This design comes from an exercise in tuning for small area on the open sky130 flow, not from production work.
RTL that was checked went through simulation tests only; none was proved equivalent to the original.
Some runs may be left out. An edit can pass the tests and still lose a function that they never use.
For run 2, only the layout was checked, not whether the RTL still works.

$ cat design/flow/design.v
module golife #(
	parameter SIDEWIDTH = 16
)(
	clk,
	rst,
	load,
	run,
	ingrid,
	grid
);
    input	wire	clk;
    input	wire	rst;
    input	wire	load;
    input	wire	run;
    input	wire	[SIDEWIDTH-1:0][SIDEWIDTH-1:0]	ingrid;
    output	wire	[SIDEWIDTH-1:0][SIDEWIDTH-1:0]	grid;
    genvar i, j;
    generate
        for (i = 0; i < SIDEWIDTH; i = i + 1) begin: row
            for (j = 0; j < SIDEWIDTH; j = j + 1) begin: column
                game_cell game_cell_inst(
                    .clk(clk),
                    .rst(rst),
                    .load(load),
                    .run(run),
                    .right_upper(grid[(SIDEWIDTH+(i+1))%SIDEWIDTH][(SIDEWIDTH+(j+1))%SIDEWIDTH]),
                    .right      (grid[(SIDEWIDTH+(i  ))%SIDEWIDTH][(SIDEWIDTH+(j+1))%SIDEWIDTH]),
                    .right_lower(grid[(SIDEWIDTH+(i-1))%SIDEWIDTH][(SIDEWIDTH+(j+1))%SIDEWIDTH]),
                    .lower      (grid[(SIDEWIDTH+(i-1))%SIDEWIDTH][(SIDEWIDTH+(j  ))%SIDEWIDTH]),
                    .left_lower (grid[(SIDEWIDTH+(i-1))%SIDEWIDTH][(SIDEWIDTH+(j-1))%SIDEWIDTH]),
                    .left       (grid[(SIDEWIDTH+(i  ))%SIDEWIDTH][(SIDEWIDTH+(j-1))%SIDEWIDTH]),
                    .left_upper (grid[(SIDEWIDTH+(i+1))%SIDEWIDTH][(SIDEWIDTH+(j-1))%SIDEWIDTH]),
                    .upper      (grid[(SIDEWIDTH+(i+1))%SIDEWIDTH][(SIDEWIDTH+(j  ))%SIDEWIDTH]),
                    .self       (grid[(SIDEWIDTH+(i  ))%SIDEWIDTH][(SIDEWIDTH+(j  ))%SIDEWIDTH]),
                    .inself     (ingrid[i][j]));
            end
        end
    endgenerate
endmodule    
module game_cell(
    clk,
    rst,
    load,
    run,
    right_upper,
    right,
    right_lower,
    lower,
    left_lower,
    left,
    left_upper,
    upper,
    self,
    inself
);
    input wire clk;
    input wire rst;
    input wire load;
    input wire run;
    input wire right_upper;
    input wire right;
    input wire right_lower;
    input wire lower;
    input wire left_lower;
    input wire left;
    input wire left_upper;
    input wire upper;
    output reg self;
    input wire inself;
    parameter LIVE = 1'b1;
    parameter DEAD = 1'b0;
    reg state;
    wire [3:0] liveCells;
    assign liveCells = right_upper + right + right_lower + lower + left_lower + left + left_upper + upper;
    always @(posedge clk) begin
        if (rst) begin
            self <= DEAD;
        end
        else begin
            if (load) begin
                self <= inself;
            end
            else if (run) begin
                if (liveCells < 2) begin
                    self <= DEAD;
                end
                else if (liveCells > 3) begin
                    self <= DEAD;
                end
                else if (liveCells == 3) begin
                    self <= LIVE;
                end
            end
        end
    end
endmodule
$ cat design/flow/constraint.sdc
create_clock -name core_clock -period 5.0 [get_ports {clk}]
set_input_delay 1.0000 -clock core_clock [delete_from_list [all_inputs] [get_ports {clk}]]
set_output_delay 1.0000 -clock core_clock [all_outputs]
set_load 0.01 [all_outputs]
$ cat design/flow/run.sh
#!/bin/bash
# synth_recipe.tcl (not shown) runs the flow's synth.tcl, then flattens the netlist and writes it again
# the make line also repeats each setting of config.mk as NAME=value (left out here)
make -C /OpenROAD-flow-scripts/flow DESIGN_CONFIG=/design/flow/config.mk WORK_HOME=/design/flow/orfs CLKGATE_MAP_FILE= SYNTH_SCRIPT=/design/flow/synth_recipe.tcl finish
$ cat design/flow/config.mk
export PLATFORM = sky130hd
export DESIGN_NAME = golife
export DESIGN_NICKNAME = golife
export VERILOG_FILES = /design/flow/design.v
export SDC_FILE = /design/flow/constraint.sdc
export NUM_CORES = 4
export LEC_CHECK = 0
export CAP_MARGIN = 20
export CORE_MARGIN = 2
export CORE_UTILIZATION = 40
export SLEW_MARGIN = 20
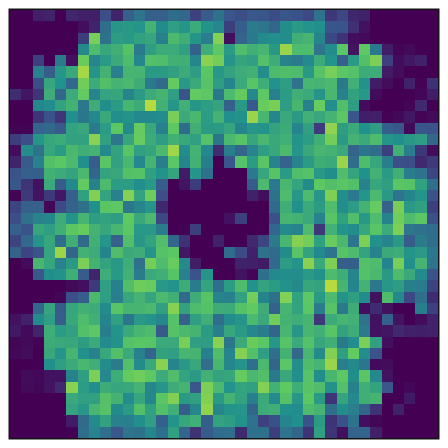
Fig. 1. Placement density heat map (run 1).
The die is cut into 38 by 38 equal tiles; dark purple is low, yellow is high, 0 to 100% covered.
nearly empty tiles	15%
tiles over 75% full	5.4%
fullest tile	89%
mean over tiles	42%

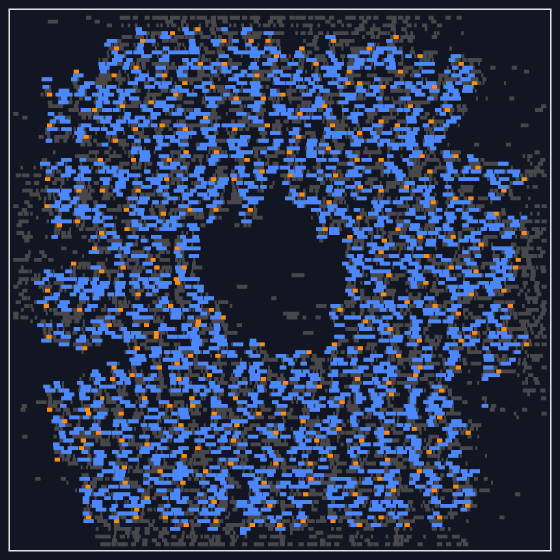
Fig. 2. Logic cells by family (run 1).
colour	family	cells	where
orange	AND and OR gates	265	widely spread
blue	adder and majority cells	1792	widely spread

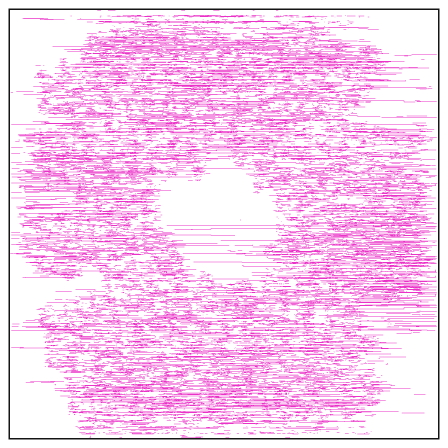
Fig. 3. M1 wires (run 1).
main direction	horizontal
share of all routed wire	43%
nets with wire on the layer	7932
longest straight run	124 µm
wire length on this layer	80.0 mm

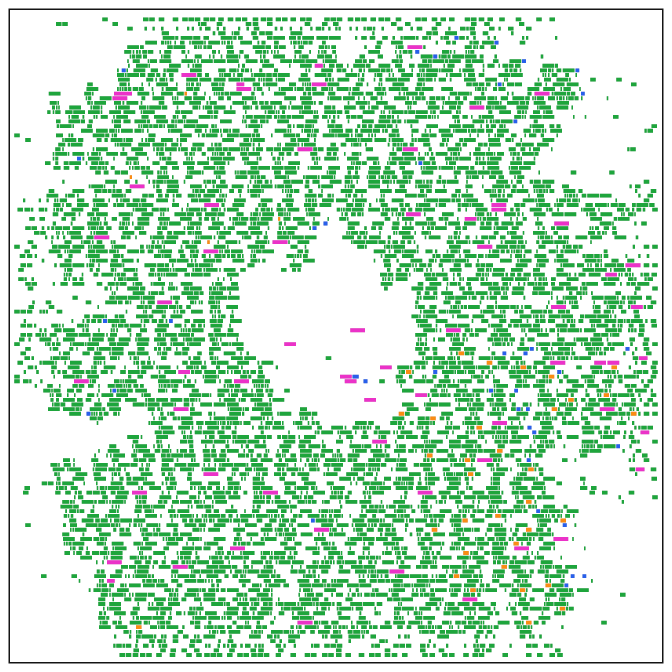
Fig. 4. Drive-strength map (run 1).
colour	size	cells	share
blue	drive 3 to 4	40	0.64%
magenta	drive 6 and up	64	1.0%
orange	drive 2	38	0.61%
green	drive 1 or less	6107	98%

==> flow_summary_export.csv, run 1 <==
group,metric,value,unit
hold_path,hold_end,"row[4].column[14].game_cell_inst.self",
timing,setup_viol,0,
timing,final-max-slew-violation-count,0,
route,wl_met1,80000,µm
timing,rsz0062_at_grt,"no",
floorplan,die_w,382,µm
final_layout,multi_input_cells,3813,
floorplan,die_area,146000,µm²
final_layout,regMostFlops,"row.column.game_cell_inst.self",
place,place_congestion,0.894,
route,dr_total_vias,43900,
synthesis,synth_compound_area_share,9.65,%
global_route,grt_first_pass_wirelength,289000,µm
route,routed.top_layer,"met5",
synthesis,synth.most_common_cell,"inv_1",
final_layout,nets,8279,
synthesis,synthAdderAreaFrac,52.6,%
final_layout,largest_register_ffs,256,
clock_network,clk_path_buf_depth,3,
timing,hold_viol_final,0,
timing,setup_ws,1020,ps
floorplan,dieHeight,382,µm
floorplan,initial_core_util,40.4,%
clock_network,root_buffer,"clkbuf_16",
worst_setup_path,crit_end,"row[4].column[6].game_cell_inst.self",
final_layout,nFillCells,13400,
synthesis,synth_flop_cell,"dfxtp_1",
global_route,grt-busiest-layer,"met2",
floorplan,nWellTaps,1890,
route,met3RoutedLength,11500,µm
run_status,status,"timing/DRC/antenna clean",
timing,setup_tns,0,ps
final_layout,largestRegisters,"row.column.game_cell_inst.self: 256 flops",
timing,relSlewSlack,33.7,%
worst_setup_path,cp_num_buf_inv,1,
worst_setup_path,cp_cell_sequence,"inv_1, fa_1, fa_1, fa_1, fa_1, or4b_1, a211o_1, a311oi_1",
timing,fin_skew,16.6,ps
route,dr_wl_met2,88600,µm
hold_path,hold_path_depth,2,
final_layout,bufAreaShareNonClock,8.94,%
global_route,grt-ovfl-total,0,
worst_setup_path,critPathCaptureType,"flip-flop",
worst_setup_path,r2r.worst_path.cells,8,
place,placed_cells,8071,
synthesis,synthDominantCellAreaShare,35.8,%
final_layout,antenna_cells,0,
worst_setup_path,worstReg2RegStart,"row[3].column[5].game_cell_inst.self",
flow_run,drv_cap,0,
synthesis,syn_nets,8122,
==> run 2: changes to the inputs <==
==> design/flow/design.v (replaced) <==
module golife #(
	parameter SIDEWIDTH = 16
)(
	input  wire clk,
	input  wire rst,
	input  wire load,
	input  wire run,
	input  wire [SIDEWIDTH-1:0][SIDEWIDTH-1:0] ingrid,
	output reg  [SIDEWIDTH-1:0][SIDEWIDTH-1:0] grid
);
    localparam N = SIDEWIDTH;
    wire ld = ~rst & load;
    wire rn = ~rst & ~load & run;
    wire hd = ~rst & ~load & ~run;
    wire [N-1:0][N-1:0] h0, h1;
    wire [N/2-1:0][N-1:0] t0, t1, be, de;
    genvar i, j;
    generate
        for (i = 0; i < N; i = i + 1) begin: row
            for (j = 0; j < N; j = j + 1) begin: col
                gl_fa u_h3(.a(grid[i][(j+N-1)%N]), .b(grid[i][j]), .c(grid[i][(j+1)%N]),
                           .s(h0[i][j]), .co(h1[i][j]));
            end
        end
        for (i = 0; i < N/2; i = i + 1) begin: prow
            for (j = 0; j < N; j = j + 1) begin: pcol
                gl_pair u_t(.a0(h0[2*i][j]), .a1(h1[2*i][j]), .b0(h0[2*i+1][j]), .b1(h1[2*i+1][j]),
                            .rn(rn), .t0(t0[i][j]), .t1(t1[i][j]), .be(be[i][j]), .de(de[i][j]));
            end
        end
        for (i = 0; i < N; i = i + 1) begin: crow
            for (j = 0; j < N; j = j + 1) begin: ccol
                localparam P = i / 2;
                localparam O = (i % 2 == 0) ? (i + N - 1) % N : (i + 1) % N;
                wire d;
                gl_next u_n(.t0(t0[P][j]), .t1(t1[P][j]), .be(be[P][j]), .de(de[P][j]),
                            .h0(h0[O][j]), .h1(h1[O][j]), .g(grid[i][j]), .in(ingrid[i][j]),
                            .ld(ld), .hd(hd), .d(d));
                always @(posedge clk) grid[i][j] <= d;
            end
        end
    endgenerate
endmodule
module gl_fa(input wire a, input wire b, input wire c, output wire s, output wire co);
    assign s = a ^ b ^ c;
    assign co = (a & b) | (a & c) | (b & c);
endmodule
module gl_pair(input wire a0, input wire a1, input wire b0, input wire b1, input wire rn,
               output wire t0, output wire t1, output wire be, output wire de);
    wire cy = a0 & b0;
    wire t2;
    assign t0 = a0 ^ b0;
    gl_fa u_fa(.a(a1), .b(b1), .c(cy), .s(t1), .co(t2));
    assign be = rn & ~t2;
    assign de = rn & ~t0 & (t1 ^ t2);
endmodule
module gl_next(input wire t0, input wire t1, input wire be, input wire de,
               input wire h0, input wire h1, input wire g, input wire in,
               input wire ld, input wire hd, output wire d);
    wire x1 = t1 ^ h1;
    wire x0 = t0 ^ h0;
    assign d = (ld & in) | (hd & g) | (be & x1 & x0) | (g & (h0 ? (x1 & be) : (~x1 & de)));
endmodule
==> design/flow/flow/run.sh (new file) <==
#!/bin/bash
# Own layout flow: the standard ORFS flow, with the port buffers made with the
# smallest buffer cell (buf_1) instead of the one buffer_ports picks by default.
set -euo pipefail
export BUFFER_PORTS_ARGS="-buffer_cell sky130_fd_sc_hd__buf_1"
bash standard.sh > standard_flow.log 2>&1
==> design/flow/standard.sh (new file) <==
#!/bin/bash
# synth_recipe.tcl (not shown) runs the flow's synth.tcl, then flattens the netlist and writes it again
# the make line also repeats each setting of config.mk as NAME=value (left out here)
make -C /OpenROAD-flow-scripts/flow DESIGN_CONFIG=/design/flow/config.mk WORK_HOME=/design/flow/orfs CLKGATE_MAP_FILE= SYNTH_SCRIPT=/design/flow/synth_recipe.tcl "${@:-finish}"
--- a/design/flow/config.mk
+++ b/design/flow/config.mk
@@ -7,5 +7,6 @@
 export LEC_CHECK = 0
 export CAP_MARGIN = 20
 export CORE_MARGIN = 2
-export CORE_UTILIZATION = 40
+export CORE_UTILIZATION = 60
 export SLEW_MARGIN = 20
+export SYNTH_HIERARCHICAL = 1
removed: design/flow/run.sh
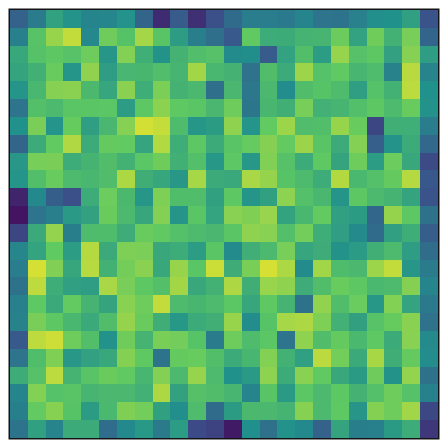
Fig. 5. Placement density heat map (run 2).
The die is cut into 24 by 24 equal tiles; dark purple is low, yellow is high, 0 to 100% covered.
mean over tiles	64%
fullest tile	94%
tiles over 75% full	28%

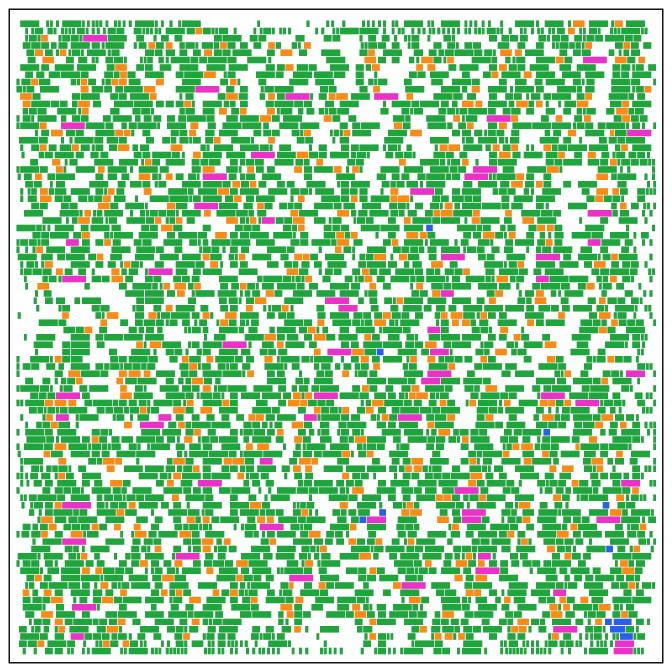
Fig. 6. Drive-strength map (run 2).
colour	size	cells	share
magenta	drive 6 and up	64	1.7%
blue	drive 3 to 4	11	0.29%
green	drive 1 or less	3214	84%
orange	drive 2	515	14%

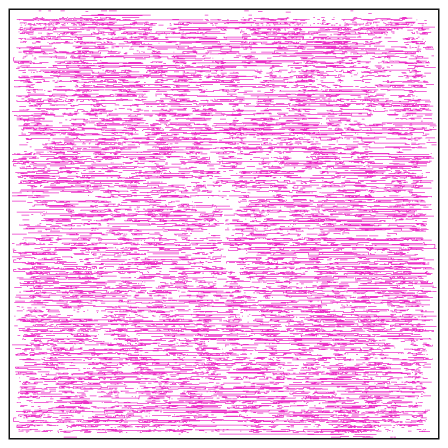
Fig. 7. M1 wires (run 2).
longest straight run	69.5 µm
wire length on this layer	45.0 mm

==> flow_summary_export.csv, run 2 <==
group,metric,value,unit
route,dr_wl_met2,50600,µm
global_route,grt-ovfl-total,0,
synthesis,async_flop_share,0,%
global_route,met1_usage,47.0,%
final_layout,signal_buffers,532,
route,dr_total_vias,28300,
final_layout,regMostFlops,"grid",
worst_setup_path,cp_num_buf_inv,0,
worst_setup_path,r2r.worst_path.cells,8,
timing,hold_viol_final,0,
run_status,status,"timing/DRC/antenna clean",
synthesis,syn_area,34300,µm²
final_layout,syn_to_final_growth,13.1,%
floorplan,initial_core_util,60.7,%
timing,final-max-slew-violation-count,0,
synthesis,yosys_warnings,7,
final_layout,largestRegisters,"grid: 256 flops",
synthesis,syn_nets,3975,
final_layout,final_common_cell,"buf_1",
floorplan,die_w,243,µm
route,met3RoutedLength,8180,µm
final_layout,largest_register_ffs,256,
floorplan,die_area,59100,µm²
clock_network,clk_path_buf_depth,3,
final_layout,bufAreaShareNonClock,5.60,%
synthesis,yosys-top-cells-area,"fa_1 (22%), dfxtp_1 (15%), xor2_1 (13%), mux2i_1 (7.5%), a211o_1 (6.5%)",
timing,min_period,2940,ps
synthesis,synthAdderAreaFrac,27.1,%
global_route,grt_pass1_vias,29100,
timing,setup_viol,0,
synthesis,synth_compound_area_share,13.1,%
worst_setup_path,critPathCaptureType,"flip-flop",
global_route,grt_first_pass_wirelength,168000,µm
timing,relSlewSlack,31.5,%
floorplan,nWellTaps,756,
hold_path,hold_path_depth,1,
worst_setup_path,cp_cell_sequence,"fa_1, ha_1, fa_1, xnor2_1, nor3b_2, nand2b_1, mux2i_1, a211o_1",
route,routed.top_layer,"met5",
final_layout,nets,4547,
hold_path,min_path_type,"flip-flop to flip-flop",
final_layout,multi_input_cells,2947,
place,placed_cells,4491,
synthesis,synthDominantCellAreaShare,22.4,%
timing,setup_ws,2060,ps
place,place_congestion,0.958,
worst_setup_path,max_stage_delay,670,ps
flow_run,drv_cap,0,
timing,rsz0062_at_grt,"no",
synthesis,synth.most_common_cell,"xor2_1",
synthesis,synth_flop_cell,"dfxtp_1",
final_layout,antenna_cells,18,
Fig. 8: run 2, logic cells by family
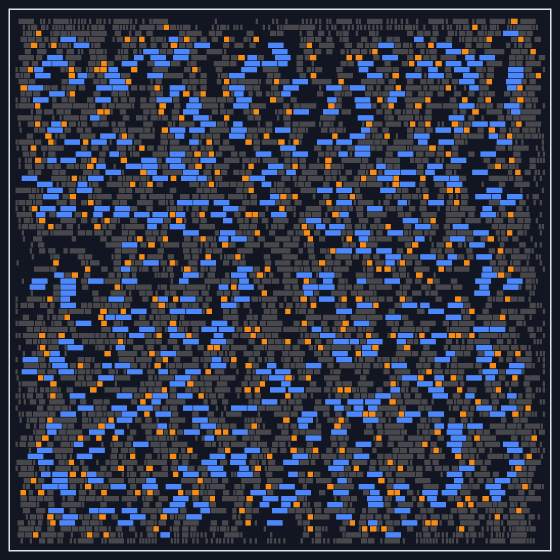

==> run 3: changes to the inputs <==
==> design/flow/design.v (replaced) <==
module golife #(
	parameter SIDEWIDTH = 16
)(
	input  wire clk,
	input  wire rst,
	input  wire load,
	input  wire run,
	input  wire [SIDEWIDTH-1:0][SIDEWIDTH-1:0] ingrid,
	output reg  [SIDEWIDTH-1:0][SIDEWIDTH-1:0] grid
);
    localparam N = SIDEWIDTH;
    wire [N-1:0][N-1:0] h0, h1;
    wire [N/2-1:0][N-1:0] t0, t1, t2, ty;
    genvar i, j;
    generate
        for (i = 0; i < N; i = i + 1) begin: row
            for (j = 0; j < N; j = j + 1) begin: col
                gl_fa u_h3(.a(grid[i][(j+N-1)%N]), .b(grid[i][j]), .c(grid[i][(j+1)%N]),
                           .s(h0[i][j]), .co(h1[i][j]));
            end
        end
        for (i = 0; i < N/2; i = i + 1) begin: prow
            for (j = 0; j < N; j = j + 1) begin: pcol
                gl_pair u_t(.a0(h0[2*i][j]), .a1(h1[2*i][j]), .b0(h0[2*i+1][j]), .b1(h1[2*i+1][j]),
                            .t0(t0[i][j]), .t1(t1[i][j]), .t2(t2[i][j]), .y(ty[i][j]));
            end
        end
        for (i = 0; i < N; i = i + 1) begin: crow
            for (j = 0; j < N; j = j + 1) begin: ccol
                localparam P = i / 2;
                localparam O = (i % 2 == 0) ? (i + N - 1) % N : (i + 1) % N;
                wire d;
                gl_next u_n(.t0(t0[P][j]), .t1(t1[P][j]), .t2(t2[P][j]), .y(ty[P][j]),
                            .h0(h0[O][j]), .h1(h1[O][j]), .g(grid[i][j]), .in(ingrid[i][j]),
                            .rst(rst), .load(load), .run(run), .d(d));
                always @(posedge clk) grid[i][j] <= d;
            end
        end
    endgenerate
endmodule
module gl_fa(input wire a, input wire b, input wire c, output wire s, output wire co);
    assign s = a ^ b ^ c;
    assign co = (a & b) | (a & c) | (b & c);
endmodule
module gl_pair(input wire a0, input wire a1, input wire b0, input wire b1,
               output wire t0, output wire t1, output wire t2, output wire y);
    wire cy = a0 & b0;
    assign t0 = a0 ^ b0;
    gl_fa u_fa(.a(a1), .b(b1), .c(cy), .s(t1), .co(t2));
    assign y = t1 ^ t2;
endmodule
module gl_next(input wire t0, input wire t1, input wire t2, input wire y,
               input wire h0, input wire h1, input wire g, input wire in,
               input wire rst, input wire load, input wire run, output wire d);
    wire x1 = t1 ^ h1;
    wire A  = ~t2 & x1;
    wire nxt = h0 ? (A & (~t0 | g)) : (t0 ? A : (g & ~x1 & y));
    assign d = rst ? 1'b0 : load ? in : run ? nxt : g;
endmodule
==> design/flow/run.sh (new file) <==
#!/bin/bash
# synth_recipe.tcl (not shown) runs the flow's synth.tcl, then flattens the netlist and writes it again
# the make line also repeats each setting of config.mk as NAME=value (left out here)
make -C /OpenROAD-flow-scripts/flow DESIGN_CONFIG=/design/flow/config.mk WORK_HOME=/design/flow/orfs CLKGATE_MAP_FILE= SYNTH_SCRIPT=/design/flow/synth_recipe.tcl finish
removed: design/flow/flow/run.sh
removed: design/flow/standard.sh
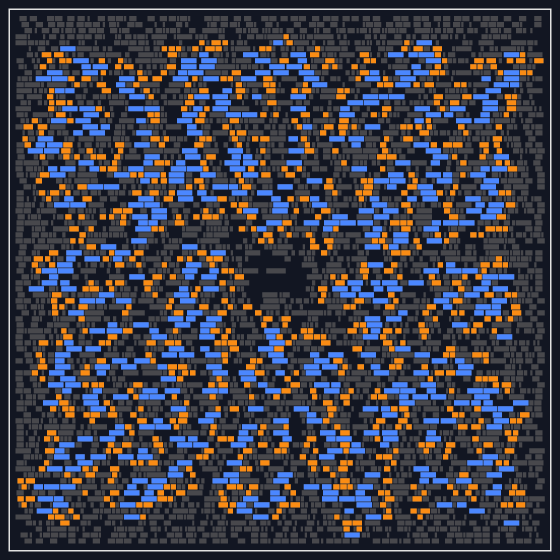
Fig. 9. Logic cells by family (run 3).
colour	family	cells	where
orange	AND and OR gates	768	widely spread
blue	adder and majority cells	512	widely spread

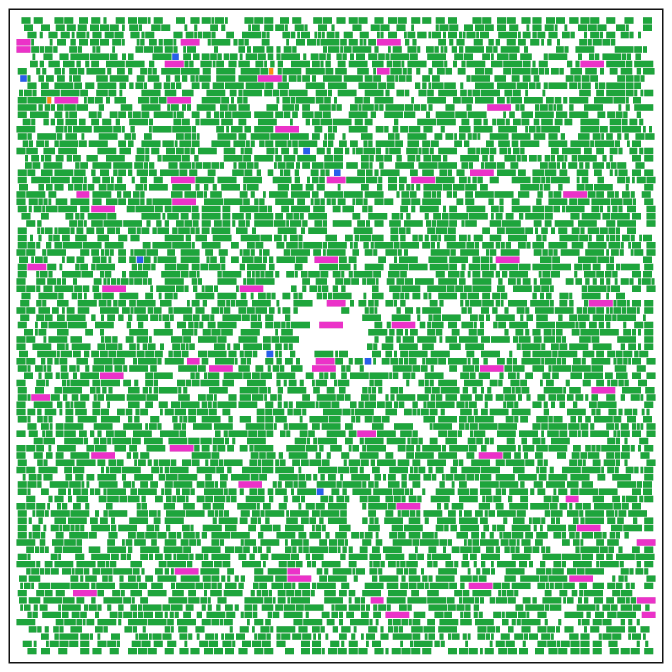
Fig. 10. Drive-strength map (run 3).
colour	size	cells	share
orange	drive 2	2	0.046%
magenta	drive 6 and up	56	1.3%
blue	drive 3 to 4	8	0.19%
green	drive 1 or less	4236	98%

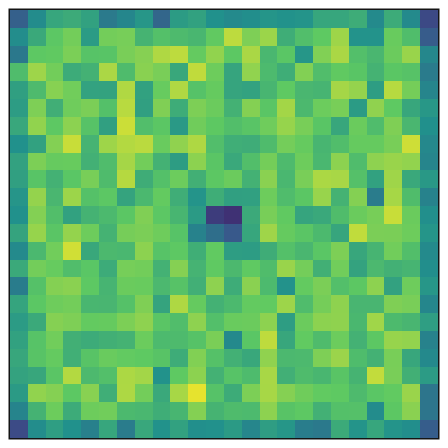
Fig. 11. Placement density heat map (run 3).
The die is cut into 24 by 24 equal tiles; dark purple is low, yellow is high, 0 to 100% covered.
mean over tiles	69%
fullest tile	96%
tiles over 75% full	39%

==> flow_summary_export.csv, run 3 <==
group,metric,value,unit
synthesis,synth_top_family_by_area,"simple AND/OR/NAND/NOR gates",
floorplan,initial_core_util,60.5,%
hold_path,min_path_type,"flip-flop to flip-flop",
clock_network,clkLatencyLatePin,560,ps
timing,setup_ws,2110,ps
synthesis,async_flop_share,0,%
clock_network,h-tree-depth,2,
worst_setup_path,cp_top_family,"buffers and inverters",
final_layout,syn_to_final_growth,21.4,%
clock_network,root_buffer,"clkbuf_16",
worst_setup_path,max_stage_delay,740,ps
place,dp_slack,2220,ps
global_route,grt_usage,37.0,%
synthesis,syn-mean-instance-area,9.36,µm²
route,avgRoutedWirePerCell,22.1,µm
hold_path,min_from,"grid[168]",
route,dr_total_vias,32400,
final_layout,signal_buffers,533,
place,place_congestion,0.939,
floorplan,core-area,57500,µm²
synthesis,yosys_warnings,7,
synthesis,yosys.area.top_type,"fa_1",
synthesis,yosys-top-cells-area,"fa_1 (22%), dfxtp_1 (15%), and4bb_1 (9.2%), a21oi_1 (7.4%), a211o_1 (6.5%)",
global_route,grtUsageMet2,59.0,%
final_layout,n_clock_buffer,55,
worst_setup_path,r2r.worst_path.cells,7,
worst_setup_path,cp_slowest_cell,"clkdlybuf4s50_1",
timing,relSlewSlack,40.5,%
timing,setup_tns,0,ps
worst_setup_path,rrSetupSlack,2170,ps
final_layout,bufAreaShareNonClock,12.9,%
synthesis,synth_flop_cell,"dfxtp_1",
final_layout,antenna_cells,1,
timing,setup_viol,0,
clock_network,clk_path_buf_depth,3,
global_route,grt_max_degree,134,
synthesis,syn_area,34800,µm²
synthesis,synth_cells,3712,
final_layout,multi_input_cells,3200,
clock_network,cts_tree,"yes",
route,viasPerCell,6.39,
final_layout,clock_area_share,2.52,%
final_layout,regMostFlops,"grid",
global_route,antenna_found_initial,1,
route,routed.top_layer,"met5",
route,met3RoutedLength,9640,µm
floorplan,die_area,59900,µm²
synthesis,synthDominantCellAreaShare,22.1,%
final_layout,multi_input_area_share,67.9,%
timing,min_period,2890,ps
timing,final-max-slew-violation-count,0,
timing,fin_skew,15.5,ps
synthesis,syn_nets,4484,
synthesis,synth.most_common_cell,"a21oi_1",
flow_run,drv_cap,0,
floorplan,die_w,245,µm
timing,fin_crit_sh,57.9,%
route,wl_met1,45800,µm
final_layout,largestRegisters,"grid: 256 flops",
synthesis,synth_simple_gate_area_share,32.3,%
final_layout,nets,5055,
synthesis,synth_compound_area_share,13.8,%
hold_path,hold_path_depth,3,
clock_network,cts_setup_buffers,0,
synthesis,synth_seq_cells,256,
global_route,grt_pass1_vias,30800,
floorplan,io_pins,516,
run_status,status,"timing/DRC/antenna clean",
worst_setup_path,critPathCaptureType,"primary output",
worst_setup_path,cp_cell_sequence,"clkdlybuf4s50_1",
final_layout,inverters,256,
synthesis,synth_xor_area_share,9.68,%
timing,rsz0062_at_grt,"no",
global_route,met1_usage,50.3,%
route,dr_wl_met2,51800,µm
worst_setup_path,arrival,1890,ps
synthesis,synthAdderAreaFrac,26.7,%
place,placed_cells,5010,
final_layout,seq_cells,256,
final_layout,largest_register_ffs,256,
place,portBuffers,515,
global_route,grt-ovfl-total,0,
timing,hold_viol_final,0,
synthesis,synth_edf_count,0,
worst_setup_path,cp_num_buf_inv,1,
floorplan,nWellTaps,765,
global_route,grt_first_pass_wirelength,175000,µm
Fig. 12: run 3, M1 wires
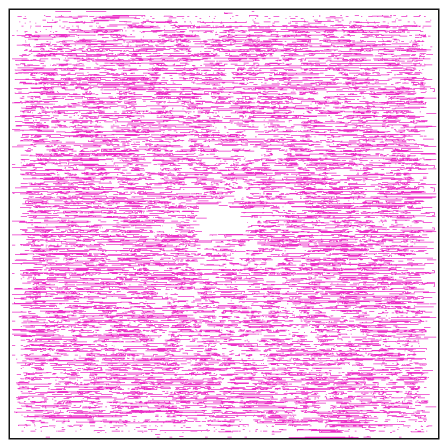

## Run 4: files that changed since run 3, shown whole
removed: design/flow/run.sh
==> design/flow/design.v <==
module golife #(
	parameter SIDEWIDTH = 16
)(
	input  wire clk,
	input  wire rst,
	input  wire load,
	input  wire run,
	input  wire [SIDEWIDTH-1:0][SIDEWIDTH-1:0] ingrid,
	output reg  [SIDEWIDTH-1:0][SIDEWIDTH-1:0] grid
);
    localparam N = SIDEWIDTH;
    wire ld  = ~rst & load;
    wire hd  = ~rst & ~load & ~run;
    wire rnn = rst | load | ~run;
    wire [N-1:0][N-1:0] h0, h1;
    wire [N/2-1:0][N-1:0] t0, t1, be, de;
    genvar i, j;
    generate
        for (i = 0; i < N; i = i + 1) begin: row
            for (j = 0; j < N; j = j + 1) begin: col
                gl_fa u_h3(.a(grid[i][(j+N-1)%N]), .b(grid[i][j]), .c(grid[i][(j+1)%N]),
                           .s(h0[i][j]), .co(h1[i][j]));
            end
        end
        for (i = 0; i < N/2; i = i + 1) begin: prow
            for (j = 0; j < N; j = j + 1) begin: pcol
                gl_pair u_t(.a0(h0[2*i][j]), .a1(h1[2*i][j]), .b0(h0[2*i+1][j]), .b1(h1[2*i+1][j]),
                            .rnn(rnn), .t0(t0[i][j]), .t1(t1[i][j]), .be(be[i][j]), .de(de[i][j]));
            end
        end
        for (i = 0; i < N; i = i + 1) begin: crow
            for (j = 0; j < N; j = j + 1) begin: ccol
                localparam P = i / 2;
                localparam O = (i % 2 == 0) ? (i + N - 1) % N : (i + 1) % N;
                wire d;
                gl_next u_n(.t0(t0[P][j]), .t1(t1[P][j]), .be(be[P][j]), .de(de[P][j]),
                            .h0(h0[O][j]), .h1(h1[O][j]), .g(grid[i][j]), .in(ingrid[i][j]),
                            .ld(ld), .hd(hd), .d(d));
                always @(posedge clk) grid[i][j] <= d;
            end
        end
    endgenerate
endmodule
module gl_fa(input wire a, input wire b, input wire c, output wire s, output wire co);
    assign s = a ^ b ^ c;
    assign co = (a & b) | (a & c) | (b & c);
endmodule
module gl_ha(input wire a, input wire b, output wire s, output wire co);
    assign s = a ^ b;
    assign co = a & b;
endmodule
module gl_pair(input wire a0, input wire a1, input wire b0, input wire b1, input wire rnn,
               output wire t0, output wire t1, output wire be, output wire de);
    wire cy, t2;
    gl_ha u_ha(.a(a0), .b(b0), .s(t0), .co(cy));
    gl_fa u_fa(.a(a1), .b(b1), .c(cy), .s(t1), .co(t2));
    assign be = ~(rnn | t2);
    assign de = ~(rnn | t0 | ~(t1 ^ t2));
endmodule
module gl_next(input wire t0, input wire t1, input wire be, input wire de,
               input wire h0, input wire h1, input wire g, input wire in,
               input wire ld, input wire hd, output wire d);
    wire new_n12, new_n13, new_n14, new_n15, new_n16, new_n17;
    gl_g_xor2 g0(.A(t1), .B(h1), .X(new_n12));
    gl_g_nor3b g1(.A(h0), .B(new_n12), .C_N(de), .Y(new_n13));
    gl_g_o21ai g2(.A1(hd), .A2(new_n13), .B1(g), .Y(new_n14));
    gl_g_nand2 g3(.A(in), .B(ld), .Y(new_n15));
    gl_g_nand3b g4(.A_N(g), .B(h0), .C(t0), .Y(new_n16));
    gl_g_o2111ai g5(.A1(t0), .A2(h0), .B1(new_n12), .C1(new_n16), .D1(be), .Y(new_n17));
    gl_g_nand3 g6(.A(new_n14), .B(new_n15), .C(new_n17), .Y(d));
endmodule
module gl_g_nand2(input wire A, input wire B, output wire Y);
    assign Y = (~A) | (~B);
endmodule
module gl_g_nand3(input wire A, input wire B, input wire C, output wire Y);
    assign Y = (~A) | (~B) | (~C);
endmodule
module gl_g_nand3b(input wire A_N, input wire B, input wire C, output wire Y);
    assign Y = (A_N) | (~B) | (~C);
endmodule
module gl_g_nor3b(input wire A, input wire B, input wire C_N, output wire Y);
    assign Y = (~A&~B&C_N);
endmodule
module gl_g_o2111ai(input wire A1, input wire A2, input wire B1, input wire C1, input wire D1, output wire Y);
    assign Y = (~A1&~A2) | (~B1) | (~C1) | (~D1);
endmodule
module gl_g_o21ai(input wire A1, input wire A2, input wire B1, output wire Y);
    assign Y = (~A1&~A2) | (~B1);
endmodule
module gl_g_xor2(input wire A, input wire B, output wire X);
    assign X = (A&~B) | (~A&B);
endmodule
==> design/flow/flow/run.sh <==
#!/bin/bash
# Own layout flow: the standard ORFS flow (standard.sh) with two changes:
#  - after synthesis, every combinational cell is set to the smallest drive strength of its
#    function (flow/downsize.sed; same cell function and pins), leaving the registers alone;
#    the resizer later upsizes wherever slew, capacitance or timing need it;
#  - the port buffers are made with sky130_fd_sc_hd__buf_1;
#  - the clock tree is built from clkbuf_4/clkbuf_8 in clusters of up to 16 registers,
#    without dummy loads.
set -euo pipefail
export BUFFER_PORTS_ARGS="-buffer_cell sky130_fd_sc_hd__buf_1"
export CTS_ARGS="-sink_clustering_enable -repair_clock_nets -buf_list {sky130_fd_sc_hd__clkbuf_4 sky130_fd_sc_hd__clkbuf_8} -sink_clustering_size 16 -sink_clustering_max_diameter 60 -dont_use_dummy_load"
R=orfs/results/sky130hd/golife/base
bash standard.sh synth > make_synth.log 2>&1
cp $R/1_2_yosys.v $R/1_2_yosys.orig.v
sed -f flow/downsize.sed $R/1_2_yosys.orig.v > $R/1_2_yosys.v
diff $R/1_2_yosys.orig.v $R/1_2_yosys.v | grep -c '^>' > downsize.log || true
bash standard.sh > make_layout.log 2>&1
==> design/flow/flow/downsize.sed <==
s/\<sky130_fd_sc_hd__a2111o_2\>/sky130_fd_sc_hd__a2111o_1/g
s/\<sky130_fd_sc_hd__a2111o_4\>/sky130_fd_sc_hd__a2111o_1/g
s/\<sky130_fd_sc_hd__a2111oi_1\>/sky130_fd_sc_hd__a2111oi_0/g
s/\<sky130_fd_sc_hd__a2111oi_2\>/sky130_fd_sc_hd__a2111oi_0/g
s/\<sky130_fd_sc_hd__a2111oi_4\>/sky130_fd_sc_hd__a2111oi_0/g
s/\<sky130_fd_sc_hd__a211o_2\>/sky130_fd_sc_hd__a211o_1/g
s/\<sky130_fd_sc_hd__a211o_4\>/sky130_fd_sc_hd__a211o_1/g
s/\<sky130_fd_sc_hd__a211oi_2\>/sky130_fd_sc_hd__a211oi_1/g
s/\<sky130_fd_sc_hd__a211oi_4\>/sky130_fd_sc_hd__a211oi_1/g
s/\<sky130_fd_sc_hd__a21bo_4\>/sky130_fd_sc_hd__a21bo_2/g
s/\<sky130_fd_sc_hd__a21boi_2\>/sky130_fd_sc_hd__a21boi_1/g
s/\<sky130_fd_sc_hd__a21boi_4\>/sky130_fd_sc_hd__a21boi_1/g
s/\<sky130_fd_sc_hd__a21o_2\>/sky130_fd_sc_hd__a21o_1/g
s/\<sky130_fd_sc_hd__a21o_4\>/sky130_fd_sc_hd__a21o_1/g
s/\<sky130_fd_sc_hd__a21oi_2\>/sky130_fd_sc_hd__a21oi_1/g
s/\<sky130_fd_sc_hd__a21oi_4\>/sky130_fd_sc_hd__a21oi_1/g
s/\<sky130_fd_sc_hd__a221o_2\>/sky130_fd_sc_hd__a221o_1/g
s/\<sky130_fd_sc_hd__a221o_4\>/sky130_fd_sc_hd__a221o_1/g
s/\<sky130_fd_sc_hd__a221oi_2\>/sky130_fd_sc_hd__a221oi_1/g
s/\<sky130_fd_sc_hd__a221oi_4\>/sky130_fd_sc_hd__a221oi_1/g
s/\<sky130_fd_sc_hd__a22o_2\>/sky130_fd_sc_hd__a22o_1/g
s/\<sky130_fd_sc_hd__a22o_4\>/sky130_fd_sc_hd__a22o_1/g
s/\<sky130_fd_sc_hd__a22oi_2\>/sky130_fd_sc_hd__a22oi_1/g
s/\<sky130_fd_sc_hd__a22oi_4\>/sky130_fd_sc_hd__a22oi_1/g
s/\<sky130_fd_sc_hd__a2bb2o_2\>/sky130_fd_sc_hd__a2bb2o_1/g
s/\<sky130_fd_sc_hd__a2bb2o_4\>/sky130_fd_sc_hd__a2bb2o_1/g
s/\<sky130_fd_sc_hd__a2bb2oi_2\>/sky130_fd_sc_hd__a2bb2oi_1/g
s/\<sky130_fd_sc_hd__a2bb2oi_4\>/sky130_fd_sc_hd__a2bb2oi_1/g
s/\<sky130_fd_sc_hd__a311o_2\>/sky130_fd_sc_hd__a311o_1/g
s/\<sky130_fd_sc_hd__a311o_4\>/sky130_fd_sc_hd__a311o_1/g
s/\<sky130_fd_sc_hd__a311oi_2\>/sky130_fd_sc_hd__a311oi_1/g
s/\<sky130_fd_sc_hd__a311oi_4\>/sky130_fd_sc_hd__a311oi_1/g
s/\<sky130_fd_sc_hd__a31o_4\>/sky130_fd_sc_hd__a31o_2/g
s/\<sky130_fd_sc_hd__a31oi_2\>/sky130_fd_sc_hd__a31oi_1/g
s/\<sky130_fd_sc_hd__a31oi_4\>/sky130_fd_sc_hd__a31oi_1/g
s/\<sky130_fd_sc_hd__a32o_2\>/sky130_fd_sc_hd__a32o_1/g
s/\<sky130_fd_sc_hd__a32o_4\>/sky130_fd_sc_hd__a32o_1/g
s/\<sky130_fd_sc_hd__a32oi_2\>/sky130_fd_sc_hd__a32oi_1/g
s/\<sky130_fd_sc_hd__a32oi_4\>/sky130_fd_sc_hd__a32oi_1/g
s/\<sky130_fd_sc_hd__a41o_2\>/sky130_fd_sc_hd__a41o_1/g
s/\<sky130_fd_sc_hd__a41o_4\>/sky130_fd_sc_hd__a41o_1/g
s/\<sky130_fd_sc_hd__a41oi_2\>/sky130_fd_sc_hd__a41oi_1/g
s/\<sky130_fd_sc_hd__a41oi_4\>/sky130_fd_sc_hd__a41oi_1/g
s/\<sky130_fd_sc_hd__and2_2\>/sky130_fd_sc_hd__and2_1/g
s/\<sky130_fd_sc_hd__and2_4\>/sky130_fd_sc_hd__and2_1/g
s/\<sky130_fd_sc_hd__and2b_2\>/sky130_fd_sc_hd__and2b_1/g
s/\<sky130_fd_sc_hd__and2b_4\>/sky130_fd_sc_hd__and2b_1/g
s/\<sky130_fd_sc_hd__and3_2\>/sky130_fd_sc_hd__and3_1/g
s/\<sky130_fd_sc_hd__and3_4\>/sky130_fd_sc_hd__and3_1/g
s/\<sky130_fd_sc_hd__and3b_2\>/sky130_fd_sc_hd__and3b_1/g
s/\<sky130_fd_sc_hd__and3b_4\>/sky130_fd_sc_hd__and3b_1/g
s/\<sky130_fd_sc_hd__and4_2\>/sky130_fd_sc_hd__and4_1/g
s/\<sky130_fd_sc_hd__and4_4\>/sky130_fd_sc_hd__and4_1/g
s/\<sky130_fd_sc_hd__and4b_2\>/sky130_fd_sc_hd__and4b_1/g
s/\<sky130_fd_sc_hd__and4b_4\>/sky130_fd_sc_hd__and4b_1/g
s/\<sky130_fd_sc_hd__and4bb_4\>/sky130_fd_sc_hd__and4bb_2/g
s/\<sky130_fd_sc_hd__fa_2\>/sky130_fd_sc_hd__fa_1/g
s/\<sky130_fd_sc_hd__fa_4\>/sky130_fd_sc_hd__fa_1/g
s/\<sky130_fd_sc_hd__ha_2\>/sky130_fd_sc_hd__ha_1/g
s/\<sky130_fd_sc_hd__ha_4\>/sky130_fd_sc_hd__ha_1/g
s/\<sky130_fd_sc_hd__inv_12\>/sky130_fd_sc_hd__inv_2/g
s/\<sky130_fd_sc_hd__inv_16\>/sky130_fd_sc_hd__inv_2/g
s/\<sky130_fd_sc_hd__inv_4\>/sky130_fd_sc_hd__inv_2/g
s/\<sky130_fd_sc_hd__inv_6\>/sky130_fd_sc_hd__inv_2/g
s/\<sky130_fd_sc_hd__inv_8\>/sky130_fd_sc_hd__inv_2/g
s/\<sky130_fd_sc_hd__maj3_2\>/sky130_fd_sc_hd__maj3_1/g
s/\<sky130_fd_sc_hd__maj3_4\>/sky130_fd_sc_hd__maj3_1/g
s/\<sky130_fd_sc_hd__mux2_4\>/sky130_fd_sc_hd__mux2_2/g
s/\<sky130_fd_sc_hd__mux2_8\>/sky130_fd_sc_hd__mux2_2/g
s/\<sky130_fd_sc_hd__mux2i_2\>/sky130_fd_sc_hd__mux2i_1/g
s/\<sky130_fd_sc_hd__mux2i_4\>/sky130_fd_sc_hd__mux2i_1/g
s/\<sky130_fd_sc_hd__mux4_1\>/sky130_fd_sc_hd__mux4_2/g
s/\<sky130_fd_sc_hd__mux4_4\>/sky130_fd_sc_hd__mux4_2/g
s/\<sky130_fd_sc_hd__nand2_2\>/sky130_fd_sc_hd__nand2_1/g
s/\<sky130_fd_sc_hd__nand2_4\>/sky130_fd_sc_hd__nand2_1/g
s/\<sky130_fd_sc_hd__nand2_8\>/sky130_fd_sc_hd__nand2_1/g
s/\<sky130_fd_sc_hd__nand2b_2\>/sky130_fd_sc_hd__nand2b_1/g
s/\<sky130_fd_sc_hd__nand2b_4\>/sky130_fd_sc_hd__nand2b_1/g
s/\<sky130_fd_sc_hd__nand3_2\>/sky130_fd_sc_hd__nand3_1/g
s/\<sky130_fd_sc_hd__nand3_4\>/sky130_fd_sc_hd__nand3_1/g
s/\<sky130_fd_sc_hd__nand3b_2\>/sky130_fd_sc_hd__nand3b_1/g
s/\<sky130_fd_sc_hd__nand3b_4\>/sky130_fd_sc_hd__nand3b_1/g
s/\<sky130_fd_sc_hd__nand4_2\>/sky130_fd_sc_hd__nand4_1/g
s/\<sky130_fd_sc_hd__nand4_4\>/sky130_fd_sc_hd__nand4_1/g
s/\<sky130_fd_sc_hd__nand4b_2\>/sky130_fd_sc_hd__nand4b_1/g
s/\<sky130_fd_sc_hd__nand4b_4\>/sky130_fd_sc_hd__nand4b_1/g
s/\<sky130_fd_sc_hd__nand4bb_2\>/sky130_fd_sc_hd__nand4bb_1/g
s/\<sky130_fd_sc_hd__nand4bb_4\>/sky130_fd_sc_hd__nand4bb_1/g
s/\<sky130_fd_sc_hd__nor2_2\>/sky130_fd_sc_hd__nor2_1/g
s/\<sky130_fd_sc_hd__nor2_4\>/sky130_fd_sc_hd__nor2_1/g
s/\<sky130_fd_sc_hd__nor2_8\>/sky130_fd_sc_hd__nor2_1/g
s/\<sky130_fd_sc_hd__nor2b_2\>/sky130_fd_sc_hd__nor2b_1/g
s/\<sky130_fd_sc_hd__nor2b_4\>/sky130_fd_sc_hd__nor2b_1/g
s/\<sky130_fd_sc_hd__nor3_2\>/sky130_fd_sc_hd__nor3_1/g
s/\<sky130_fd_sc_hd__nor3_4\>/sky130_fd_sc_hd__nor3_1/g
s/\<sky130_fd_sc_hd__nor3b_2\>/sky130_fd_sc_hd__nor3b_1/g
s/\<sky130_fd_sc_hd__nor3b_4\>/sky130_fd_sc_hd__nor3b_1/g
s/\<sky130_fd_sc_hd__nor4_2\>/sky130_fd_sc_hd__nor4_1/g
s/\<sky130_fd_sc_hd__nor4_4\>/sky130_fd_sc_hd__nor4_1/g
s/\<sky130_fd_sc_hd__nor4b_2\>/sky130_fd_sc_hd__nor4b_1/g
s/\<sky130_fd_sc_hd__nor4b_4\>/sky130_fd_sc_hd__nor4b_1/g
s/\<sky130_fd_sc_hd__nor4bb_2\>/sky130_fd_sc_hd__nor4bb_1/g
s/\<sky130_fd_sc_hd__nor4bb_4\>/sky130_fd_sc_hd__nor4bb_1/g
s/\<sky130_fd_sc_hd__o2111a_2\>/sky130_fd_sc_hd__o2111a_1/g
s/\<sky130_fd_sc_hd__o2111a_4\>/sky130_fd_sc_hd__o2111a_1/g
s/\<sky130_fd_sc_hd__o2111ai_2\>/sky130_fd_sc_hd__o2111ai_1/g
s/\<sky130_fd_sc_hd__o2111ai_4\>/sky130_fd_sc_hd__o2111ai_1/g
s/\<sky130_fd_sc_hd__o211a_4\>/sky130_fd_sc_hd__o211a_2/g
s/\<sky130_fd_sc_hd__o211ai_2\>/sky130_fd_sc_hd__o211ai_1/g
s/\<sky130_fd_sc_hd__o211ai_4\>/sky130_fd_sc_hd__o211ai_1/g
s/\<sky130_fd_sc_hd__o21a_2\>/sky130_fd_sc_hd__o21a_1/g
s/\<sky130_fd_sc_hd__o21a_4\>/sky130_fd_sc_hd__o21a_1/g
s/\<sky130_fd_sc_hd__o21ai_2\>/sky130_fd_sc_hd__o21ai_1/g
s/\<sky130_fd_sc_hd__o21ai_4\>/sky130_fd_sc_hd__o21ai_1/g
s/\<sky130_fd_sc_hd__o21ba_4\>/sky130_fd_sc_hd__o21ba_2/g
s/\<sky130_fd_sc_hd__o21bai_2\>/sky130_fd_sc_hd__o21bai_1/g
s/\<sky130_fd_sc_hd__o21bai_4\>/sky130_fd_sc_hd__o21bai_1/g
s/\<sky130_fd_sc_hd__o221a_4\>/sky130_fd_sc_hd__o221a_2/g
s/\<sky130_fd_sc_hd__o221ai_2\>/sky130_fd_sc_hd__o221ai_1/g
s/\<sky130_fd_sc_hd__o221ai_4\>/sky130_fd_sc_hd__o221ai_1/g
s/\<sky130_fd_sc_hd__o22a_2\>/sky130_fd_sc_hd__o22a_1/g
s/\<sky130_fd_sc_hd__o22a_4\>/sky130_fd_sc_hd__o22a_1/g
s/\<sky130_fd_sc_hd__o22ai_2\>/sky130_fd_sc_hd__o22ai_1/g
s/\<sky130_fd_sc_hd__o22ai_4\>/sky130_fd_sc_hd__o22ai_1/g
s/\<sky130_fd_sc_hd__o2bb2a_2\>/sky130_fd_sc_hd__o2bb2a_1/g
s/\<sky130_fd_sc_hd__o2bb2a_4\>/sky130_fd_sc_hd__o2bb2a_1/g
s/\<sky130_fd_sc_hd__o2bb2ai_2\>/sky130_fd_sc_hd__o2bb2ai_1/g
s/\<sky130_fd_sc_hd__o2bb2ai_4\>/sky130_fd_sc_hd__o2bb2ai_1/g
s/\<sky130_fd_sc_hd__o311a_2\>/sky130_fd_sc_hd__o311a_1/g
s/\<sky130_fd_sc_hd__o311a_4\>/sky130_fd_sc_hd__o311a_1/g
s/\<sky130_fd_sc_hd__o311ai_2\>/sky130_fd_sc_hd__o311ai_1/g
s/\<sky130_fd_sc_hd__o311ai_4\>/sky130_fd_sc_hd__o311ai_1/g
s/\<sky130_fd_sc_hd__o31a_2\>/sky130_fd_sc_hd__o31a_1/g
s/\<sky130_fd_sc_hd__o31a_4\>/sky130_fd_sc_hd__o31a_1/g
s/\<sky130_fd_sc_hd__o31ai_2\>/sky130_fd_sc_hd__o31ai_1/g
s/\<sky130_fd_sc_hd__o31ai_4\>/sky130_fd_sc_hd__o31ai_1/g
s/\<sky130_fd_sc_hd__o32a_2\>/sky130_fd_sc_hd__o32a_1/g
s/\<sky130_fd_sc_hd__o32a_4\>/sky130_fd_sc_hd__o32a_1/g
s/\<sky130_fd_sc_hd__o32ai_2\>/sky130_fd_sc_hd__o32ai_1/g
s/\<sky130_fd_sc_hd__o32ai_4\>/sky130_fd_sc_hd__o32ai_1/g
s/\<sky130_fd_sc_hd__o41a_2\>/sky130_fd_sc_hd__o41a_1/g
s/\<sky130_fd_sc_hd__o41a_4\>/sky130_fd_sc_hd__o41a_1/g
s/\<sky130_fd_sc_hd__o41ai_2\>/sky130_fd_sc_hd__o41ai_1/g
s/\<sky130_fd_sc_hd__o41ai_4\>/sky130_fd_sc_hd__o41ai_1/g
s/\<sky130_fd_sc_hd__or2_4\>/sky130_fd_sc_hd__or2_2/g
s/\<sky130_fd_sc_hd__or2b_2\>/sky130_fd_sc_hd__or2b_1/g
s/\<sky130_fd_sc_hd__or2b_4\>/sky130_fd_sc_hd__or2b_1/g
s/\<sky130_fd_sc_hd__or3_2\>/sky130_fd_sc_hd__or3_1/g
s/\<sky130_fd_sc_hd__or3_4\>/sky130_fd_sc_hd__or3_1/g
s/\<sky130_fd_sc_hd__or3b_4\>/sky130_fd_sc_hd__or3b_2/g
s/\<sky130_fd_sc_hd__or4_2\>/sky130_fd_sc_hd__or4_1/g
s/\<sky130_fd_sc_hd__or4_4\>/sky130_fd_sc_hd__or4_1/g
s/\<sky130_fd_sc_hd__or4b_4\>/sky130_fd_sc_hd__or4b_2/g
s/\<sky130_fd_sc_hd__or4bb_2\>/sky130_fd_sc_hd__or4bb_1/g
s/\<sky130_fd_sc_hd__or4bb_4\>/sky130_fd_sc_hd__or4bb_1/g
s/\<sky130_fd_sc_hd__xnor2_2\>/sky130_fd_sc_hd__xnor2_1/g
s/\<sky130_fd_sc_hd__xnor2_4\>/sky130_fd_sc_hd__xnor2_1/g
s/\<sky130_fd_sc_hd__xnor3_2\>/sky130_fd_sc_hd__xnor3_1/g
s/\<sky130_fd_sc_hd__xnor3_4\>/sky130_fd_sc_hd__xnor3_1/g
s/\<sky130_fd_sc_hd__xor2_2\>/sky130_fd_sc_hd__xor2_1/g
s/\<sky130_fd_sc_hd__xor2_4\>/sky130_fd_sc_hd__xor2_1/g
s/\<sky130_fd_sc_hd__xor3_2\>/sky130_fd_sc_hd__xor3_1/g
s/\<sky130_fd_sc_hd__xor3_4\>/sky130_fd_sc_hd__xor3_1/g
==> design/flow/standard.sh <==
#!/bin/bash
# synth_recipe.tcl (not shown) runs the flow's synth.tcl, then flattens the netlist and writes it again
# the make line also repeats each setting of config.mk as NAME=value (left out here)
make -C /OpenROAD-flow-scripts/flow DESIGN_CONFIG=/design/flow/config.mk WORK_HOME=/design/flow/orfs CLKGATE_MAP_FILE= SYNTH_SCRIPT=/design/flow/synth_recipe.tcl "${@:-finish}"
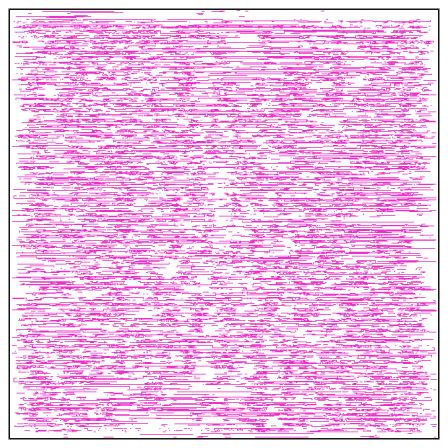
Fig. 13. M1 wires (run 4).
share of all routed wire	40%
longest straight run	79.6 µm
wire length on this layer	40.9 mm
nets with wire on the layer	3987

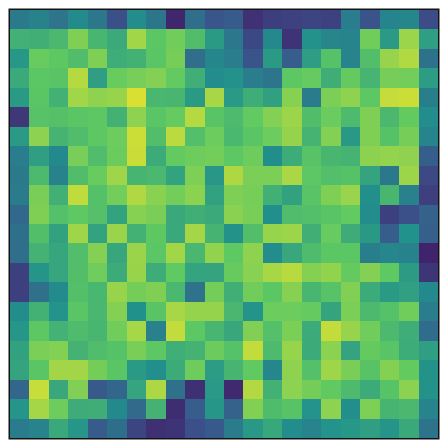
Fig. 14. Placement density heat map (run 4).
The die is cut into 22 by 22 equal tiles; dark purple is low, yellow is high, 0 to 100% covered.
mean over tiles	63%
fullest tile	94%
tiles over 75% full	33%

==> flow_summary_export.csv, run 4 <==
group,metric,value,unit
timing,final-max-slew-violation-count,0,
route,wl_met1,40900,µm
worst_setup_path,path_max_fanout,6,
floorplan,die_w,222,µm
flow_run,drv_cap,0,
global_route,grt_first_pass_wirelength,158000,µm
place,portBuffers,515,
worst_setup_path,critPathCaptureType,"flip-flop",
final_layout,clock_area_share,1.72,%
clock_network,cts_setup_buffers,0,
floorplan,initial_core_util,61.0,%
final_layout,largestRegisters,"grid: 256 flops",
global_route,met1_usage,55.4,%
route,dr_wl_met2,46500,µm
synthesis,syn_nets,3719,
final_layout,signal_buffers,527,
timing,fin_crit_sh,58.5,%
clock_network,clk_path_buf_depth,3,
final_layout,layout-drive-gt1-share,1.57,%
clock_network,cts_tree,"yes",
hold_path,min_from,"ingrid[194]",
synthesis,yosys_warnings,7,
final_layout,n_clock_buffer,40,
final_layout,inverters,0,
worst_setup_path,r2r.worst_path.cells,8,
timing,setup_ws,2080,ps
final_layout,bufAreaShareNonClock,6.67,%
global_route,antenna_found_initial,5,
clock_network,clkLatencyLatePin,650,ps
floorplan,nWellTaps,607,
floorplan,die_area,49300,µm²
global_route,grtUsageMet2,63.3,%
route,dr_total_vias,28000,
worst_setup_path,arrival,3500,ps
worst_setup_path,cp_num_buf_inv,0,
place,place_congestion,0.970,
synthesis,synth_cells,2947,
timing,min_period,2920,ps
final_layout,regMostFlops,"grid",
global_route,grt_max_degree,153,
worst_setup_path,cp_cell_sequence,"fa_1, ha_1, fa_1, xnor2_1, nor3_1, nor3b_1, o21ai_1, nand3_1",
worst_setup_path,rrSetupSlack,2080,ps
final_layout,multi_input_area_share,73.2,%
clock_network,cts.sinks,256,
synthesis,syn-mean-instance-area,9.68,µm²
global_route,grt-ovfl-total,0,
worst_setup_path,max_stage_delay,650,ps
route,routed_wl,102000,µm
place,placed_cells,4081,
final_layout,multi_input_cells,2691,
route,avgRoutedWirePerCell,24.7,µm
hold_path,min_path_type,"input port to flip-flop",
final_layout,antenna_cells,5,
timing,rsz0062_at_grt,"no",
worst_setup_path,reg2reg_to,"grid[183]",
final_layout,largest_register_ffs,256,
synthesis,syn_area,28500,µm²
final_layout,seq_cells,256,
final_layout,nets,4288,
timing,relSlewSlack,36.2,%
final_layout,final_cell_mix,"buf_1 (515), fa_1 (384)",
place,dp_slack,1980,ps
worst_setup_path,cp_top_family,"adder cells",
global_route,grt_pass1_vias,27700,
floorplan,core-area,46800,µm²
route,viasPerCell,6.78,
timing,setup_viol,0,
global_route,grt_usage,40.9,%
route,met3RoutedLength,10700,µm
final_layout,sh_seq_area,16.0,%
worst_setup_path,start_kind,"flip-flop",
final_layout,fin_cells,4126,
clock_network,root_buffer,"clkbuf_8",
final_layout,syn_to_final_growth,12.2,%
timing,fin_skew,39.0,ps
run_status,status,"timing/DRC/antenna clean",
route,drt_pass1_iterations,5,
route,routed.top_layer,"met4",
clock_network,h-tree-depth,2,
timing,setup_tns,0,ps
floorplan,io_pins,516,
worst_setup_path,cp_slowest_cell,"dfxtp_1",
final_layout,largest_cell_class,"multi-input gates",
timing,hold_viol_final,0,
hold_path,hold_path_depth,3,
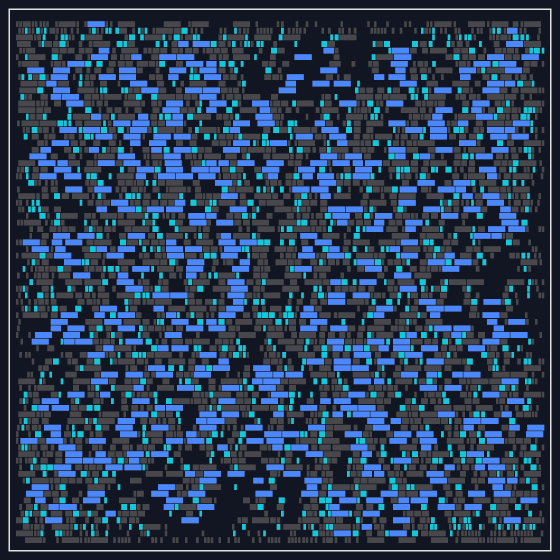
Fig. 15. Logic cells by family (run 4).
colour	family	cells	where
cyan	NAND gates	768	widely spread
blue	adder and majority cells	512	widely spread

Fig. 16: run 4, drive-strength map
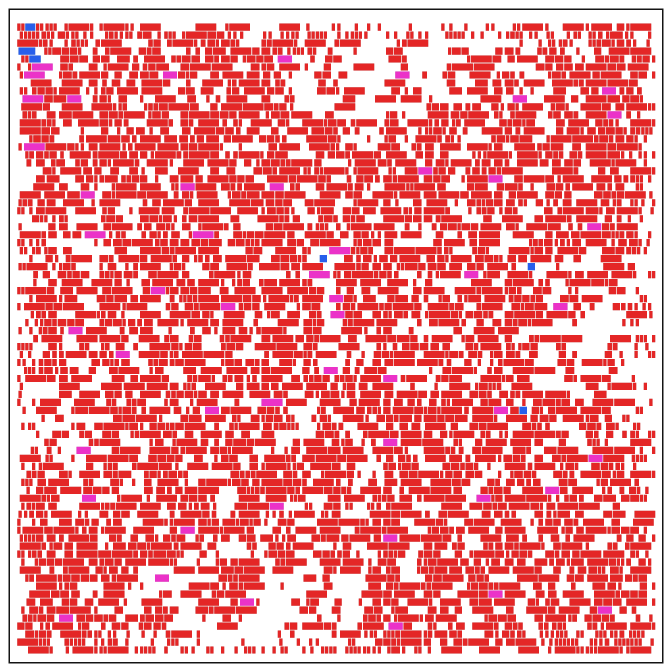

==> run 5: changes to the inputs <==
--- a/design/flow/flow/run.sh
+++ b/design/flow/flow/run.sh
@@ -8,7 +8,7 @@
 #    without dummy loads.
 set -euo pipefail
 export BUFFER_PORTS_ARGS="-buffer_cell sky130_fd_sc_hd__buf_1"
-export CTS_ARGS="-sink_clustering_enable -repair_clock_nets -buf_list {sky130_fd_sc_hd__clkbuf_4 sky130_fd_sc_hd__clkbuf_8} -sink_clustering_size 16 -sink_clustering_max_diameter 60 -dont_use_dummy_load"
+export CTS_ARGS="-sink_clustering_enable -repair_clock_nets -buf_list {sky130_fd_sc_hd__clkbuf_8} -sink_clustering_size 12 -sink_clustering_max_diameter 80 -dont_use_dummy_load"
 R=orfs/results/sky130hd/golife/base
 bash standard.sh synth > make_synth.log 2>&1
 cp $R/1_2_yosys.v $R/1_2_yosys.orig.v
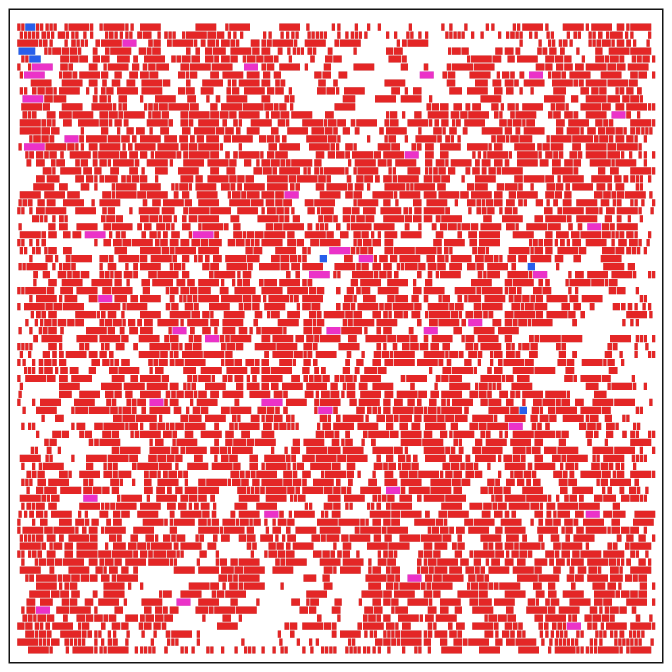
Fig. 17. Drive-strength map (run 5).
colour	size	cells	share
red	drive 1 or less	3459	99%
magenta	drive 6 and up	37	1.1%
blue	drive 3 to 4	6	0.17%

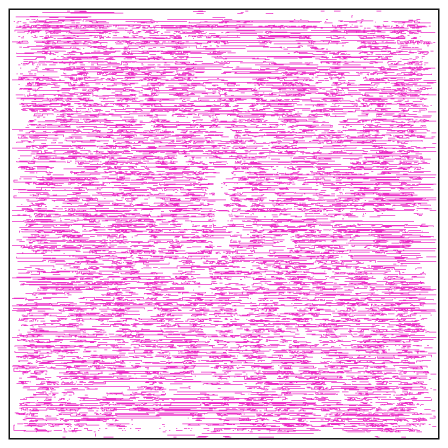
Fig. 18. M1 wires (run 5).
nets with wire on the layer	3973
longest straight run	73.1 µm
wire length on this layer	40.7 mm
share of all routed wire	40%
main direction	horizontal

==> flow_summary_export.csv, run 5 <==
group,metric,value,unit
route,dr_total_vias,27900,
route,viasPerCell,6.78,
worst_setup_path,critPathCaptureType,"flip-flop",
floorplan,die_area,49300,µm²
final_layout,multi_input_area_share,73.5,%
route,wl_met1,40700,µm
timing,min_period,2940,ps
clock_network,root_buffer,"clkbuf_8",
final_layout,syn_to_final_growth,11.6,%
clock_network,cts.sinks,256,
final_layout,nets,4276,
final_layout,clock_area_share,1.21,%
route,routed.top_layer,"met4",
final_layout,final_cell_mix,"buf_1 (515), fa_1 (384)",
synthesis,yosys_warnings,7,
global_route,grtUsageMet2,63.4,%
route,met3RoutedLength,10400,µm
global_route,met1_usage,55.4,%
final_layout,largest_cell_class,"multi-input gates",
final_layout,layout-drive-gt1-share,1.23,%
worst_setup_path,cp_cell_sequence,"fa_1, ha_1, fa_1, xnor2_1, nor3_1, nor3b_1, o21ai_1, nand3_1",
floorplan,initial_core_util,61.0,%
final_layout,largest_register_ffs,256,
worst_setup_path,reg2reg_to,"grid[130]",
run_status,status,"timing/DRC/antenna clean",
global_route,grt-ovfl-total,0,
route,dr_wl_met2,46300,µm
final_layout,inverters,0,
flow_run,drv_cap,0,
worst_setup_path,rrSetupSlack,2060,ps
hold_path,hold_path_depth,3,
place,place_congestion,0.970,
timing,setup_tns,0,ps
final_layout,largestRegisters,"grid: 256 flops",
route,drt_pass1_iterations,5,
floorplan,die_w,222,µm
final_layout,sh_seq_area,16.1,%
timing,hold_viol_final,0,
timing,setup_ws,2060,ps
clock_network,clk_path_buf_depth,3,
timing,setup_viol,0,
worst_setup_path,cp_num_buf_inv,0,
final_layout,antenna_cells,7,
floorplan,nWellTaps,607,
final_layout,regMostFlops,"grid",
clock_network,h-tree-depth,1,
global_route,grt_usage,40.4,%
final_layout,fin_cells,4116,
route,avgRoutedWirePerCell,24.6,µm
worst_setup_path,path_max_fanout,6,
place,portBuffers,515,
place,dp_slack,1980,ps
timing,final-max-slew-violation-count,0,
route,routed_wl,101000,µm
floorplan,core-area,46800,µm²
synthesis,syn-mean-instance-area,9.68,µm²
global_route,grt_pass1_vias,27600,
final_layout,bufAreaShareNonClock,6.71,%
timing,rsz0062_at_grt,"no",
place,placed_cells,4081,
final_layout,n_clock_buffer,28,
worst_setup_path,start_kind,"flip-flop",
clock_network,clkLatencyLatePin,660,ps
clock_network,cts_tree,"yes",
worst_setup_path,arrival,3540,ps
global_route,grt_first_pass_wirelength,157000,µm
worst_setup_path,r2r.worst_path.cells,8,
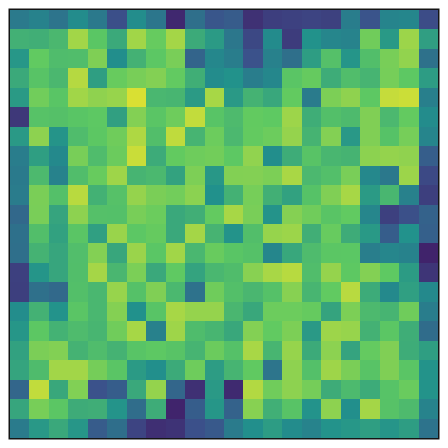
Fig. 19. Placement density heat map (run 5).
The die is cut into 22 by 22 equal tiles; dark purple is low, yellow is high, 0 to 100% covered.
tiles over 75% full	32%
fullest tile	94%
mean over tiles	63%

Fig. 20: run 5, logic cells by family
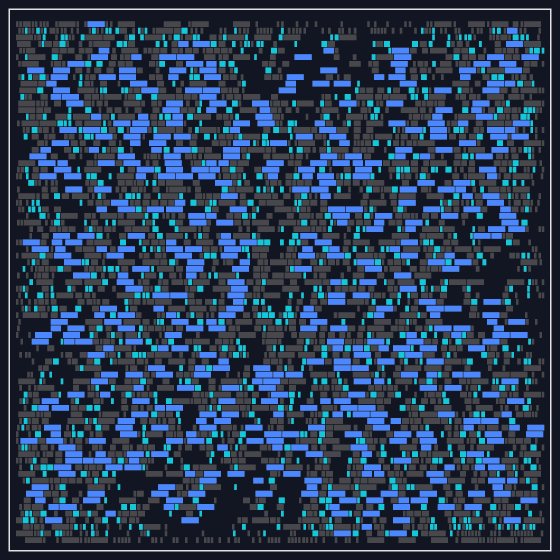

==> run 6: changes to the inputs <==
--- a/design/flow/flow/run.sh
+++ b/design/flow/flow/run.sh
@@ -8,7 +8,7 @@
 #    without dummy loads.
 set -euo pipefail
 export BUFFER_PORTS_ARGS="-buffer_cell sky130_fd_sc_hd__buf_1"
-export CTS_ARGS="-sink_clustering_enable -repair_clock_nets -buf_list {sky130_fd_sc_hd__clkbuf_8} -sink_clustering_size 12 -sink_clustering_max_diameter 80 -dont_use_dummy_load"
+export CTS_ARGS="-sink_clustering_enable -repair_clock_nets -buf_list {sky130_fd_sc_hd__clkbuf_16} -sink_clustering_size 24 -sink_clustering_max_diameter 80 -dont_use_dummy_load"
 R=orfs/results/sky130hd/golife/base
 bash standard.sh synth > make_synth.log 2>&1
 cp $R/1_2_yosys.v $R/1_2_yosys.orig.v
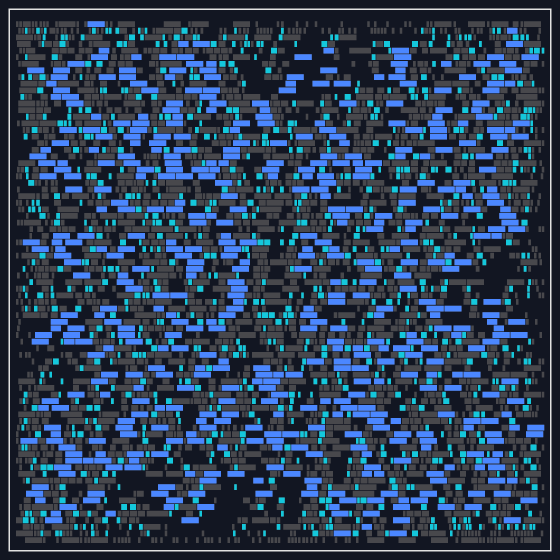
Fig. 21. Logic cells by family (run 6).
colour	family	cells	where
cyan	NAND gates	768	widely spread
blue	adder and majority cells	512	widely spread

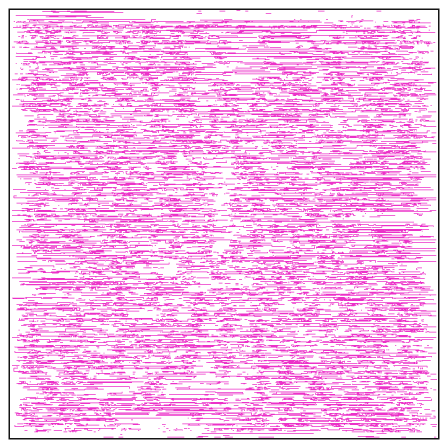
Fig. 22. M1 wires (run 6).
share of all routed wire	40%
longest straight run	87.9 µm

==> flow_summary_export.csv, run 6 <==
group,metric,value,unit
run_status,status,"timing/DRC/antenna clean",
floorplan,initial_core_util,61.0,%
synthesis,syn-mean-instance-area,9.68,µm²
final_layout,n_clock_buffer,26,
clock_network,clk_path_buf_depth,3,
timing,rsz0062_at_grt,"no",
clock_network,root_buffer,"clkbuf_16",
global_route,grt_pass1_vias,27600,
worst_setup_path,critPathCaptureType,"flip-flop",
final_layout,inverters,0,
route,dr_wl_met2,46400,µm
route,dr_total_vias,27900,
synthesis,yosys_warnings,7,
final_layout,sh_seq_area,16.0,%
place,placed_cells,4081,
place,portBuffers,515,
final_layout,antenna_cells,7,
final_layout,layout-drive-gt1-share,1.17,%
floorplan,nWellTaps,607,
timing,setup_tns,0,ps
clock_network,cts_tree,"yes",
final_layout,largest_cell_class,"multi-input gates",
worst_setup_path,start_kind,"flip-flop",
timing,hold_viol_final,0,
worst_setup_path,r2r.worst_path.cells,8,
hold_path,hold_path_depth,3,
final_layout,bufAreaShareNonClock,6.65,%
worst_setup_path,arrival,3450,ps
route,wl_met1,40500,µm
global_route,grt_usage,40.6,%
route,drt_pass1_iterations,5,
route,routed_wl,101000,µm
final_layout,syn_to_final_growth,12.5,%
floorplan,core-area,46800,µm²
place,dp_slack,1980,ps
timing,min_period,2910,ps
worst_setup_path,cp_num_buf_inv,0,
final_layout,clock_area_share,2.03,%
worst_setup_path,rrSetupSlack,2090,ps
final_layout,largestRegisters,"grid: 256 flops",
floorplan,die_area,49300,µm²
global_route,met1_usage,55.7,%
clock_network,clkLatencyLatePin,590,ps
final_layout,final_cell_mix,"buf_1 (515), fa_1 (384)",
clock_network,cts.sinks,256,
timing,setup_viol,0,
clock_network,h-tree-depth,1,
final_layout,nets,4274,
place,place_congestion,0.970,
route,routed.top_layer,"met4",
timing,final-max-slew-violation-count,0,
route,met3RoutedLength,10300,µm
timing,setup_ws,2090,ps
worst_setup_path,cp_cell_sequence,"fa_1, ha_1, fa_1, xnor2_1, nor3_1, nor3b_1, o21ai_1, nand3_1",
floorplan,die_w,222,µm
global_route,grt-ovfl-total,0,
final_layout,regMostFlops,"grid",
route,avgRoutedWirePerCell,24.7,µm
worst_setup_path,reg2reg_to,"grid[130]",
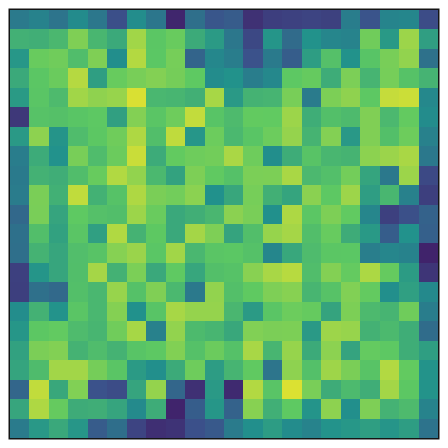
Fig. 23. Placement density heat map (run 6).
The die is cut into 22 by 22 equal tiles; dark purple is low, yellow is high, 0 to 100% covered.
tiles over 75% full	34%
fullest tile	95%
mean over tiles	64%

Fig. 24: run 6, drive-strength map
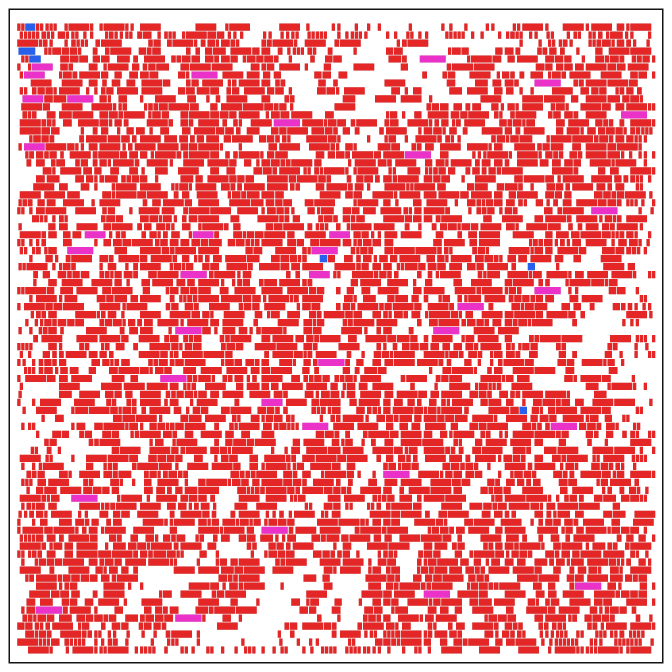

==> run 7: changes to the inputs <==
==> design/flow/flow/run.sh (replaced) <==
#!/bin/bash
# Own layout flow: the standard ORFS flow (standard.sh) with two changes:
#  - after synthesis, every combinational cell is set to the smallest drive strength of its
#    function (flow/downsize.sed; same cell function and pins), leaving the registers alone;
#    the resizer later upsizes wherever slew, capacitance or timing need it;
#  - the port buffers are made with sky130_fd_sc_hd__buf_1.
set -euo pipefail
export BUFFER_PORTS_ARGS="-buffer_cell sky130_fd_sc_hd__buf_1"
R=orfs/results/sky130hd/golife/base
bash standard.sh synth > make_synth.log 2>&1
cp $R/1_2_yosys.v $R/1_2_yosys.orig.v
sed -f flow/downsize.sed $R/1_2_yosys.orig.v > $R/1_2_yosys.v
diff $R/1_2_yosys.orig.v $R/1_2_yosys.v | grep -c '^>' > downsize.log || true
bash standard.sh > make_layout.log 2>&1
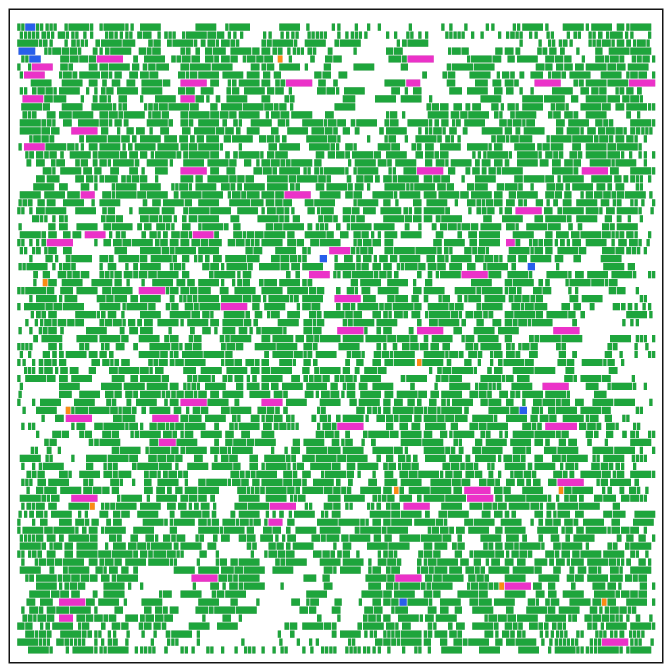
Fig. 25. Drive-strength map (run 7).
colour	size	cells	share
magenta	drive 6 and up	53	1.5%
blue	drive 3 to 4	7	0.20%
orange	drive 2	9	0.25%
green	drive 1 or less	3466	98%

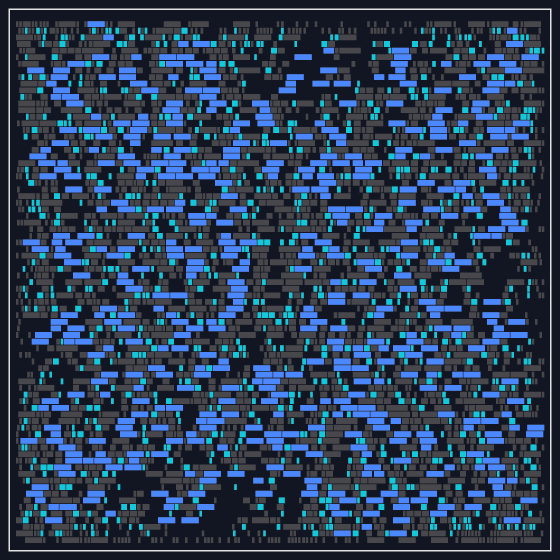
Fig. 26. Logic cells by family (run 7).
colour	family	cells	where
blue	adder and majority cells	512	widely spread
cyan	NAND gates	768	widely spread

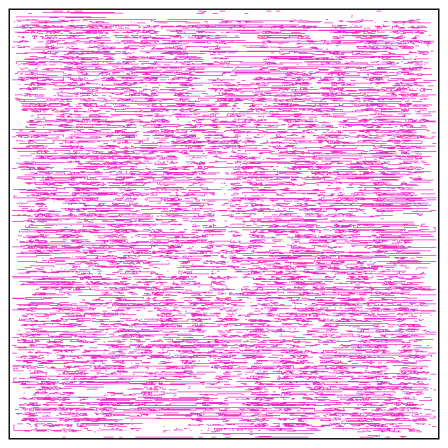
Fig. 27. M1 wires (run 7).
main direction	horizontal
share of all routed wire	40%

==> flow_summary_export.csv, run 7 <==
group,metric,value,unit
route,wl_met1,40600,µm
global_route,met1_usage,56.2,%
timing,rsz0062_at_grt,"no",
route,routed.top_layer,"met4",
timing,setup_viol,0,
final_layout,nets,4283,
place,place_congestion,0.970,
worst_setup_path,critPathCaptureType,"flip-flop",
clock_network,h-tree-depth,2,
worst_setup_path,r2r.worst_path.cells,8,
timing,setup_tns,0,ps
timing,final-max-slew-violation-count,0,
worst_setup_path,start_kind,"flip-flop",
synthesis,syn-mean-instance-area,9.68,µm²
worst_setup_path,cp_num_buf_inv,0,
route,avgRoutedWirePerCell,24.6,µm
run_status,status,"timing/DRC/antenna clean",
clock_network,clk_path_buf_depth,3,
route,routed_wl,102000,µm
final_layout,clock_area_share,3.39,%
clock_network,root_buffer,"clkbuf_16",
place,portBuffers,515,
place,placed_cells,4081,
route,drt_pass1_iterations,8,
floorplan,die_w,222,µm
final_layout,bufAreaShareNonClock,6.56,%
worst_setup_path,arrival,3490,ps
final_layout,inverters,0,
clock_network,cts_tree,"yes",
final_layout,syn_to_final_growth,14.1,%
global_route,grt-ovfl-total,0,
route,met3RoutedLength,10900,µm
timing,hold_viol_final,0,
final_layout,sh_seq_area,15.7,%
route,dr_total_vias,28100,
global_route,grt_usage,41.0,%
final_layout,largest_cell_class,"multi-input gates",
worst_setup_path,rrSetupSlack,2000,ps
clock_network,cts.sinks,256,
final_layout,n_clock_buffer,48,
clock_network,clkLatencyLatePin,580,ps
floorplan,nWellTaps,607,
route,dr_wl_met2,46500,µm
worst_setup_path,reg2reg_to,"grid[159]",
place,dp_slack,1980,ps
Fig. 28: run 7, placement density heat map
The die is cut into 22 by 22 equal tiles; dark purple is low, yellow is high, 0 to 100% covered.
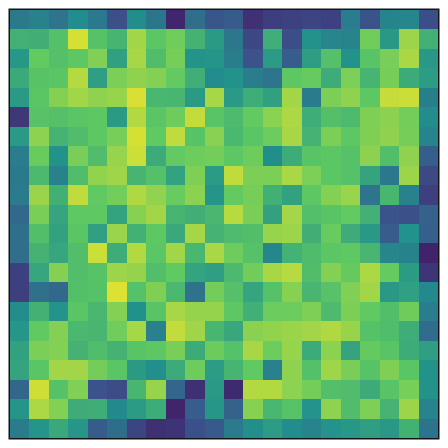

==> run 8: changes to the inputs <==
==> design/flow/design.v (replaced) <==
module golife #(
	parameter SIDEWIDTH = 16
)(
	input  wire clk,
	input  wire rst,
	input  wire load,
	input  wire run,
	input  wire [SIDEWIDTH-1:0][SIDEWIDTH-1:0] ingrid,
	output reg  [SIDEWIDTH-1:0][SIDEWIDTH-1:0] grid
);
    localparam N = SIDEWIDTH;
    wire ld  = ~rst & load;
    wire hd  = ~rst & ~load & ~run;
    wire rnn = rst | load | ~run;
    wire [N-1:0][N-1:0] h0, h1;
    wire [N/2-1:0][N-1:0] t0, t1, t2, q;
    genvar i, j;
    generate
        for (i = 0; i < N; i = i + 1) begin: row
            for (j = 0; j < N; j = j + 1) begin: col
                gl_fa u_h3(.a(grid[i][(j+N-1)%N]), .b(grid[i][j]), .c(grid[i][(j+1)%N]),
                           .s(h0[i][j]), .co(h1[i][j]));
            end
        end
        for (i = 0; i < N/2; i = i + 1) begin: prow
            for (j = 0; j < N; j = j + 1) begin: pcol
                gl_pair u_t(.a0(h0[2*i][j]), .a1(h1[2*i][j]), .b0(h0[2*i+1][j]), .b1(h1[2*i+1][j]),
                            .rnn(rnn), .t0(t0[i][j]), .t1(t1[i][j]), .t2(t2[i][j]), .q(q[i][j]));
            end
        end
        for (i = 0; i < N; i = i + 1) begin: crow
            for (j = 0; j < N; j = j + 1) begin: ccol
                localparam P = i / 2;
                localparam O = (i % 2 == 0) ? (i + N - 1) % N : (i + 1) % N;
                wire d;
                gl_next u_n(.t0(t0[P][j]), .t1(t1[P][j]), .t2(t2[P][j]), .rnn(rnn), .q(q[P][j]),
                            .h0(h0[O][j]), .h1(h1[O][j]), .g(grid[i][j]), .in(ingrid[i][j]),
                            .ld(ld), .hd(hd), .d(d));
                always @(posedge clk) grid[i][j] <= d;
            end
        end
    endgenerate
endmodule
module gl_fa(input wire a, input wire b, input wire c, output wire s, output wire co);
    assign s = a ^ b ^ c;
    assign co = (a & b) | (a & c) | (b & c);
endmodule
module gl_ha(input wire a, input wire b, output wire s, output wire co);
    assign s = a ^ b;
    assign co = a & b;
endmodule
module gl_pair(input wire a0, input wire a1, input wire b0, input wire b1, input wire rnn,
               output wire t0, output wire t1, output wire t2, output wire q);
    wire cy;
    gl_ha u_ha(.a(a0), .b(b0), .s(t0), .co(cy));
    gl_fa u_fa(.a(a1), .b(b1), .c(cy), .s(t1), .co(t2));
    gl_pairq u_q(.t1(t1), .t2(t2), .rnn(rnn), .q(q));
endmodule
module gl_next(input wire t0, input wire t1, input wire t2, input wire rnn, input wire q, input wire h0, input wire h1, input wire g, input wire in, input wire ld, input wire hd, output wire d);
    wire new_n29, new_n30, new_n31, new_n32, new_n33, new_n34, new_n35, new_n36;
    gl_g_nor2 g12(.A(t0), .B(h0), .Y(new_n29));
    gl_g_xor2 g13(.A(t1), .B(h1), .X(new_n30));
    gl_g_nor4 g14(.A(t0), .B(h0), .C(q), .D(new_n30), .Y(new_n31));
    gl_g_o21ai g15(.A1(hd), .A2(new_n31), .B1(g), .Y(new_n32));
    gl_g_nand2 g16(.A(t0), .B(h0), .Y(new_n33));
    gl_g_o21ai g17(.A1(g), .A2(new_n33), .B1(new_n30), .Y(new_n34));
    gl_g_nor4 g18(.A(t2), .B(rnn), .C(new_n29), .D(new_n34), .Y(new_n35));
    gl_g_a21oi g19(.A1(ld), .A2(in), .B1(new_n35), .Y(new_n36));
    gl_g_nand2 g20(.A(new_n32), .B(new_n36), .Y(d));
endmodule
module gl_pairq(input wire t1, input wire t2, input wire rnn, output wire q);
    wire new_n17;
    gl_g_a21oi g00(.A1(t1), .A2(t2), .B1(rnn), .Y(new_n17));
    gl_g_o21ai g01(.A1(t1), .A2(t2), .B1(new_n17), .Y(q));
endmodule
module gl_g_a21oi(input wire A1, input wire A2, input wire B1, output wire Y);
    assign Y = (~A1&~B1) | (~A2&~B1);
endmodule
module gl_g_nand2(input wire A, input wire B, output wire Y);
    assign Y = (~A) | (~B);
endmodule
module gl_g_nor2(input wire A, input wire B, output wire Y);
    assign Y = (~A&~B);
endmodule
module gl_g_nor4(input wire A, input wire B, input wire C, input wire D, output wire Y);
    assign Y = (~A&~B&~C&~D);
endmodule
module gl_g_o21ai(input wire A1, input wire A2, input wire B1, output wire Y);
    assign Y = (~A1&~A2) | (~B1);
endmodule
module gl_g_xor2(input wire A, input wire B, output wire X);
    assign X = (A&~B) | (~A&B);
endmodule
==> design/flow/flow/run.sh (replaced) <==
#!/bin/bash
# Own layout flow: the standard ORFS flow (standard.sh) with these changes:
#  - after synthesis, every combinational cell is set to the smallest drive strength of its
#    function (flow/downsize.sed; same cell function and pins), leaving the registers alone;
#    the resizer later upsizes wherever slew, capacitance or timing need it;
#  - the port buffers are made with sky130_fd_sc_hd__buf_1;
#  - the clock tree is built from clkbuf_8 in clusters of up to 12 registers,
#    without dummy loads.
set -euo pipefail
export BUFFER_PORTS_ARGS="-buffer_cell sky130_fd_sc_hd__buf_1"
export CTS_ARGS="-sink_clustering_enable -repair_clock_nets -buf_list {sky130_fd_sc_hd__clkbuf_8} -sink_clustering_size 12 -sink_clustering_max_diameter 80 -dont_use_dummy_load"
R=orfs/results/sky130hd/golife/base
bash standard.sh synth > make_synth.log 2>&1
cp $R/1_2_yosys.v $R/1_2_yosys.orig.v
sed -f flow/downsize.sed $R/1_2_yosys.orig.v > $R/1_2_yosys.v
diff $R/1_2_yosys.orig.v $R/1_2_yosys.v | grep -c '^>' > downsize.log || true
bash standard.sh > make_layout.log 2>&1
--- a/design/flow/config.mk
+++ b/design/flow/config.mk
@@ -5,8 +5,8 @@
 export SDC_FILE = /design/flow/constraint.sdc
 export NUM_CORES = 4
 export LEC_CHECK = 0
-export CAP_MARGIN = 20
+export CAP_MARGIN = 0
 export CORE_MARGIN = 2
 export CORE_UTILIZATION = 60
-export SLEW_MARGIN = 20
+export SLEW_MARGIN = 0
 export SYNTH_HIERARCHICAL = 1
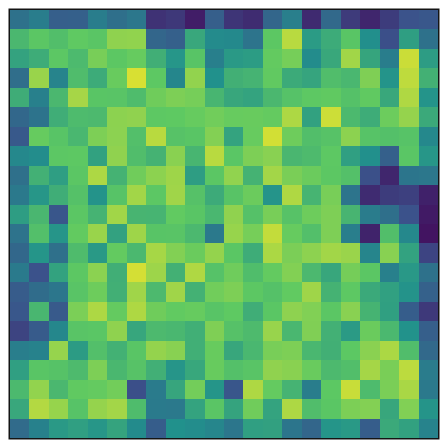
Fig. 29. Placement density heat map (run 8).
The die is cut into 22 by 22 equal tiles; dark purple is low, yellow is high, 0 to 100% covered.
emptiest ninth of the die	middle right
densest ninth of the die	centre
mean over tiles	63%
tiles over 75% full	32%

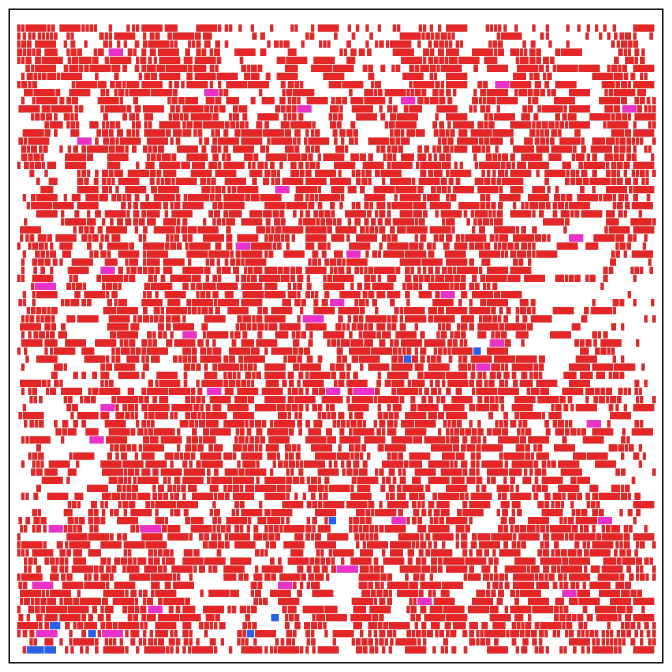
Fig. 30. Drive-strength map (run 8).
colour	size	cells	share
blue	drive 3 to 4	9	0.23%
magenta	drive 6 and up	37	0.95%
red	drive 1 or less	3843	99%

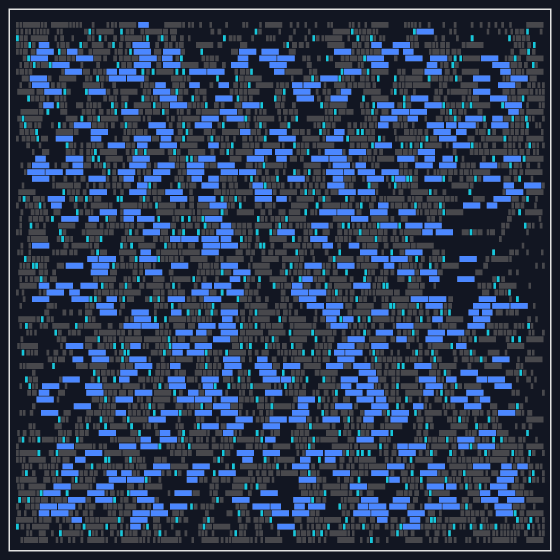
Fig. 31. Logic cells by family (run 8).
colour	family	cells	where
blue	adder and majority cells	512	widely spread
cyan	NAND gates	512	widely spread

==> flow_summary_export.csv, run 8 <==
group,metric,value,unit
timing,min_period,3060,ps
final_layout,inverters,0,
clock_network,postCtsResizedCells,0,
global_route,grt_pass1_vias,29000,
final_layout,largest_cell_class,"multi-input gates",
route,wl_met1,40000,µm
final_layout,largestRegisters,"grid: 256 flops",
worst_setup_path,cp_num_buf_inv,0,
timing,fin_skew,42.1,ps
floorplan,initial_core_util,61.1,%
timing,setup_tns,0,ps
run_status,status,"timing/DRC/antenna clean",
worst_setup_path,cp_num_cells,8,
final_layout,fin_cells,4510,
timing,worstMarginPinSlew,1030,ps
final_layout,bufAreaShareNonClock,6.84,%
place,dp_hpwl,83400,µm
synthesis,syn_nets,4103,
global_route,grt-ovfl-total,0,
worst_setup_path,reg2reg_to,"grid[201]",
worst_setup_path,max_stage_delay,630,ps
floorplan,core-area,45700,µm²
timing,relSlewSlack,30.9,%
route,avgRoutedWirePerCell,23.7,µm
place,place_congestion,1.01,
worst_setup_path,start_kind,"flip-flop",
clock_network,ctsHoldBuffers,0,
worst_setup_path,cp_cell_sequence,"fa_1, ha_1, fa_1, xor2_1, o21ai_1, nor4_1, a21oi_1, nand2_1",
final_layout,multi_input_area_share,72.9,%
final_layout,sh_seq_area,16.4,%
final_layout,post-route-util,68.4,%
final_layout,ff_latch_area,5120,µm²
clock_network,cts.reportedPaths.clkPinSlew,110,ps
global_route,grt_usage,43.1,%
timing,whs,520,ps
route,met3RoutedLength,13600,µm
route,drt-initial-drc-count,4302,
final_layout,multi_input_cells,3075,
route,dr_total_vias,30900,
synthesis,yosys_warnings,7,
worst_setup_path,critPathCaptureType,"flip-flop",
global_route,grt-busiest-layer,"met2",
timing,fin_crit_sh,61.2,%
final_layout,nFillCells,3779,
clock_network,cts_buffers,29,
clock_network,root_buffer,"clkbuf_8",
worst_setup_path,cpMostUsedCell,"fa_1",
final_layout,signal_buffers,529,
floorplan,die_area,48200,µm²
timing,fmax,327,MHz
place,placed_cells,4460,
clock_network,cts.sinks,256,
hold_path,min_from,"ingrid[176]",
timing,rsz0062_at_grt,"no",
final_layout,layout-drive-gt1-share,1.18,%
place,dpl_cell_area,30800,µm²
worst_setup_path,startpoint,"grid[202]",
timing,final-max-slew-violation-count,0,
place,dp_slack,1910,ps
clock_network,clkLatencyLatePin,680,ps
final_layout,postLayoutCellArea,31200,µm²
timing,setup_viol,0,
route,dr_wl_met2,47500,µm
global_route,met1_usage,57.1,%
final_layout,largest_register_ffs,256,
final_layout,multiInputGateArea,22800,µm²
final_layout,clock_area_share,1.28,%
global_route,grt_first_pass_wirelength,162000,µm
global_route,antenna_found_initial,24,
clock_network,cts_tree,"yes",
final_layout,syn_to_final_growth,12.0,%
synthesis,syn-mean-instance-area,8.37,µm²
floorplan,die_w,220,µm
clock_network,h-tree-depth,1,
final_layout,n_clock_buffer,29,
route,routed.top_layer,"met5",
worst_setup_path,rrSetupSlack,1940,ps
floorplan,nWellTaps,600,
global_route,grtUsageMet2,67.1,%
worst_setup_path,r2r.worst_path.cells,8,
final_layout,nets,4663,
route,routed_wl,107000,µm
timing,hold_viol_final,0,
final_layout,seq_cells,256,
route,drt_pass1_iterations,6,
worst_setup_path,arrival,3650,ps
timing,setup_ws,1940,ps
clock_network,clk_path_buf_depth,3,
place,portBuffers,515,
worst_setup_path,crit_type,"flip-flop to flip-flop",
worst_setup_path,cp_top_family,"adder cells",
final_layout,final_common_cell,"o21ai_1",
worst_setup_path,path_max_fanout,6,
==> run 9: changes to the inputs <==
--- a/design/flow/config.mk
+++ b/design/flow/config.mk
@@ -5,8 +5,8 @@
 export SDC_FILE = /design/flow/constraint.sdc
 export NUM_CORES = 4
 export LEC_CHECK = 0
-export CAP_MARGIN = 0
+export CAP_MARGIN = 20
 export CORE_MARGIN = 2
 export CORE_UTILIZATION = 60
-export SLEW_MARGIN = 0
+export SLEW_MARGIN = 20
 export SYNTH_HIERARCHICAL = 1
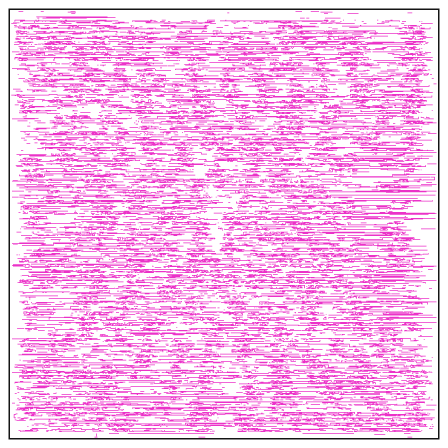
Fig. 32. M1 wires (run 9).
nets with wire on the layer	4353
main direction	horizontal
wire length on this layer	40.0 mm
longest straight run	58.0 µm
share of all routed wire	37%

==> flow_summary_export.csv, run 9 <==
group,metric,value,unit
route,avgRoutedWirePerCell,23.7,µm
timing,worstMarginPinSlew,1030,ps
final_layout,largest_cell_class,"multi-input gates",
clock_network,clkLatencyLatePin,680,ps
global_route,antenna_found_initial,24,
place,dp_slack,1910,ps
final_layout,multiInputGateArea,22800,µm²
clock_network,cts_buffers,29,
global_route,grt-busiest-layer,"met2",
final_layout,fin_cells,4510,
hold_path,min_from,"ingrid[176]",
floorplan,die_w,220,µm
worst_setup_path,critPathCaptureType,"flip-flop",
final_layout,seq_cells,256,
final_layout,ff_latch_area,5120,µm²
synthesis,yosys_warnings,7,
timing,rsz0062_at_grt,"no",
clock_network,cts.reportedPaths.clkPinSlew,110,ps
final_layout,n_clock_buffer,29,
worst_setup_path,cp_top_family,"adder cells",
place,placed_cells,4460,
route,dr_total_vias,30900,
final_layout,multi_input_area_share,72.9,%
worst_setup_path,arrival,3650,ps
worst_setup_path,cpMostUsedCell,"fa_1",
place,portBuffers,515,
worst_setup_path,r2r.worst_path.cells,8,
timing,whs,520,ps
clock_network,clk_path_buf_depth,3,
final_layout,largest_register_ffs,256,
clock_network,cts_tree,"yes",
timing,setup_ws,1940,ps
timing,final-max-slew-violation-count,0,
final_layout,multi_input_cells,3075,
route,routed_wl,107000,µm
final_layout,final_common_cell,"o21ai_1",
global_route,grtUsageMet2,67.1,%
route,drt_pass1_iterations,6,
run_status,status,"timing/DRC/antenna clean",
timing,fin_skew,42.1,ps
clock_network,postCtsResizedCells,0,
floorplan,die_area,48200,µm²
worst_setup_path,startpoint,"grid[202]",
place,dpl_cell_area,30800,µm²
place,dp_hpwl,83400,µm
timing,min_period,3060,ps
timing,setup_viol,0,
worst_setup_path,rrSetupSlack,1940,ps
clock_network,root_buffer,"clkbuf_8",
worst_setup_path,reg2reg_to,"grid[201]",
final_layout,largestRegisters,"grid: 256 flops",
final_layout,signal_buffers,529,
final_layout,syn_to_final_growth,12.0,%
clock_network,cts.sinks,256,
floorplan,initial_core_util,61.1,%
timing,hold_viol_final,0,
worst_setup_path,cp_num_buf_inv,0,
worst_setup_path,cp_cell_sequence,"fa_1, ha_1, fa_1, xor2_1, o21ai_1, nor4_1, a21oi_1, nand2_1",
place,place_congestion,1.01,
floorplan,nWellTaps,600,
final_layout,post-route-util,68.4,%
final_layout,inverters,0,
synthesis,syn_nets,4103,
final_layout,clock_area_share,1.28,%
final_layout,layout-drive-gt1-share,1.18,%
timing,relSlewSlack,30.9,%
global_route,grt_usage,43.1,%
final_layout,sh_seq_area,16.4,%
global_route,grt_first_pass_wirelength,162000,µm
final_layout,nFillCells,3779,
route,dr_wl_met2,47500,µm
==> run 10: changes to the inputs <==
--- a/design/flow/flow/run.sh
+++ b/design/flow/flow/run.sh
@@ -8,7 +8,7 @@
 #    without dummy loads.
 set -euo pipefail
 export BUFFER_PORTS_ARGS="-buffer_cell sky130_fd_sc_hd__buf_1"
-export CTS_ARGS="-sink_clustering_enable -repair_clock_nets -buf_list {sky130_fd_sc_hd__clkbuf_8} -sink_clustering_size 12 -sink_clustering_max_diameter 80 -dont_use_dummy_load"
+export CTS_ARGS="-sink_clustering_enable -repair_clock_nets -buf_list {sky130_fd_sc_hd__clkbuf_4} -sink_clustering_size 7 -sink_clustering_max_diameter 50 -dont_use_dummy_load"
 R=orfs/results/sky130hd/golife/base
 bash standard.sh synth > make_synth.log 2>&1
 cp $R/1_2_yosys.v $R/1_2_yosys.orig.v
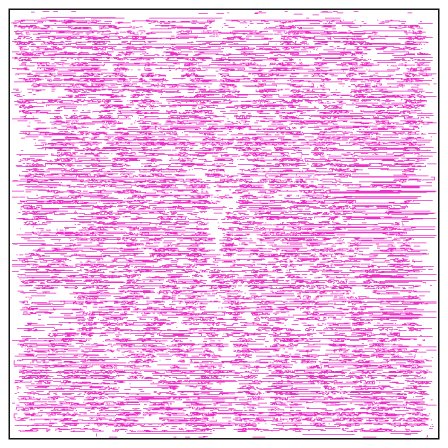
Fig. 33. M1 wires (run 10).
nets with wire on the layer	4360
main direction	horizontal
longest straight run	58.9 µm
share of all routed wire	37%
wire length on this layer	39.5 mm

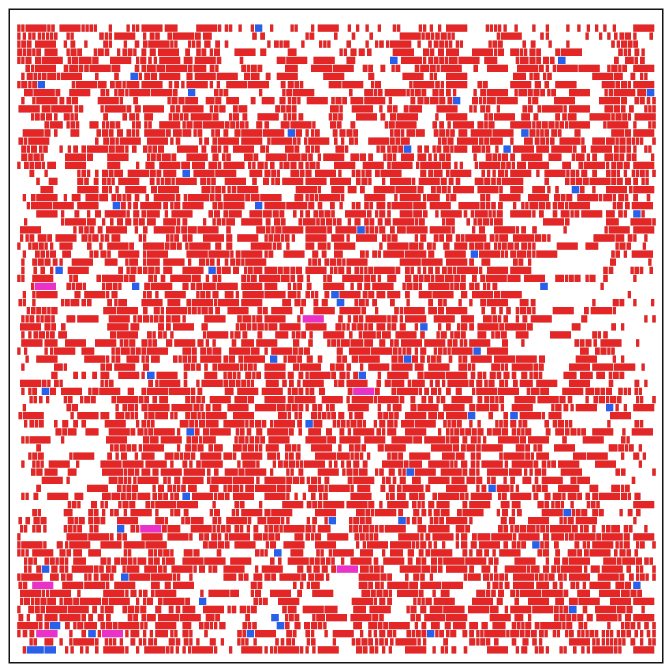
Fig. 34. Drive-strength map (run 10).
colour	size	cells	share
red	drive 1 or less	3843	98%
magenta	drive 6 and up	8	0.20%
blue	drive 3 to 4	59	1.5%

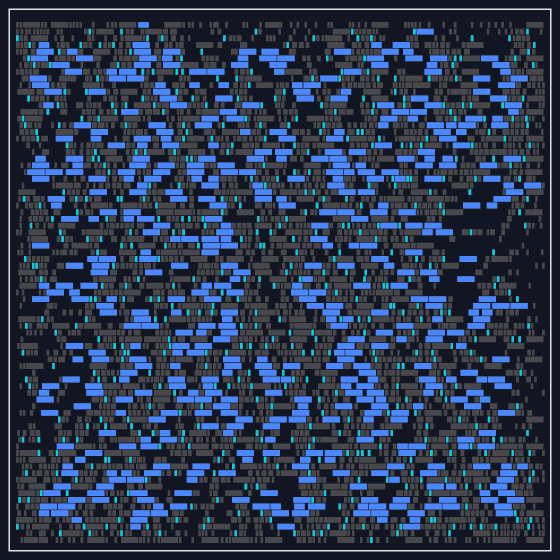
Fig. 35. Logic cells by family (run 10).
colour	family	cells	where
cyan	NAND gates	512	widely spread
blue	adder and majority cells	512	widely spread

==> flow_summary_export.csv, run 10 <==
group,metric,value,unit
run_status,status,"timing/DRC/antenna clean",
final_layout,signal_buffers,529,
synthesis,syn_nets,4103,
global_route,grt_usage,43.5,%
clock_network,root_buffer,"clkbuf_4",
final_layout,syn_to_final_growth,12.0,%
final_layout,nFillCells,3777,
final_layout,largest_register_ffs,256,
floorplan,nWellTaps,600,
final_layout,inverters,0,
final_layout,post-route-util,68.4,%
final_layout,seq_cells,256,
clock_network,cts_buffers,50,
worst_setup_path,cp_top_family,"adder cells",
final_layout,largestRegisters,"grid: 256 flops",
final_layout,final_common_cell,"o21ai_1",
global_route,grt-busiest-layer,"met2",
clock_network,clk_path_buf_depth,3,
clock_network,postCtsResizedCells,0,
floorplan,die_w,220,µm
hold_path,hold_path_depth,3,
place,dp_hpwl,83400,µm
worst_setup_path,critPathCaptureType,"flip-flop",
final_layout,fin_cells,4537,
global_route,grtUsageMet2,67.2,%
final_layout,postLayoutCellArea,31200,µm²
worst_setup_path,startpoint,"grid[36]",
place,place_congestion,1.01,
route,avgRoutedWirePerCell,23.6,µm
route,dr_total_vias,30900,
final_layout,multiInputGateArea,22800,µm²
timing,setup_viol,0,
timing,relSlewSlack,27.6,%
worst_setup_path,arrival,3820,ps
worst_setup_path,rrSetupSlack,2000,ps
floorplan,die_area,48200,µm²
worst_setup_path,cpMostUsedCell,"fa_1",
final_layout,multi_input_area_share,72.9,%
route,dr_wl_met2,47800,µm
final_layout,ff_latch_area,5120,µm²
synthesis,synth_cells,3331,
worst_setup_path,reg2reg_to,"grid[37]",
worst_setup_path,crit_end,"grid[37]",
final_layout,layout-drive-gt1-share,1.71,%
global_route,grt_first_pass_wirelength,162000,µm
place,portBuffers,515,
global_route,antenna_found_initial,24,
floorplan,initial_core_util,61.1,%
timing,hold_viol_final,0,
timing,fin_skew,73.4,ps
place,dp_slack,1910,ps
clock_network,cts.reportedPaths.clkPinSlew,90,ps
final_layout,multi_input_cells,3075,
timing,rsz0062_at_grt,"no",
worst_setup_path,cp_num_buf_inv,0,
timing,worstMarginPinSlew,1080,ps
timing,setup_ws,2000,ps
worst_setup_path,r2r.worst_path.cells,8,
route,drt_pass1_iterations,8,
place,dpl_cell_area,30800,µm²
hold_path,min_from,"ingrid[142]",
timing,min_period,3000,ps
route,routed_wl,107000,µm
clock_network,cts.sinks,256,
synthesis,yosys_warnings,7,
worst_setup_path,start_kind,"flip-flop",
final_layout,sh_seq_area,16.4,%
clock_network,clkLatencyLatePin,890,ps
timing,whs,309,ps
place,placed_cells,4460,
hold_path,hold_end,"grid[142]",
clock_network,cts_tree,"yes",
worst_setup_path,cp_cell_sequence,"fa_1, ha_1, fa_1, xor2_1, o21ai_1, nor4_1, a21oi_1, nand2_1",
final_layout,largest_cell_class,"multi-input gates",
final_layout,clock_area_share,1.20,%
worst_setup_path,cp_slowest_cell,"dfxtp_1",
timing,final-max-slew-violation-count,0,
Fig. 36: run 10, placement density heat map
The die is cut into 22 by 22 equal tiles; dark purple is low, yellow is high, 0 to 100% covered.
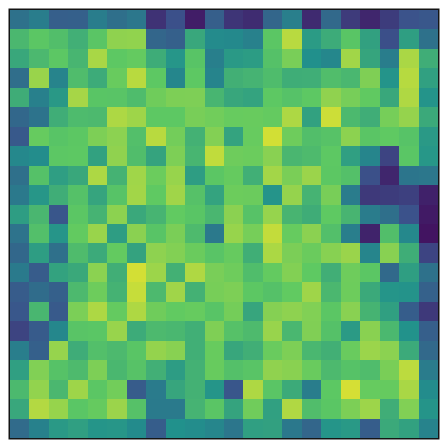

==> run 11: changes to the inputs <==
--- a/design/flow/config.mk
+++ b/design/flow/config.mk
@@ -7,6 +7,6 @@
 export LEC_CHECK = 0
 export CAP_MARGIN = 20
 export CORE_MARGIN = 2
-export CORE_UTILIZATION = 60
+export CORE_UTILIZATION = 75
 export SLEW_MARGIN = 20
 export SYNTH_HIERARCHICAL = 1
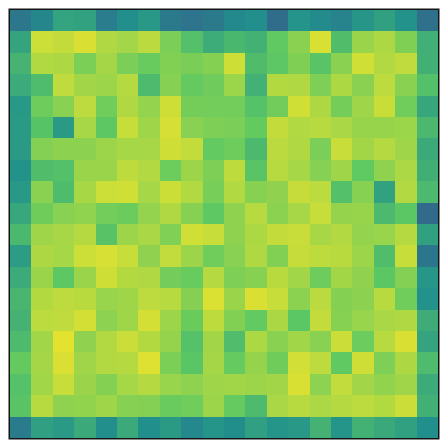
Fig. 37. Placement density heat map (run 11).
The die is cut into 20 by 20 equal tiles; dark purple is low, yellow is high, 0 to 100% covered.
tiles over 75% full	73%
mean over tiles	78%
fullest tile	96%

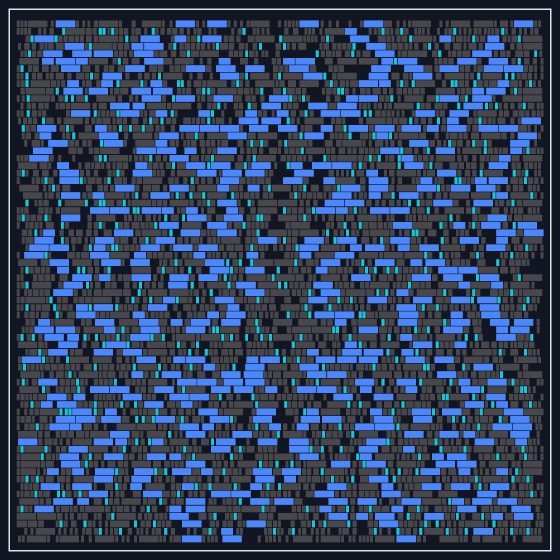
Fig. 38. Logic cells by family (run 11).
colour	family	cells	where
cyan	NAND gates	512	widely spread
blue	adder and majority cells	512	widely spread

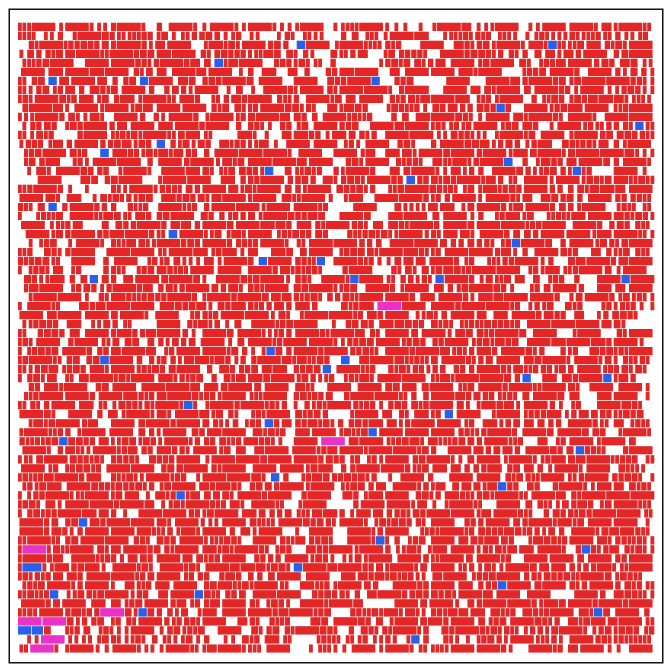
Fig. 39. Drive-strength map (run 11).
colour	size	cells	share
magenta	drive 6 and up	8	0.21%
blue	drive 3 to 4	51	1.3%
red	drive 1 or less	3843	98%

==> flow_summary_export.csv, run 11 <==
group,metric,value,unit
worst_setup_path,startpoint,"grid[140]",
clock_network,clk_path_buf_depth,3,
place,dp_slack,1640,ps
worst_setup_path,rrSetupSlack,1960,ps
place,portBuffers,515,
clock_network,cts_tree,"yes",
worst_setup_path,cp_top_family,"adder cells",
final_layout,fin_cells,4398,
hold_path,hold_end,"grid[159]",
final_layout,multiInputGateArea,22800,µm²
floorplan,die_w,197,µm
final_layout,inverters,0,
final_layout,postLayoutCellArea,31000,µm²
run_status,status,"timing/DRC/antenna clean",
timing,setup_viol,0,
synthesis,synth_cells,3331,
clock_network,postCtsResizedCells,0,
hold_path,hold_path_depth,3,
floorplan,initial_core_util,76.2,%
final_layout,layout-drive-gt1-share,1.51,%
final_layout,seq_cells,256,
final_layout,post-route-util,84.7,%
place,dp_hpwl,76800,µm
final_layout,nFillCells,2322,
worst_setup_path,cp_slowest_cell,"dfxtp_1",
worst_setup_path,cp_num_buf_inv,0,
synthesis,yosys_warnings,7,
place,placed_cells,4324,
timing,relSlewSlack,30.2,%
clock_network,cts_buffers,46,
worst_setup_path,reg2reg_to,"grid[156]",
final_layout,signal_buffers,525,
timing,setup_ws,1960,ps
timing,whs,341,ps
clock_network,cts.sinks,256,
hold_path,min_from,"ingrid[159]",
timing,rsz0062_at_grt,"no",
route,routed_wl,101000,µm
worst_setup_path,cpMostUsedCell,"fa_1",
global_route,grt_first_pass_wirelength,158000,µm
global_route,grt_usage,51.6,%
final_layout,largest_register_ffs,256,
final_layout,final_common_cell,"o21ai_1",
floorplan,nWellTaps,468,
clock_network,root_buffer,"clkbuf_4",
final_layout,multi_input_area_share,73.4,%
worst_setup_path,max_stage_delay,670,ps
timing,fin_skew,77.8,ps
final_layout,syn_to_final_growth,11.2,%
worst_setup_path,r2r.worst_path.cells,8,
global_route,antenna_found_initial,28,
route,dr_wl_met2,43600,µm
final_layout,clock_area_share,1.11,%
floorplan,die_area,38700,µm²
final_layout,ff_latch_area,5120,µm²
timing,hold_viol_final,0,
clock_network,clkLatencyLatePin,850,ps
worst_setup_path,arrival,3820,ps
final_layout,largestRegisters,"grid: 256 flops",
global_route,grtUsageMet2,77.6,%
worst_setup_path,crit_end,"grid[156]",
final_layout,multi_input_cells,3075,
final_layout,largest_cell_class,"multi-input gates",
synthesis,syn_nets,4103,
place,dpl_cell_area,30600,µm²
worst_setup_path,cp_cell_sequence,"fa_1, ha_1, fa_1, xor2_1, o21ai_1, nor4_1, a21oi_1, nand2_1",
clock_network,cts_setup_buffers,0,
Fig. 40: run 11, M1 wires
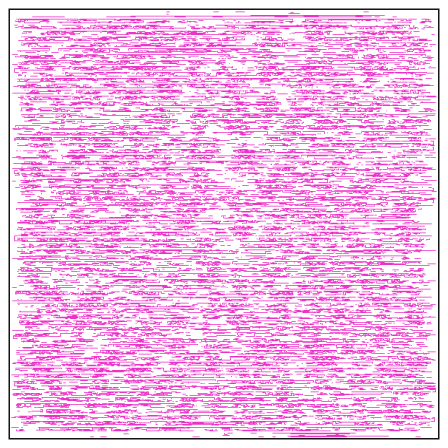

==> run 12: changes to the inputs <==
--- a/design/flow/flow/run.sh
+++ b/design/flow/flow/run.sh
@@ -5,10 +5,12 @@
 #    the resizer later upsizes wherever slew, capacitance or timing need it;
 #  - the port buffers are made with sky130_fd_sc_hd__buf_1;
 #  - the clock tree is built from clkbuf_8 in clusters of up to 12 registers,
-#    without dummy loads.
+#    without dummy loads;
+#  - after global routing, repair_timing -recover_power 100 downsizes gates off the critical paths.
 set -euo pipefail
 export BUFFER_PORTS_ARGS="-buffer_cell sky130_fd_sc_hd__buf_1"
 export CTS_ARGS="-sink_clustering_enable -repair_clock_nets -buf_list {sky130_fd_sc_hd__clkbuf_4} -sink_clustering_size 7 -sink_clustering_max_diameter 50 -dont_use_dummy_load"
+export RECOVER_POWER=100
 R=orfs/results/sky130hd/golife/base
 bash standard.sh synth > make_synth.log 2>&1
 cp $R/1_2_yosys.v $R/1_2_yosys.orig.v
--- a/design/flow/config.mk
+++ b/design/flow/config.mk
@@ -7,6 +7,6 @@
 export LEC_CHECK = 0
 export CAP_MARGIN = 20
 export CORE_MARGIN = 2
-export CORE_UTILIZATION = 75
+export CORE_UTILIZATION = 60
 export SLEW_MARGIN = 20
 export SYNTH_HIERARCHICAL = 1
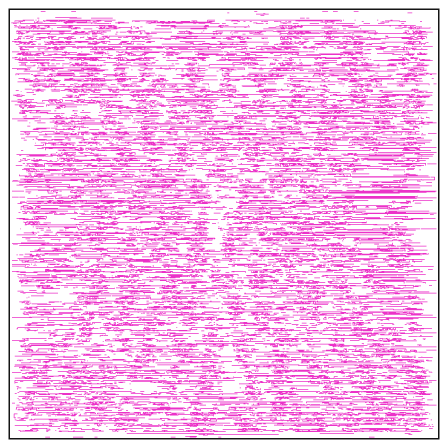
Fig. 41. M1 wires (run 12).
wire length on this layer	39.4 mm
longest straight run	67.2 µm
share of all routed wire	37%

==> flow_summary_export.csv, run 12 <==
group,metric,value,unit
route,drt_pass1_iterations,8,
clock_network,clkLatencyLatePin,910,ps
final_layout,layout-drive-gt1-share,1.71,%
floorplan,initial_core_util,61.1,%
hold_path,min_from,"ingrid[142]",
place,dpl_cell_area,30800,µm²
worst_setup_path,max_stage_delay,600,ps
worst_setup_path,startpoint,"grid[36]",
final_layout,largestRegisters,"grid: 256 flops",
final_layout,largest_register_ffs,256,
floorplan,die_area,48200,µm²
hold_path,hold_path_depth,3,
timing,setup_ws,2000,ps
final_layout,seq_cells,256,
final_layout,postLayoutCellArea,31200,µm²
place,dp_slack,1910,ps
worst_setup_path,cp_top_family,"adder cells",
final_layout,ff_latch_area,5120,µm²
final_layout,post-route-util,68.4,%
final_layout,clock_area_share,1.20,%
worst_setup_path,cp_cell_sequence,"fa_1, ha_1, fa_1, xor2_1, o21ai_0, nor4_1, a21oi_1, nand2_1",
final_layout,multi_input_area_share,72.9,%
clock_network,postCtsResizedCells,0,
timing,rsz0062_at_grt,"no",
timing,setup_viol,0,
timing,whs,290,ps
final_layout,fin_cells,4537,
clock_network,cts_tree,"yes",
timing,fin_skew,83.1,ps
worst_setup_path,cp_slowest_cell,"fa_1",
synthesis,syn_nets,4103,
clock_network,cts.sinks,256,
worst_setup_path,cp_num_buf_inv,0,
worst_setup_path,crit_end,"grid[37]",
place,placed_cells,4460,
clock_network,cts_buffers,50,
final_layout,signal_buffers,529,
floorplan,die_w,220,µm
route,dr_wl_met2,47900,µm
timing,hold_viol_final,0,
hold_path,hold_end,"grid[142]",
final_layout,multi_input_cells,3075,
worst_setup_path,cpMostUsedCell,"fa_1",
global_route,grt_usage,43.5,%
global_route,grt_first_pass_wirelength,162000,µm
final_layout,inverters,0,
clock_network,root_buffer,"clkbuf_4",
final_layout,largest_cell_class,"multi-input gates",
final_layout,syn_to_final_growth,12.0,%
worst_setup_path,rrSetupSlack,2000,ps
worst_setup_path,reg2reg_to,"grid[37]",
run_status,status,"timing/DRC/antenna clean",
global_route,antenna_found_initial,24,
synthesis,yosys_warnings,7,
floorplan,nWellTaps,600,
final_layout,multiInputGateArea,22800,µm²
worst_setup_path,arrival,3840,ps
==> run 13: changes to the inputs <==
--- a/design/flow/flow/run.sh
+++ b/design/flow/flow/run.sh
@@ -4,13 +4,11 @@
 #    function (flow/downsize.sed; same cell function and pins), leaving the registers alone;
 #    the resizer later upsizes wherever slew, capacitance or timing need it;
 #  - the port buffers are made with sky130_fd_sc_hd__buf_1;
-#  - the clock tree is built from clkbuf_8 in clusters of up to 12 registers,
-#    without dummy loads;
-#  - after global routing, repair_timing -recover_power 100 downsizes gates off the critical paths.
+#  - the clock tree is built from clkbuf_4 in clusters of up to 7 registers,
+#    without dummy loads.
 set -euo pipefail
 export BUFFER_PORTS_ARGS="-buffer_cell sky130_fd_sc_hd__buf_1"
 export CTS_ARGS="-sink_clustering_enable -repair_clock_nets -buf_list {sky130_fd_sc_hd__clkbuf_4} -sink_clustering_size 7 -sink_clustering_max_diameter 50 -dont_use_dummy_load"
-export RECOVER_POWER=100
 R=orfs/results/sky130hd/golife/base
 bash standard.sh synth > make_synth.log 2>&1
 cp $R/1_2_yosys.v $R/1_2_yosys.orig.v
==> flow_summary_export.csv, run 13 <==
group,metric,value,unit
run_status,status,"timing/DRC/antenna clean",
worst_setup_path,cp_top_family,"adder cells",
place,dpl_cell_area,30800,µm²
timing,setup_viol,0,
floorplan,nWellTaps,600,
timing,hold_viol_final,0,
worst_setup_path,startpoint,"grid[36]",
final_layout,postLayoutCellArea,31200,µm²
worst_setup_path,max_stage_delay,610,ps
final_layout,multiInputGateArea,22800,µm²
worst_setup_path,rrSetupSlack,2000,ps
clock_network,cts.sinks,256,
route,drt_pass1_iterations,8,
final_layout,signal_buffers,529,
final_layout,syn_to_final_growth,12.0,%
place,placed_cells,4460,
worst_setup_path,crit_end,"grid[37]",
final_layout,ff_latch_area,5120,µm²
worst_setup_path,reg2reg_to,"grid[37]",
worst_setup_path,cp_slowest_cell,"dfxtp_1",
final_layout,largest_register_ffs,256,
final_layout,largestRegisters,"grid: 256 flops",
hold_path,min_from,"ingrid[142]",
final_layout,multi_input_cells,3075,
hold_path,hold_end,"grid[142]",
final_layout,clock_area_share,1.20,%
timing,rsz0062_at_grt,"no",
floorplan,die_w,220,µm
timing,fin_skew,73.4,ps
global_route,grt_usage,43.5,%
hold_path,hold_path_depth,3,
final_layout,seq_cells,256,
clock_network,postCtsResizedCells,0,
route,dr_wl_met2,47800,µm
clock_network,cts_tree,"yes",
timing,setup_ws,2000,ps
clock_network,root_buffer,"clkbuf_4",
final_layout,layout-drive-gt1-share,1.71,%
place,dp_slack,1910,ps
final_layout,multi_input_area_share,72.9,%
global_route,grt_first_pass_wirelength,162000,µm
worst_setup_path,cpMostUsedCell,"fa_1",
synthesis,yosys_warnings,7,
final_layout,inverters,0,
synthesis,syn_nets,4103,
worst_setup_path,cp_cell_sequence,"fa_1, ha_1, fa_1, xor2_1, o21ai_1, nor4_1, a21oi_1, nand2_1",
worst_setup_path,cp_num_buf_inv,0,
==> run 14: changes to the inputs <==
--- a/design/flow/config.mk
+++ b/design/flow/config.mk
@@ -7,6 +7,6 @@
 export LEC_CHECK = 0
 export CAP_MARGIN = 20
 export CORE_MARGIN = 2
-export CORE_UTILIZATION = 60
+export CORE_UTILIZATION = 75
 export SLEW_MARGIN = 20
 export SYNTH_HIERARCHICAL = 1
==> flow_summary_export.csv, run 14 <==
group,metric,value,unit
final_layout,inverters,0,
run_status,status,"timing/DRC/antenna clean",
place,dp_slack,1640,ps
global_route,met3_usage,17.4,%
worst_setup_path,cp_top_family,"adder cells",
hold_path,hold_end,"grid[159]",
final_layout,ff_latch_area,5120,µm²
timing,fin_skew,77.8,ps
worst_setup_path,crit_end,"grid[156]",
worst_setup_path,rrSetupSlack,1960,ps
final_layout,postLayoutCellArea,31000,µm²
route,drt_pass1_iterations,9,
final_layout,multi_input_cells,3075,
place,dpl_cell_area,30600,µm²
hold_path,hold_path_depth,3,
route,dr_wl_met2,43600,µm
final_layout,seq_cells,256,
timing,min_period,3040,ps
final_layout,multi_input_area_share,73.4,%
final_layout,nets,4676,
worst_setup_path,cp_slowest_cell,"dfxtp_1",
timing,hold_viol_final,0,
timing,rsz0062_at_grt,"no",
hold_path,min_from,"ingrid[159]",
final_layout,multiInputGateArea,22800,µm²
clock_network,root_buffer,"clkbuf_4",
worst_setup_path,cp_cell_sequence,"fa_1, ha_1, fa_1, xor2_1, o21ai_1, nor4_1, a21oi_1, nand2_1",
final_layout,signal_buffers,525,
worst_setup_path,cpMostUsedCell,"fa_1",
final_layout,fin_cells,4398,
floorplan,dieHeight,197,µm
route,avgRoutedWirePerCell,23.0,µm
global_route,grt_first_pass_wirelength,158000,µm
final_layout,largest_register_ffs,256,
final_layout,largestRegisters,"grid: 256 flops",
clock_network,cts.sinks,256,
final_layout,layout-drive-gt1-share,1.51,%
global_route,grt_usage,51.6,%
clock_network,cts_tree,"yes",
floorplan,nWellTaps,468,
synthesis,syn_nets,4103,
synthesis,yosys_warnings,7,
worst_setup_path,reg2reg_to,"grid[156]",
clock_network,postCtsResizedCells,0,
final_layout,clock_area_share,1.11,%
worst_setup_path,cp_num_buf_inv,0,
worst_setup_path,startpoint,"grid[140]",
place,placed_cells,4324,
worst_setup_path,max_stage_delay,670,ps
timing,setup_ws,1960,ps
floorplan,core-area,36600,µm²

separate check: timing with driven ports:
The flow's constraints put no driver on any port. The routed layouts listed below were extracted and timed again, unchanged, in two steps.
Step 1 sets driving cells, clkbuf_16 on the clock port and buf_2 on the other inputs (assumed; they add their load-dependent delay and slew).
Step 2 moves the port delays by t, midway between the first and last clock arrival at a register: inputs arrive t later, outputs are due t later. That takes back most of the time a late clock gives input paths.
Slacks: ideal ports / drivers / drivers and shift; pairs: ideal ports / drivers.
| run | shift t [ns] | setup slack, ns | hold WS [ns] | worst setup path at the end | clock arrival spread, ns |
|---|---|---|---|---|---|
| run 1 | 0.688 | 1.020 / 1.020 / 1.020 | 0.693 / 0.693 / 0.693 | register to register | 0.023 / 0.023 |
| run 2 | 0.633 | 2.059 / 2.059 / 1.756 | 0.699 / 0.682 / 0.699 | input to register | 0.025 / 0.025 |
| run 3 | 0.619 | 2.106 / 2.042 / 2.142 | 0.803 / 0.803 / 0.803 | input to register | 0.018 / 0.017 |
| run 4 | 0.685 | 2.075 / 2.075 / 1.840 | 0.546 / 0.513 / 0.637 | input to register | 0.042 / 0.043 |
| run 5 | 0.697 | 2.055 / 2.055 / 1.892 | 0.531 / 0.499 / 0.634 | input to register | 0.041 / 0.042 |
| run 6 | 0.642 | 2.088 / 2.088 / 1.870 | 0.593 / 0.554 / 0.635 | input to register | 0.050 / 0.050 |
| run 7 | 0.623 | 2.001 / 2.001 / 1.810 | 0.617 / 0.580 / 0.632 | input to register | 0.031 / 0.031 |
| run 8 | 0.716 | 1.942 / 1.942 / 1.766 | 0.520 / 0.490 / 0.616 | input to register | 0.043 / 0.044 |
| run 9 | 0.716 | 1.942 / 1.942 / 1.766 | 0.520 / 0.490 / 0.616 | input to register | 0.043 / 0.044 |
| run 10 | 0.909 | 1.999 / 1.999 / 1.757 | 0.309 / 0.278 / 0.607 | input to register | 0.074 / 0.073 |
| run 11 | 0.879 | 1.958 / 1.958 / 1.474 | 0.341 / 0.304 / 0.612 | input to register | 0.090 / 0.089 |
| run 12 | 0.922 | 1.997 / 1.997 / 1.809 | 0.290 / 0.259 / 0.603 | input to register | 0.083 / 0.083 |
| run 13 | 0.909 | 1.999 / 1.999 / 1.757 | 0.309 / 0.278 / 0.607 | input to register | 0.074 / 0.073 |
| run 14 | 0.879 | 1.958 / 1.958 / 1.474 | 0.341 / 0.304 / 0.612 | input to register | 0.090 / 0.089 |
After both steps setup and hold are still met in every run listed.
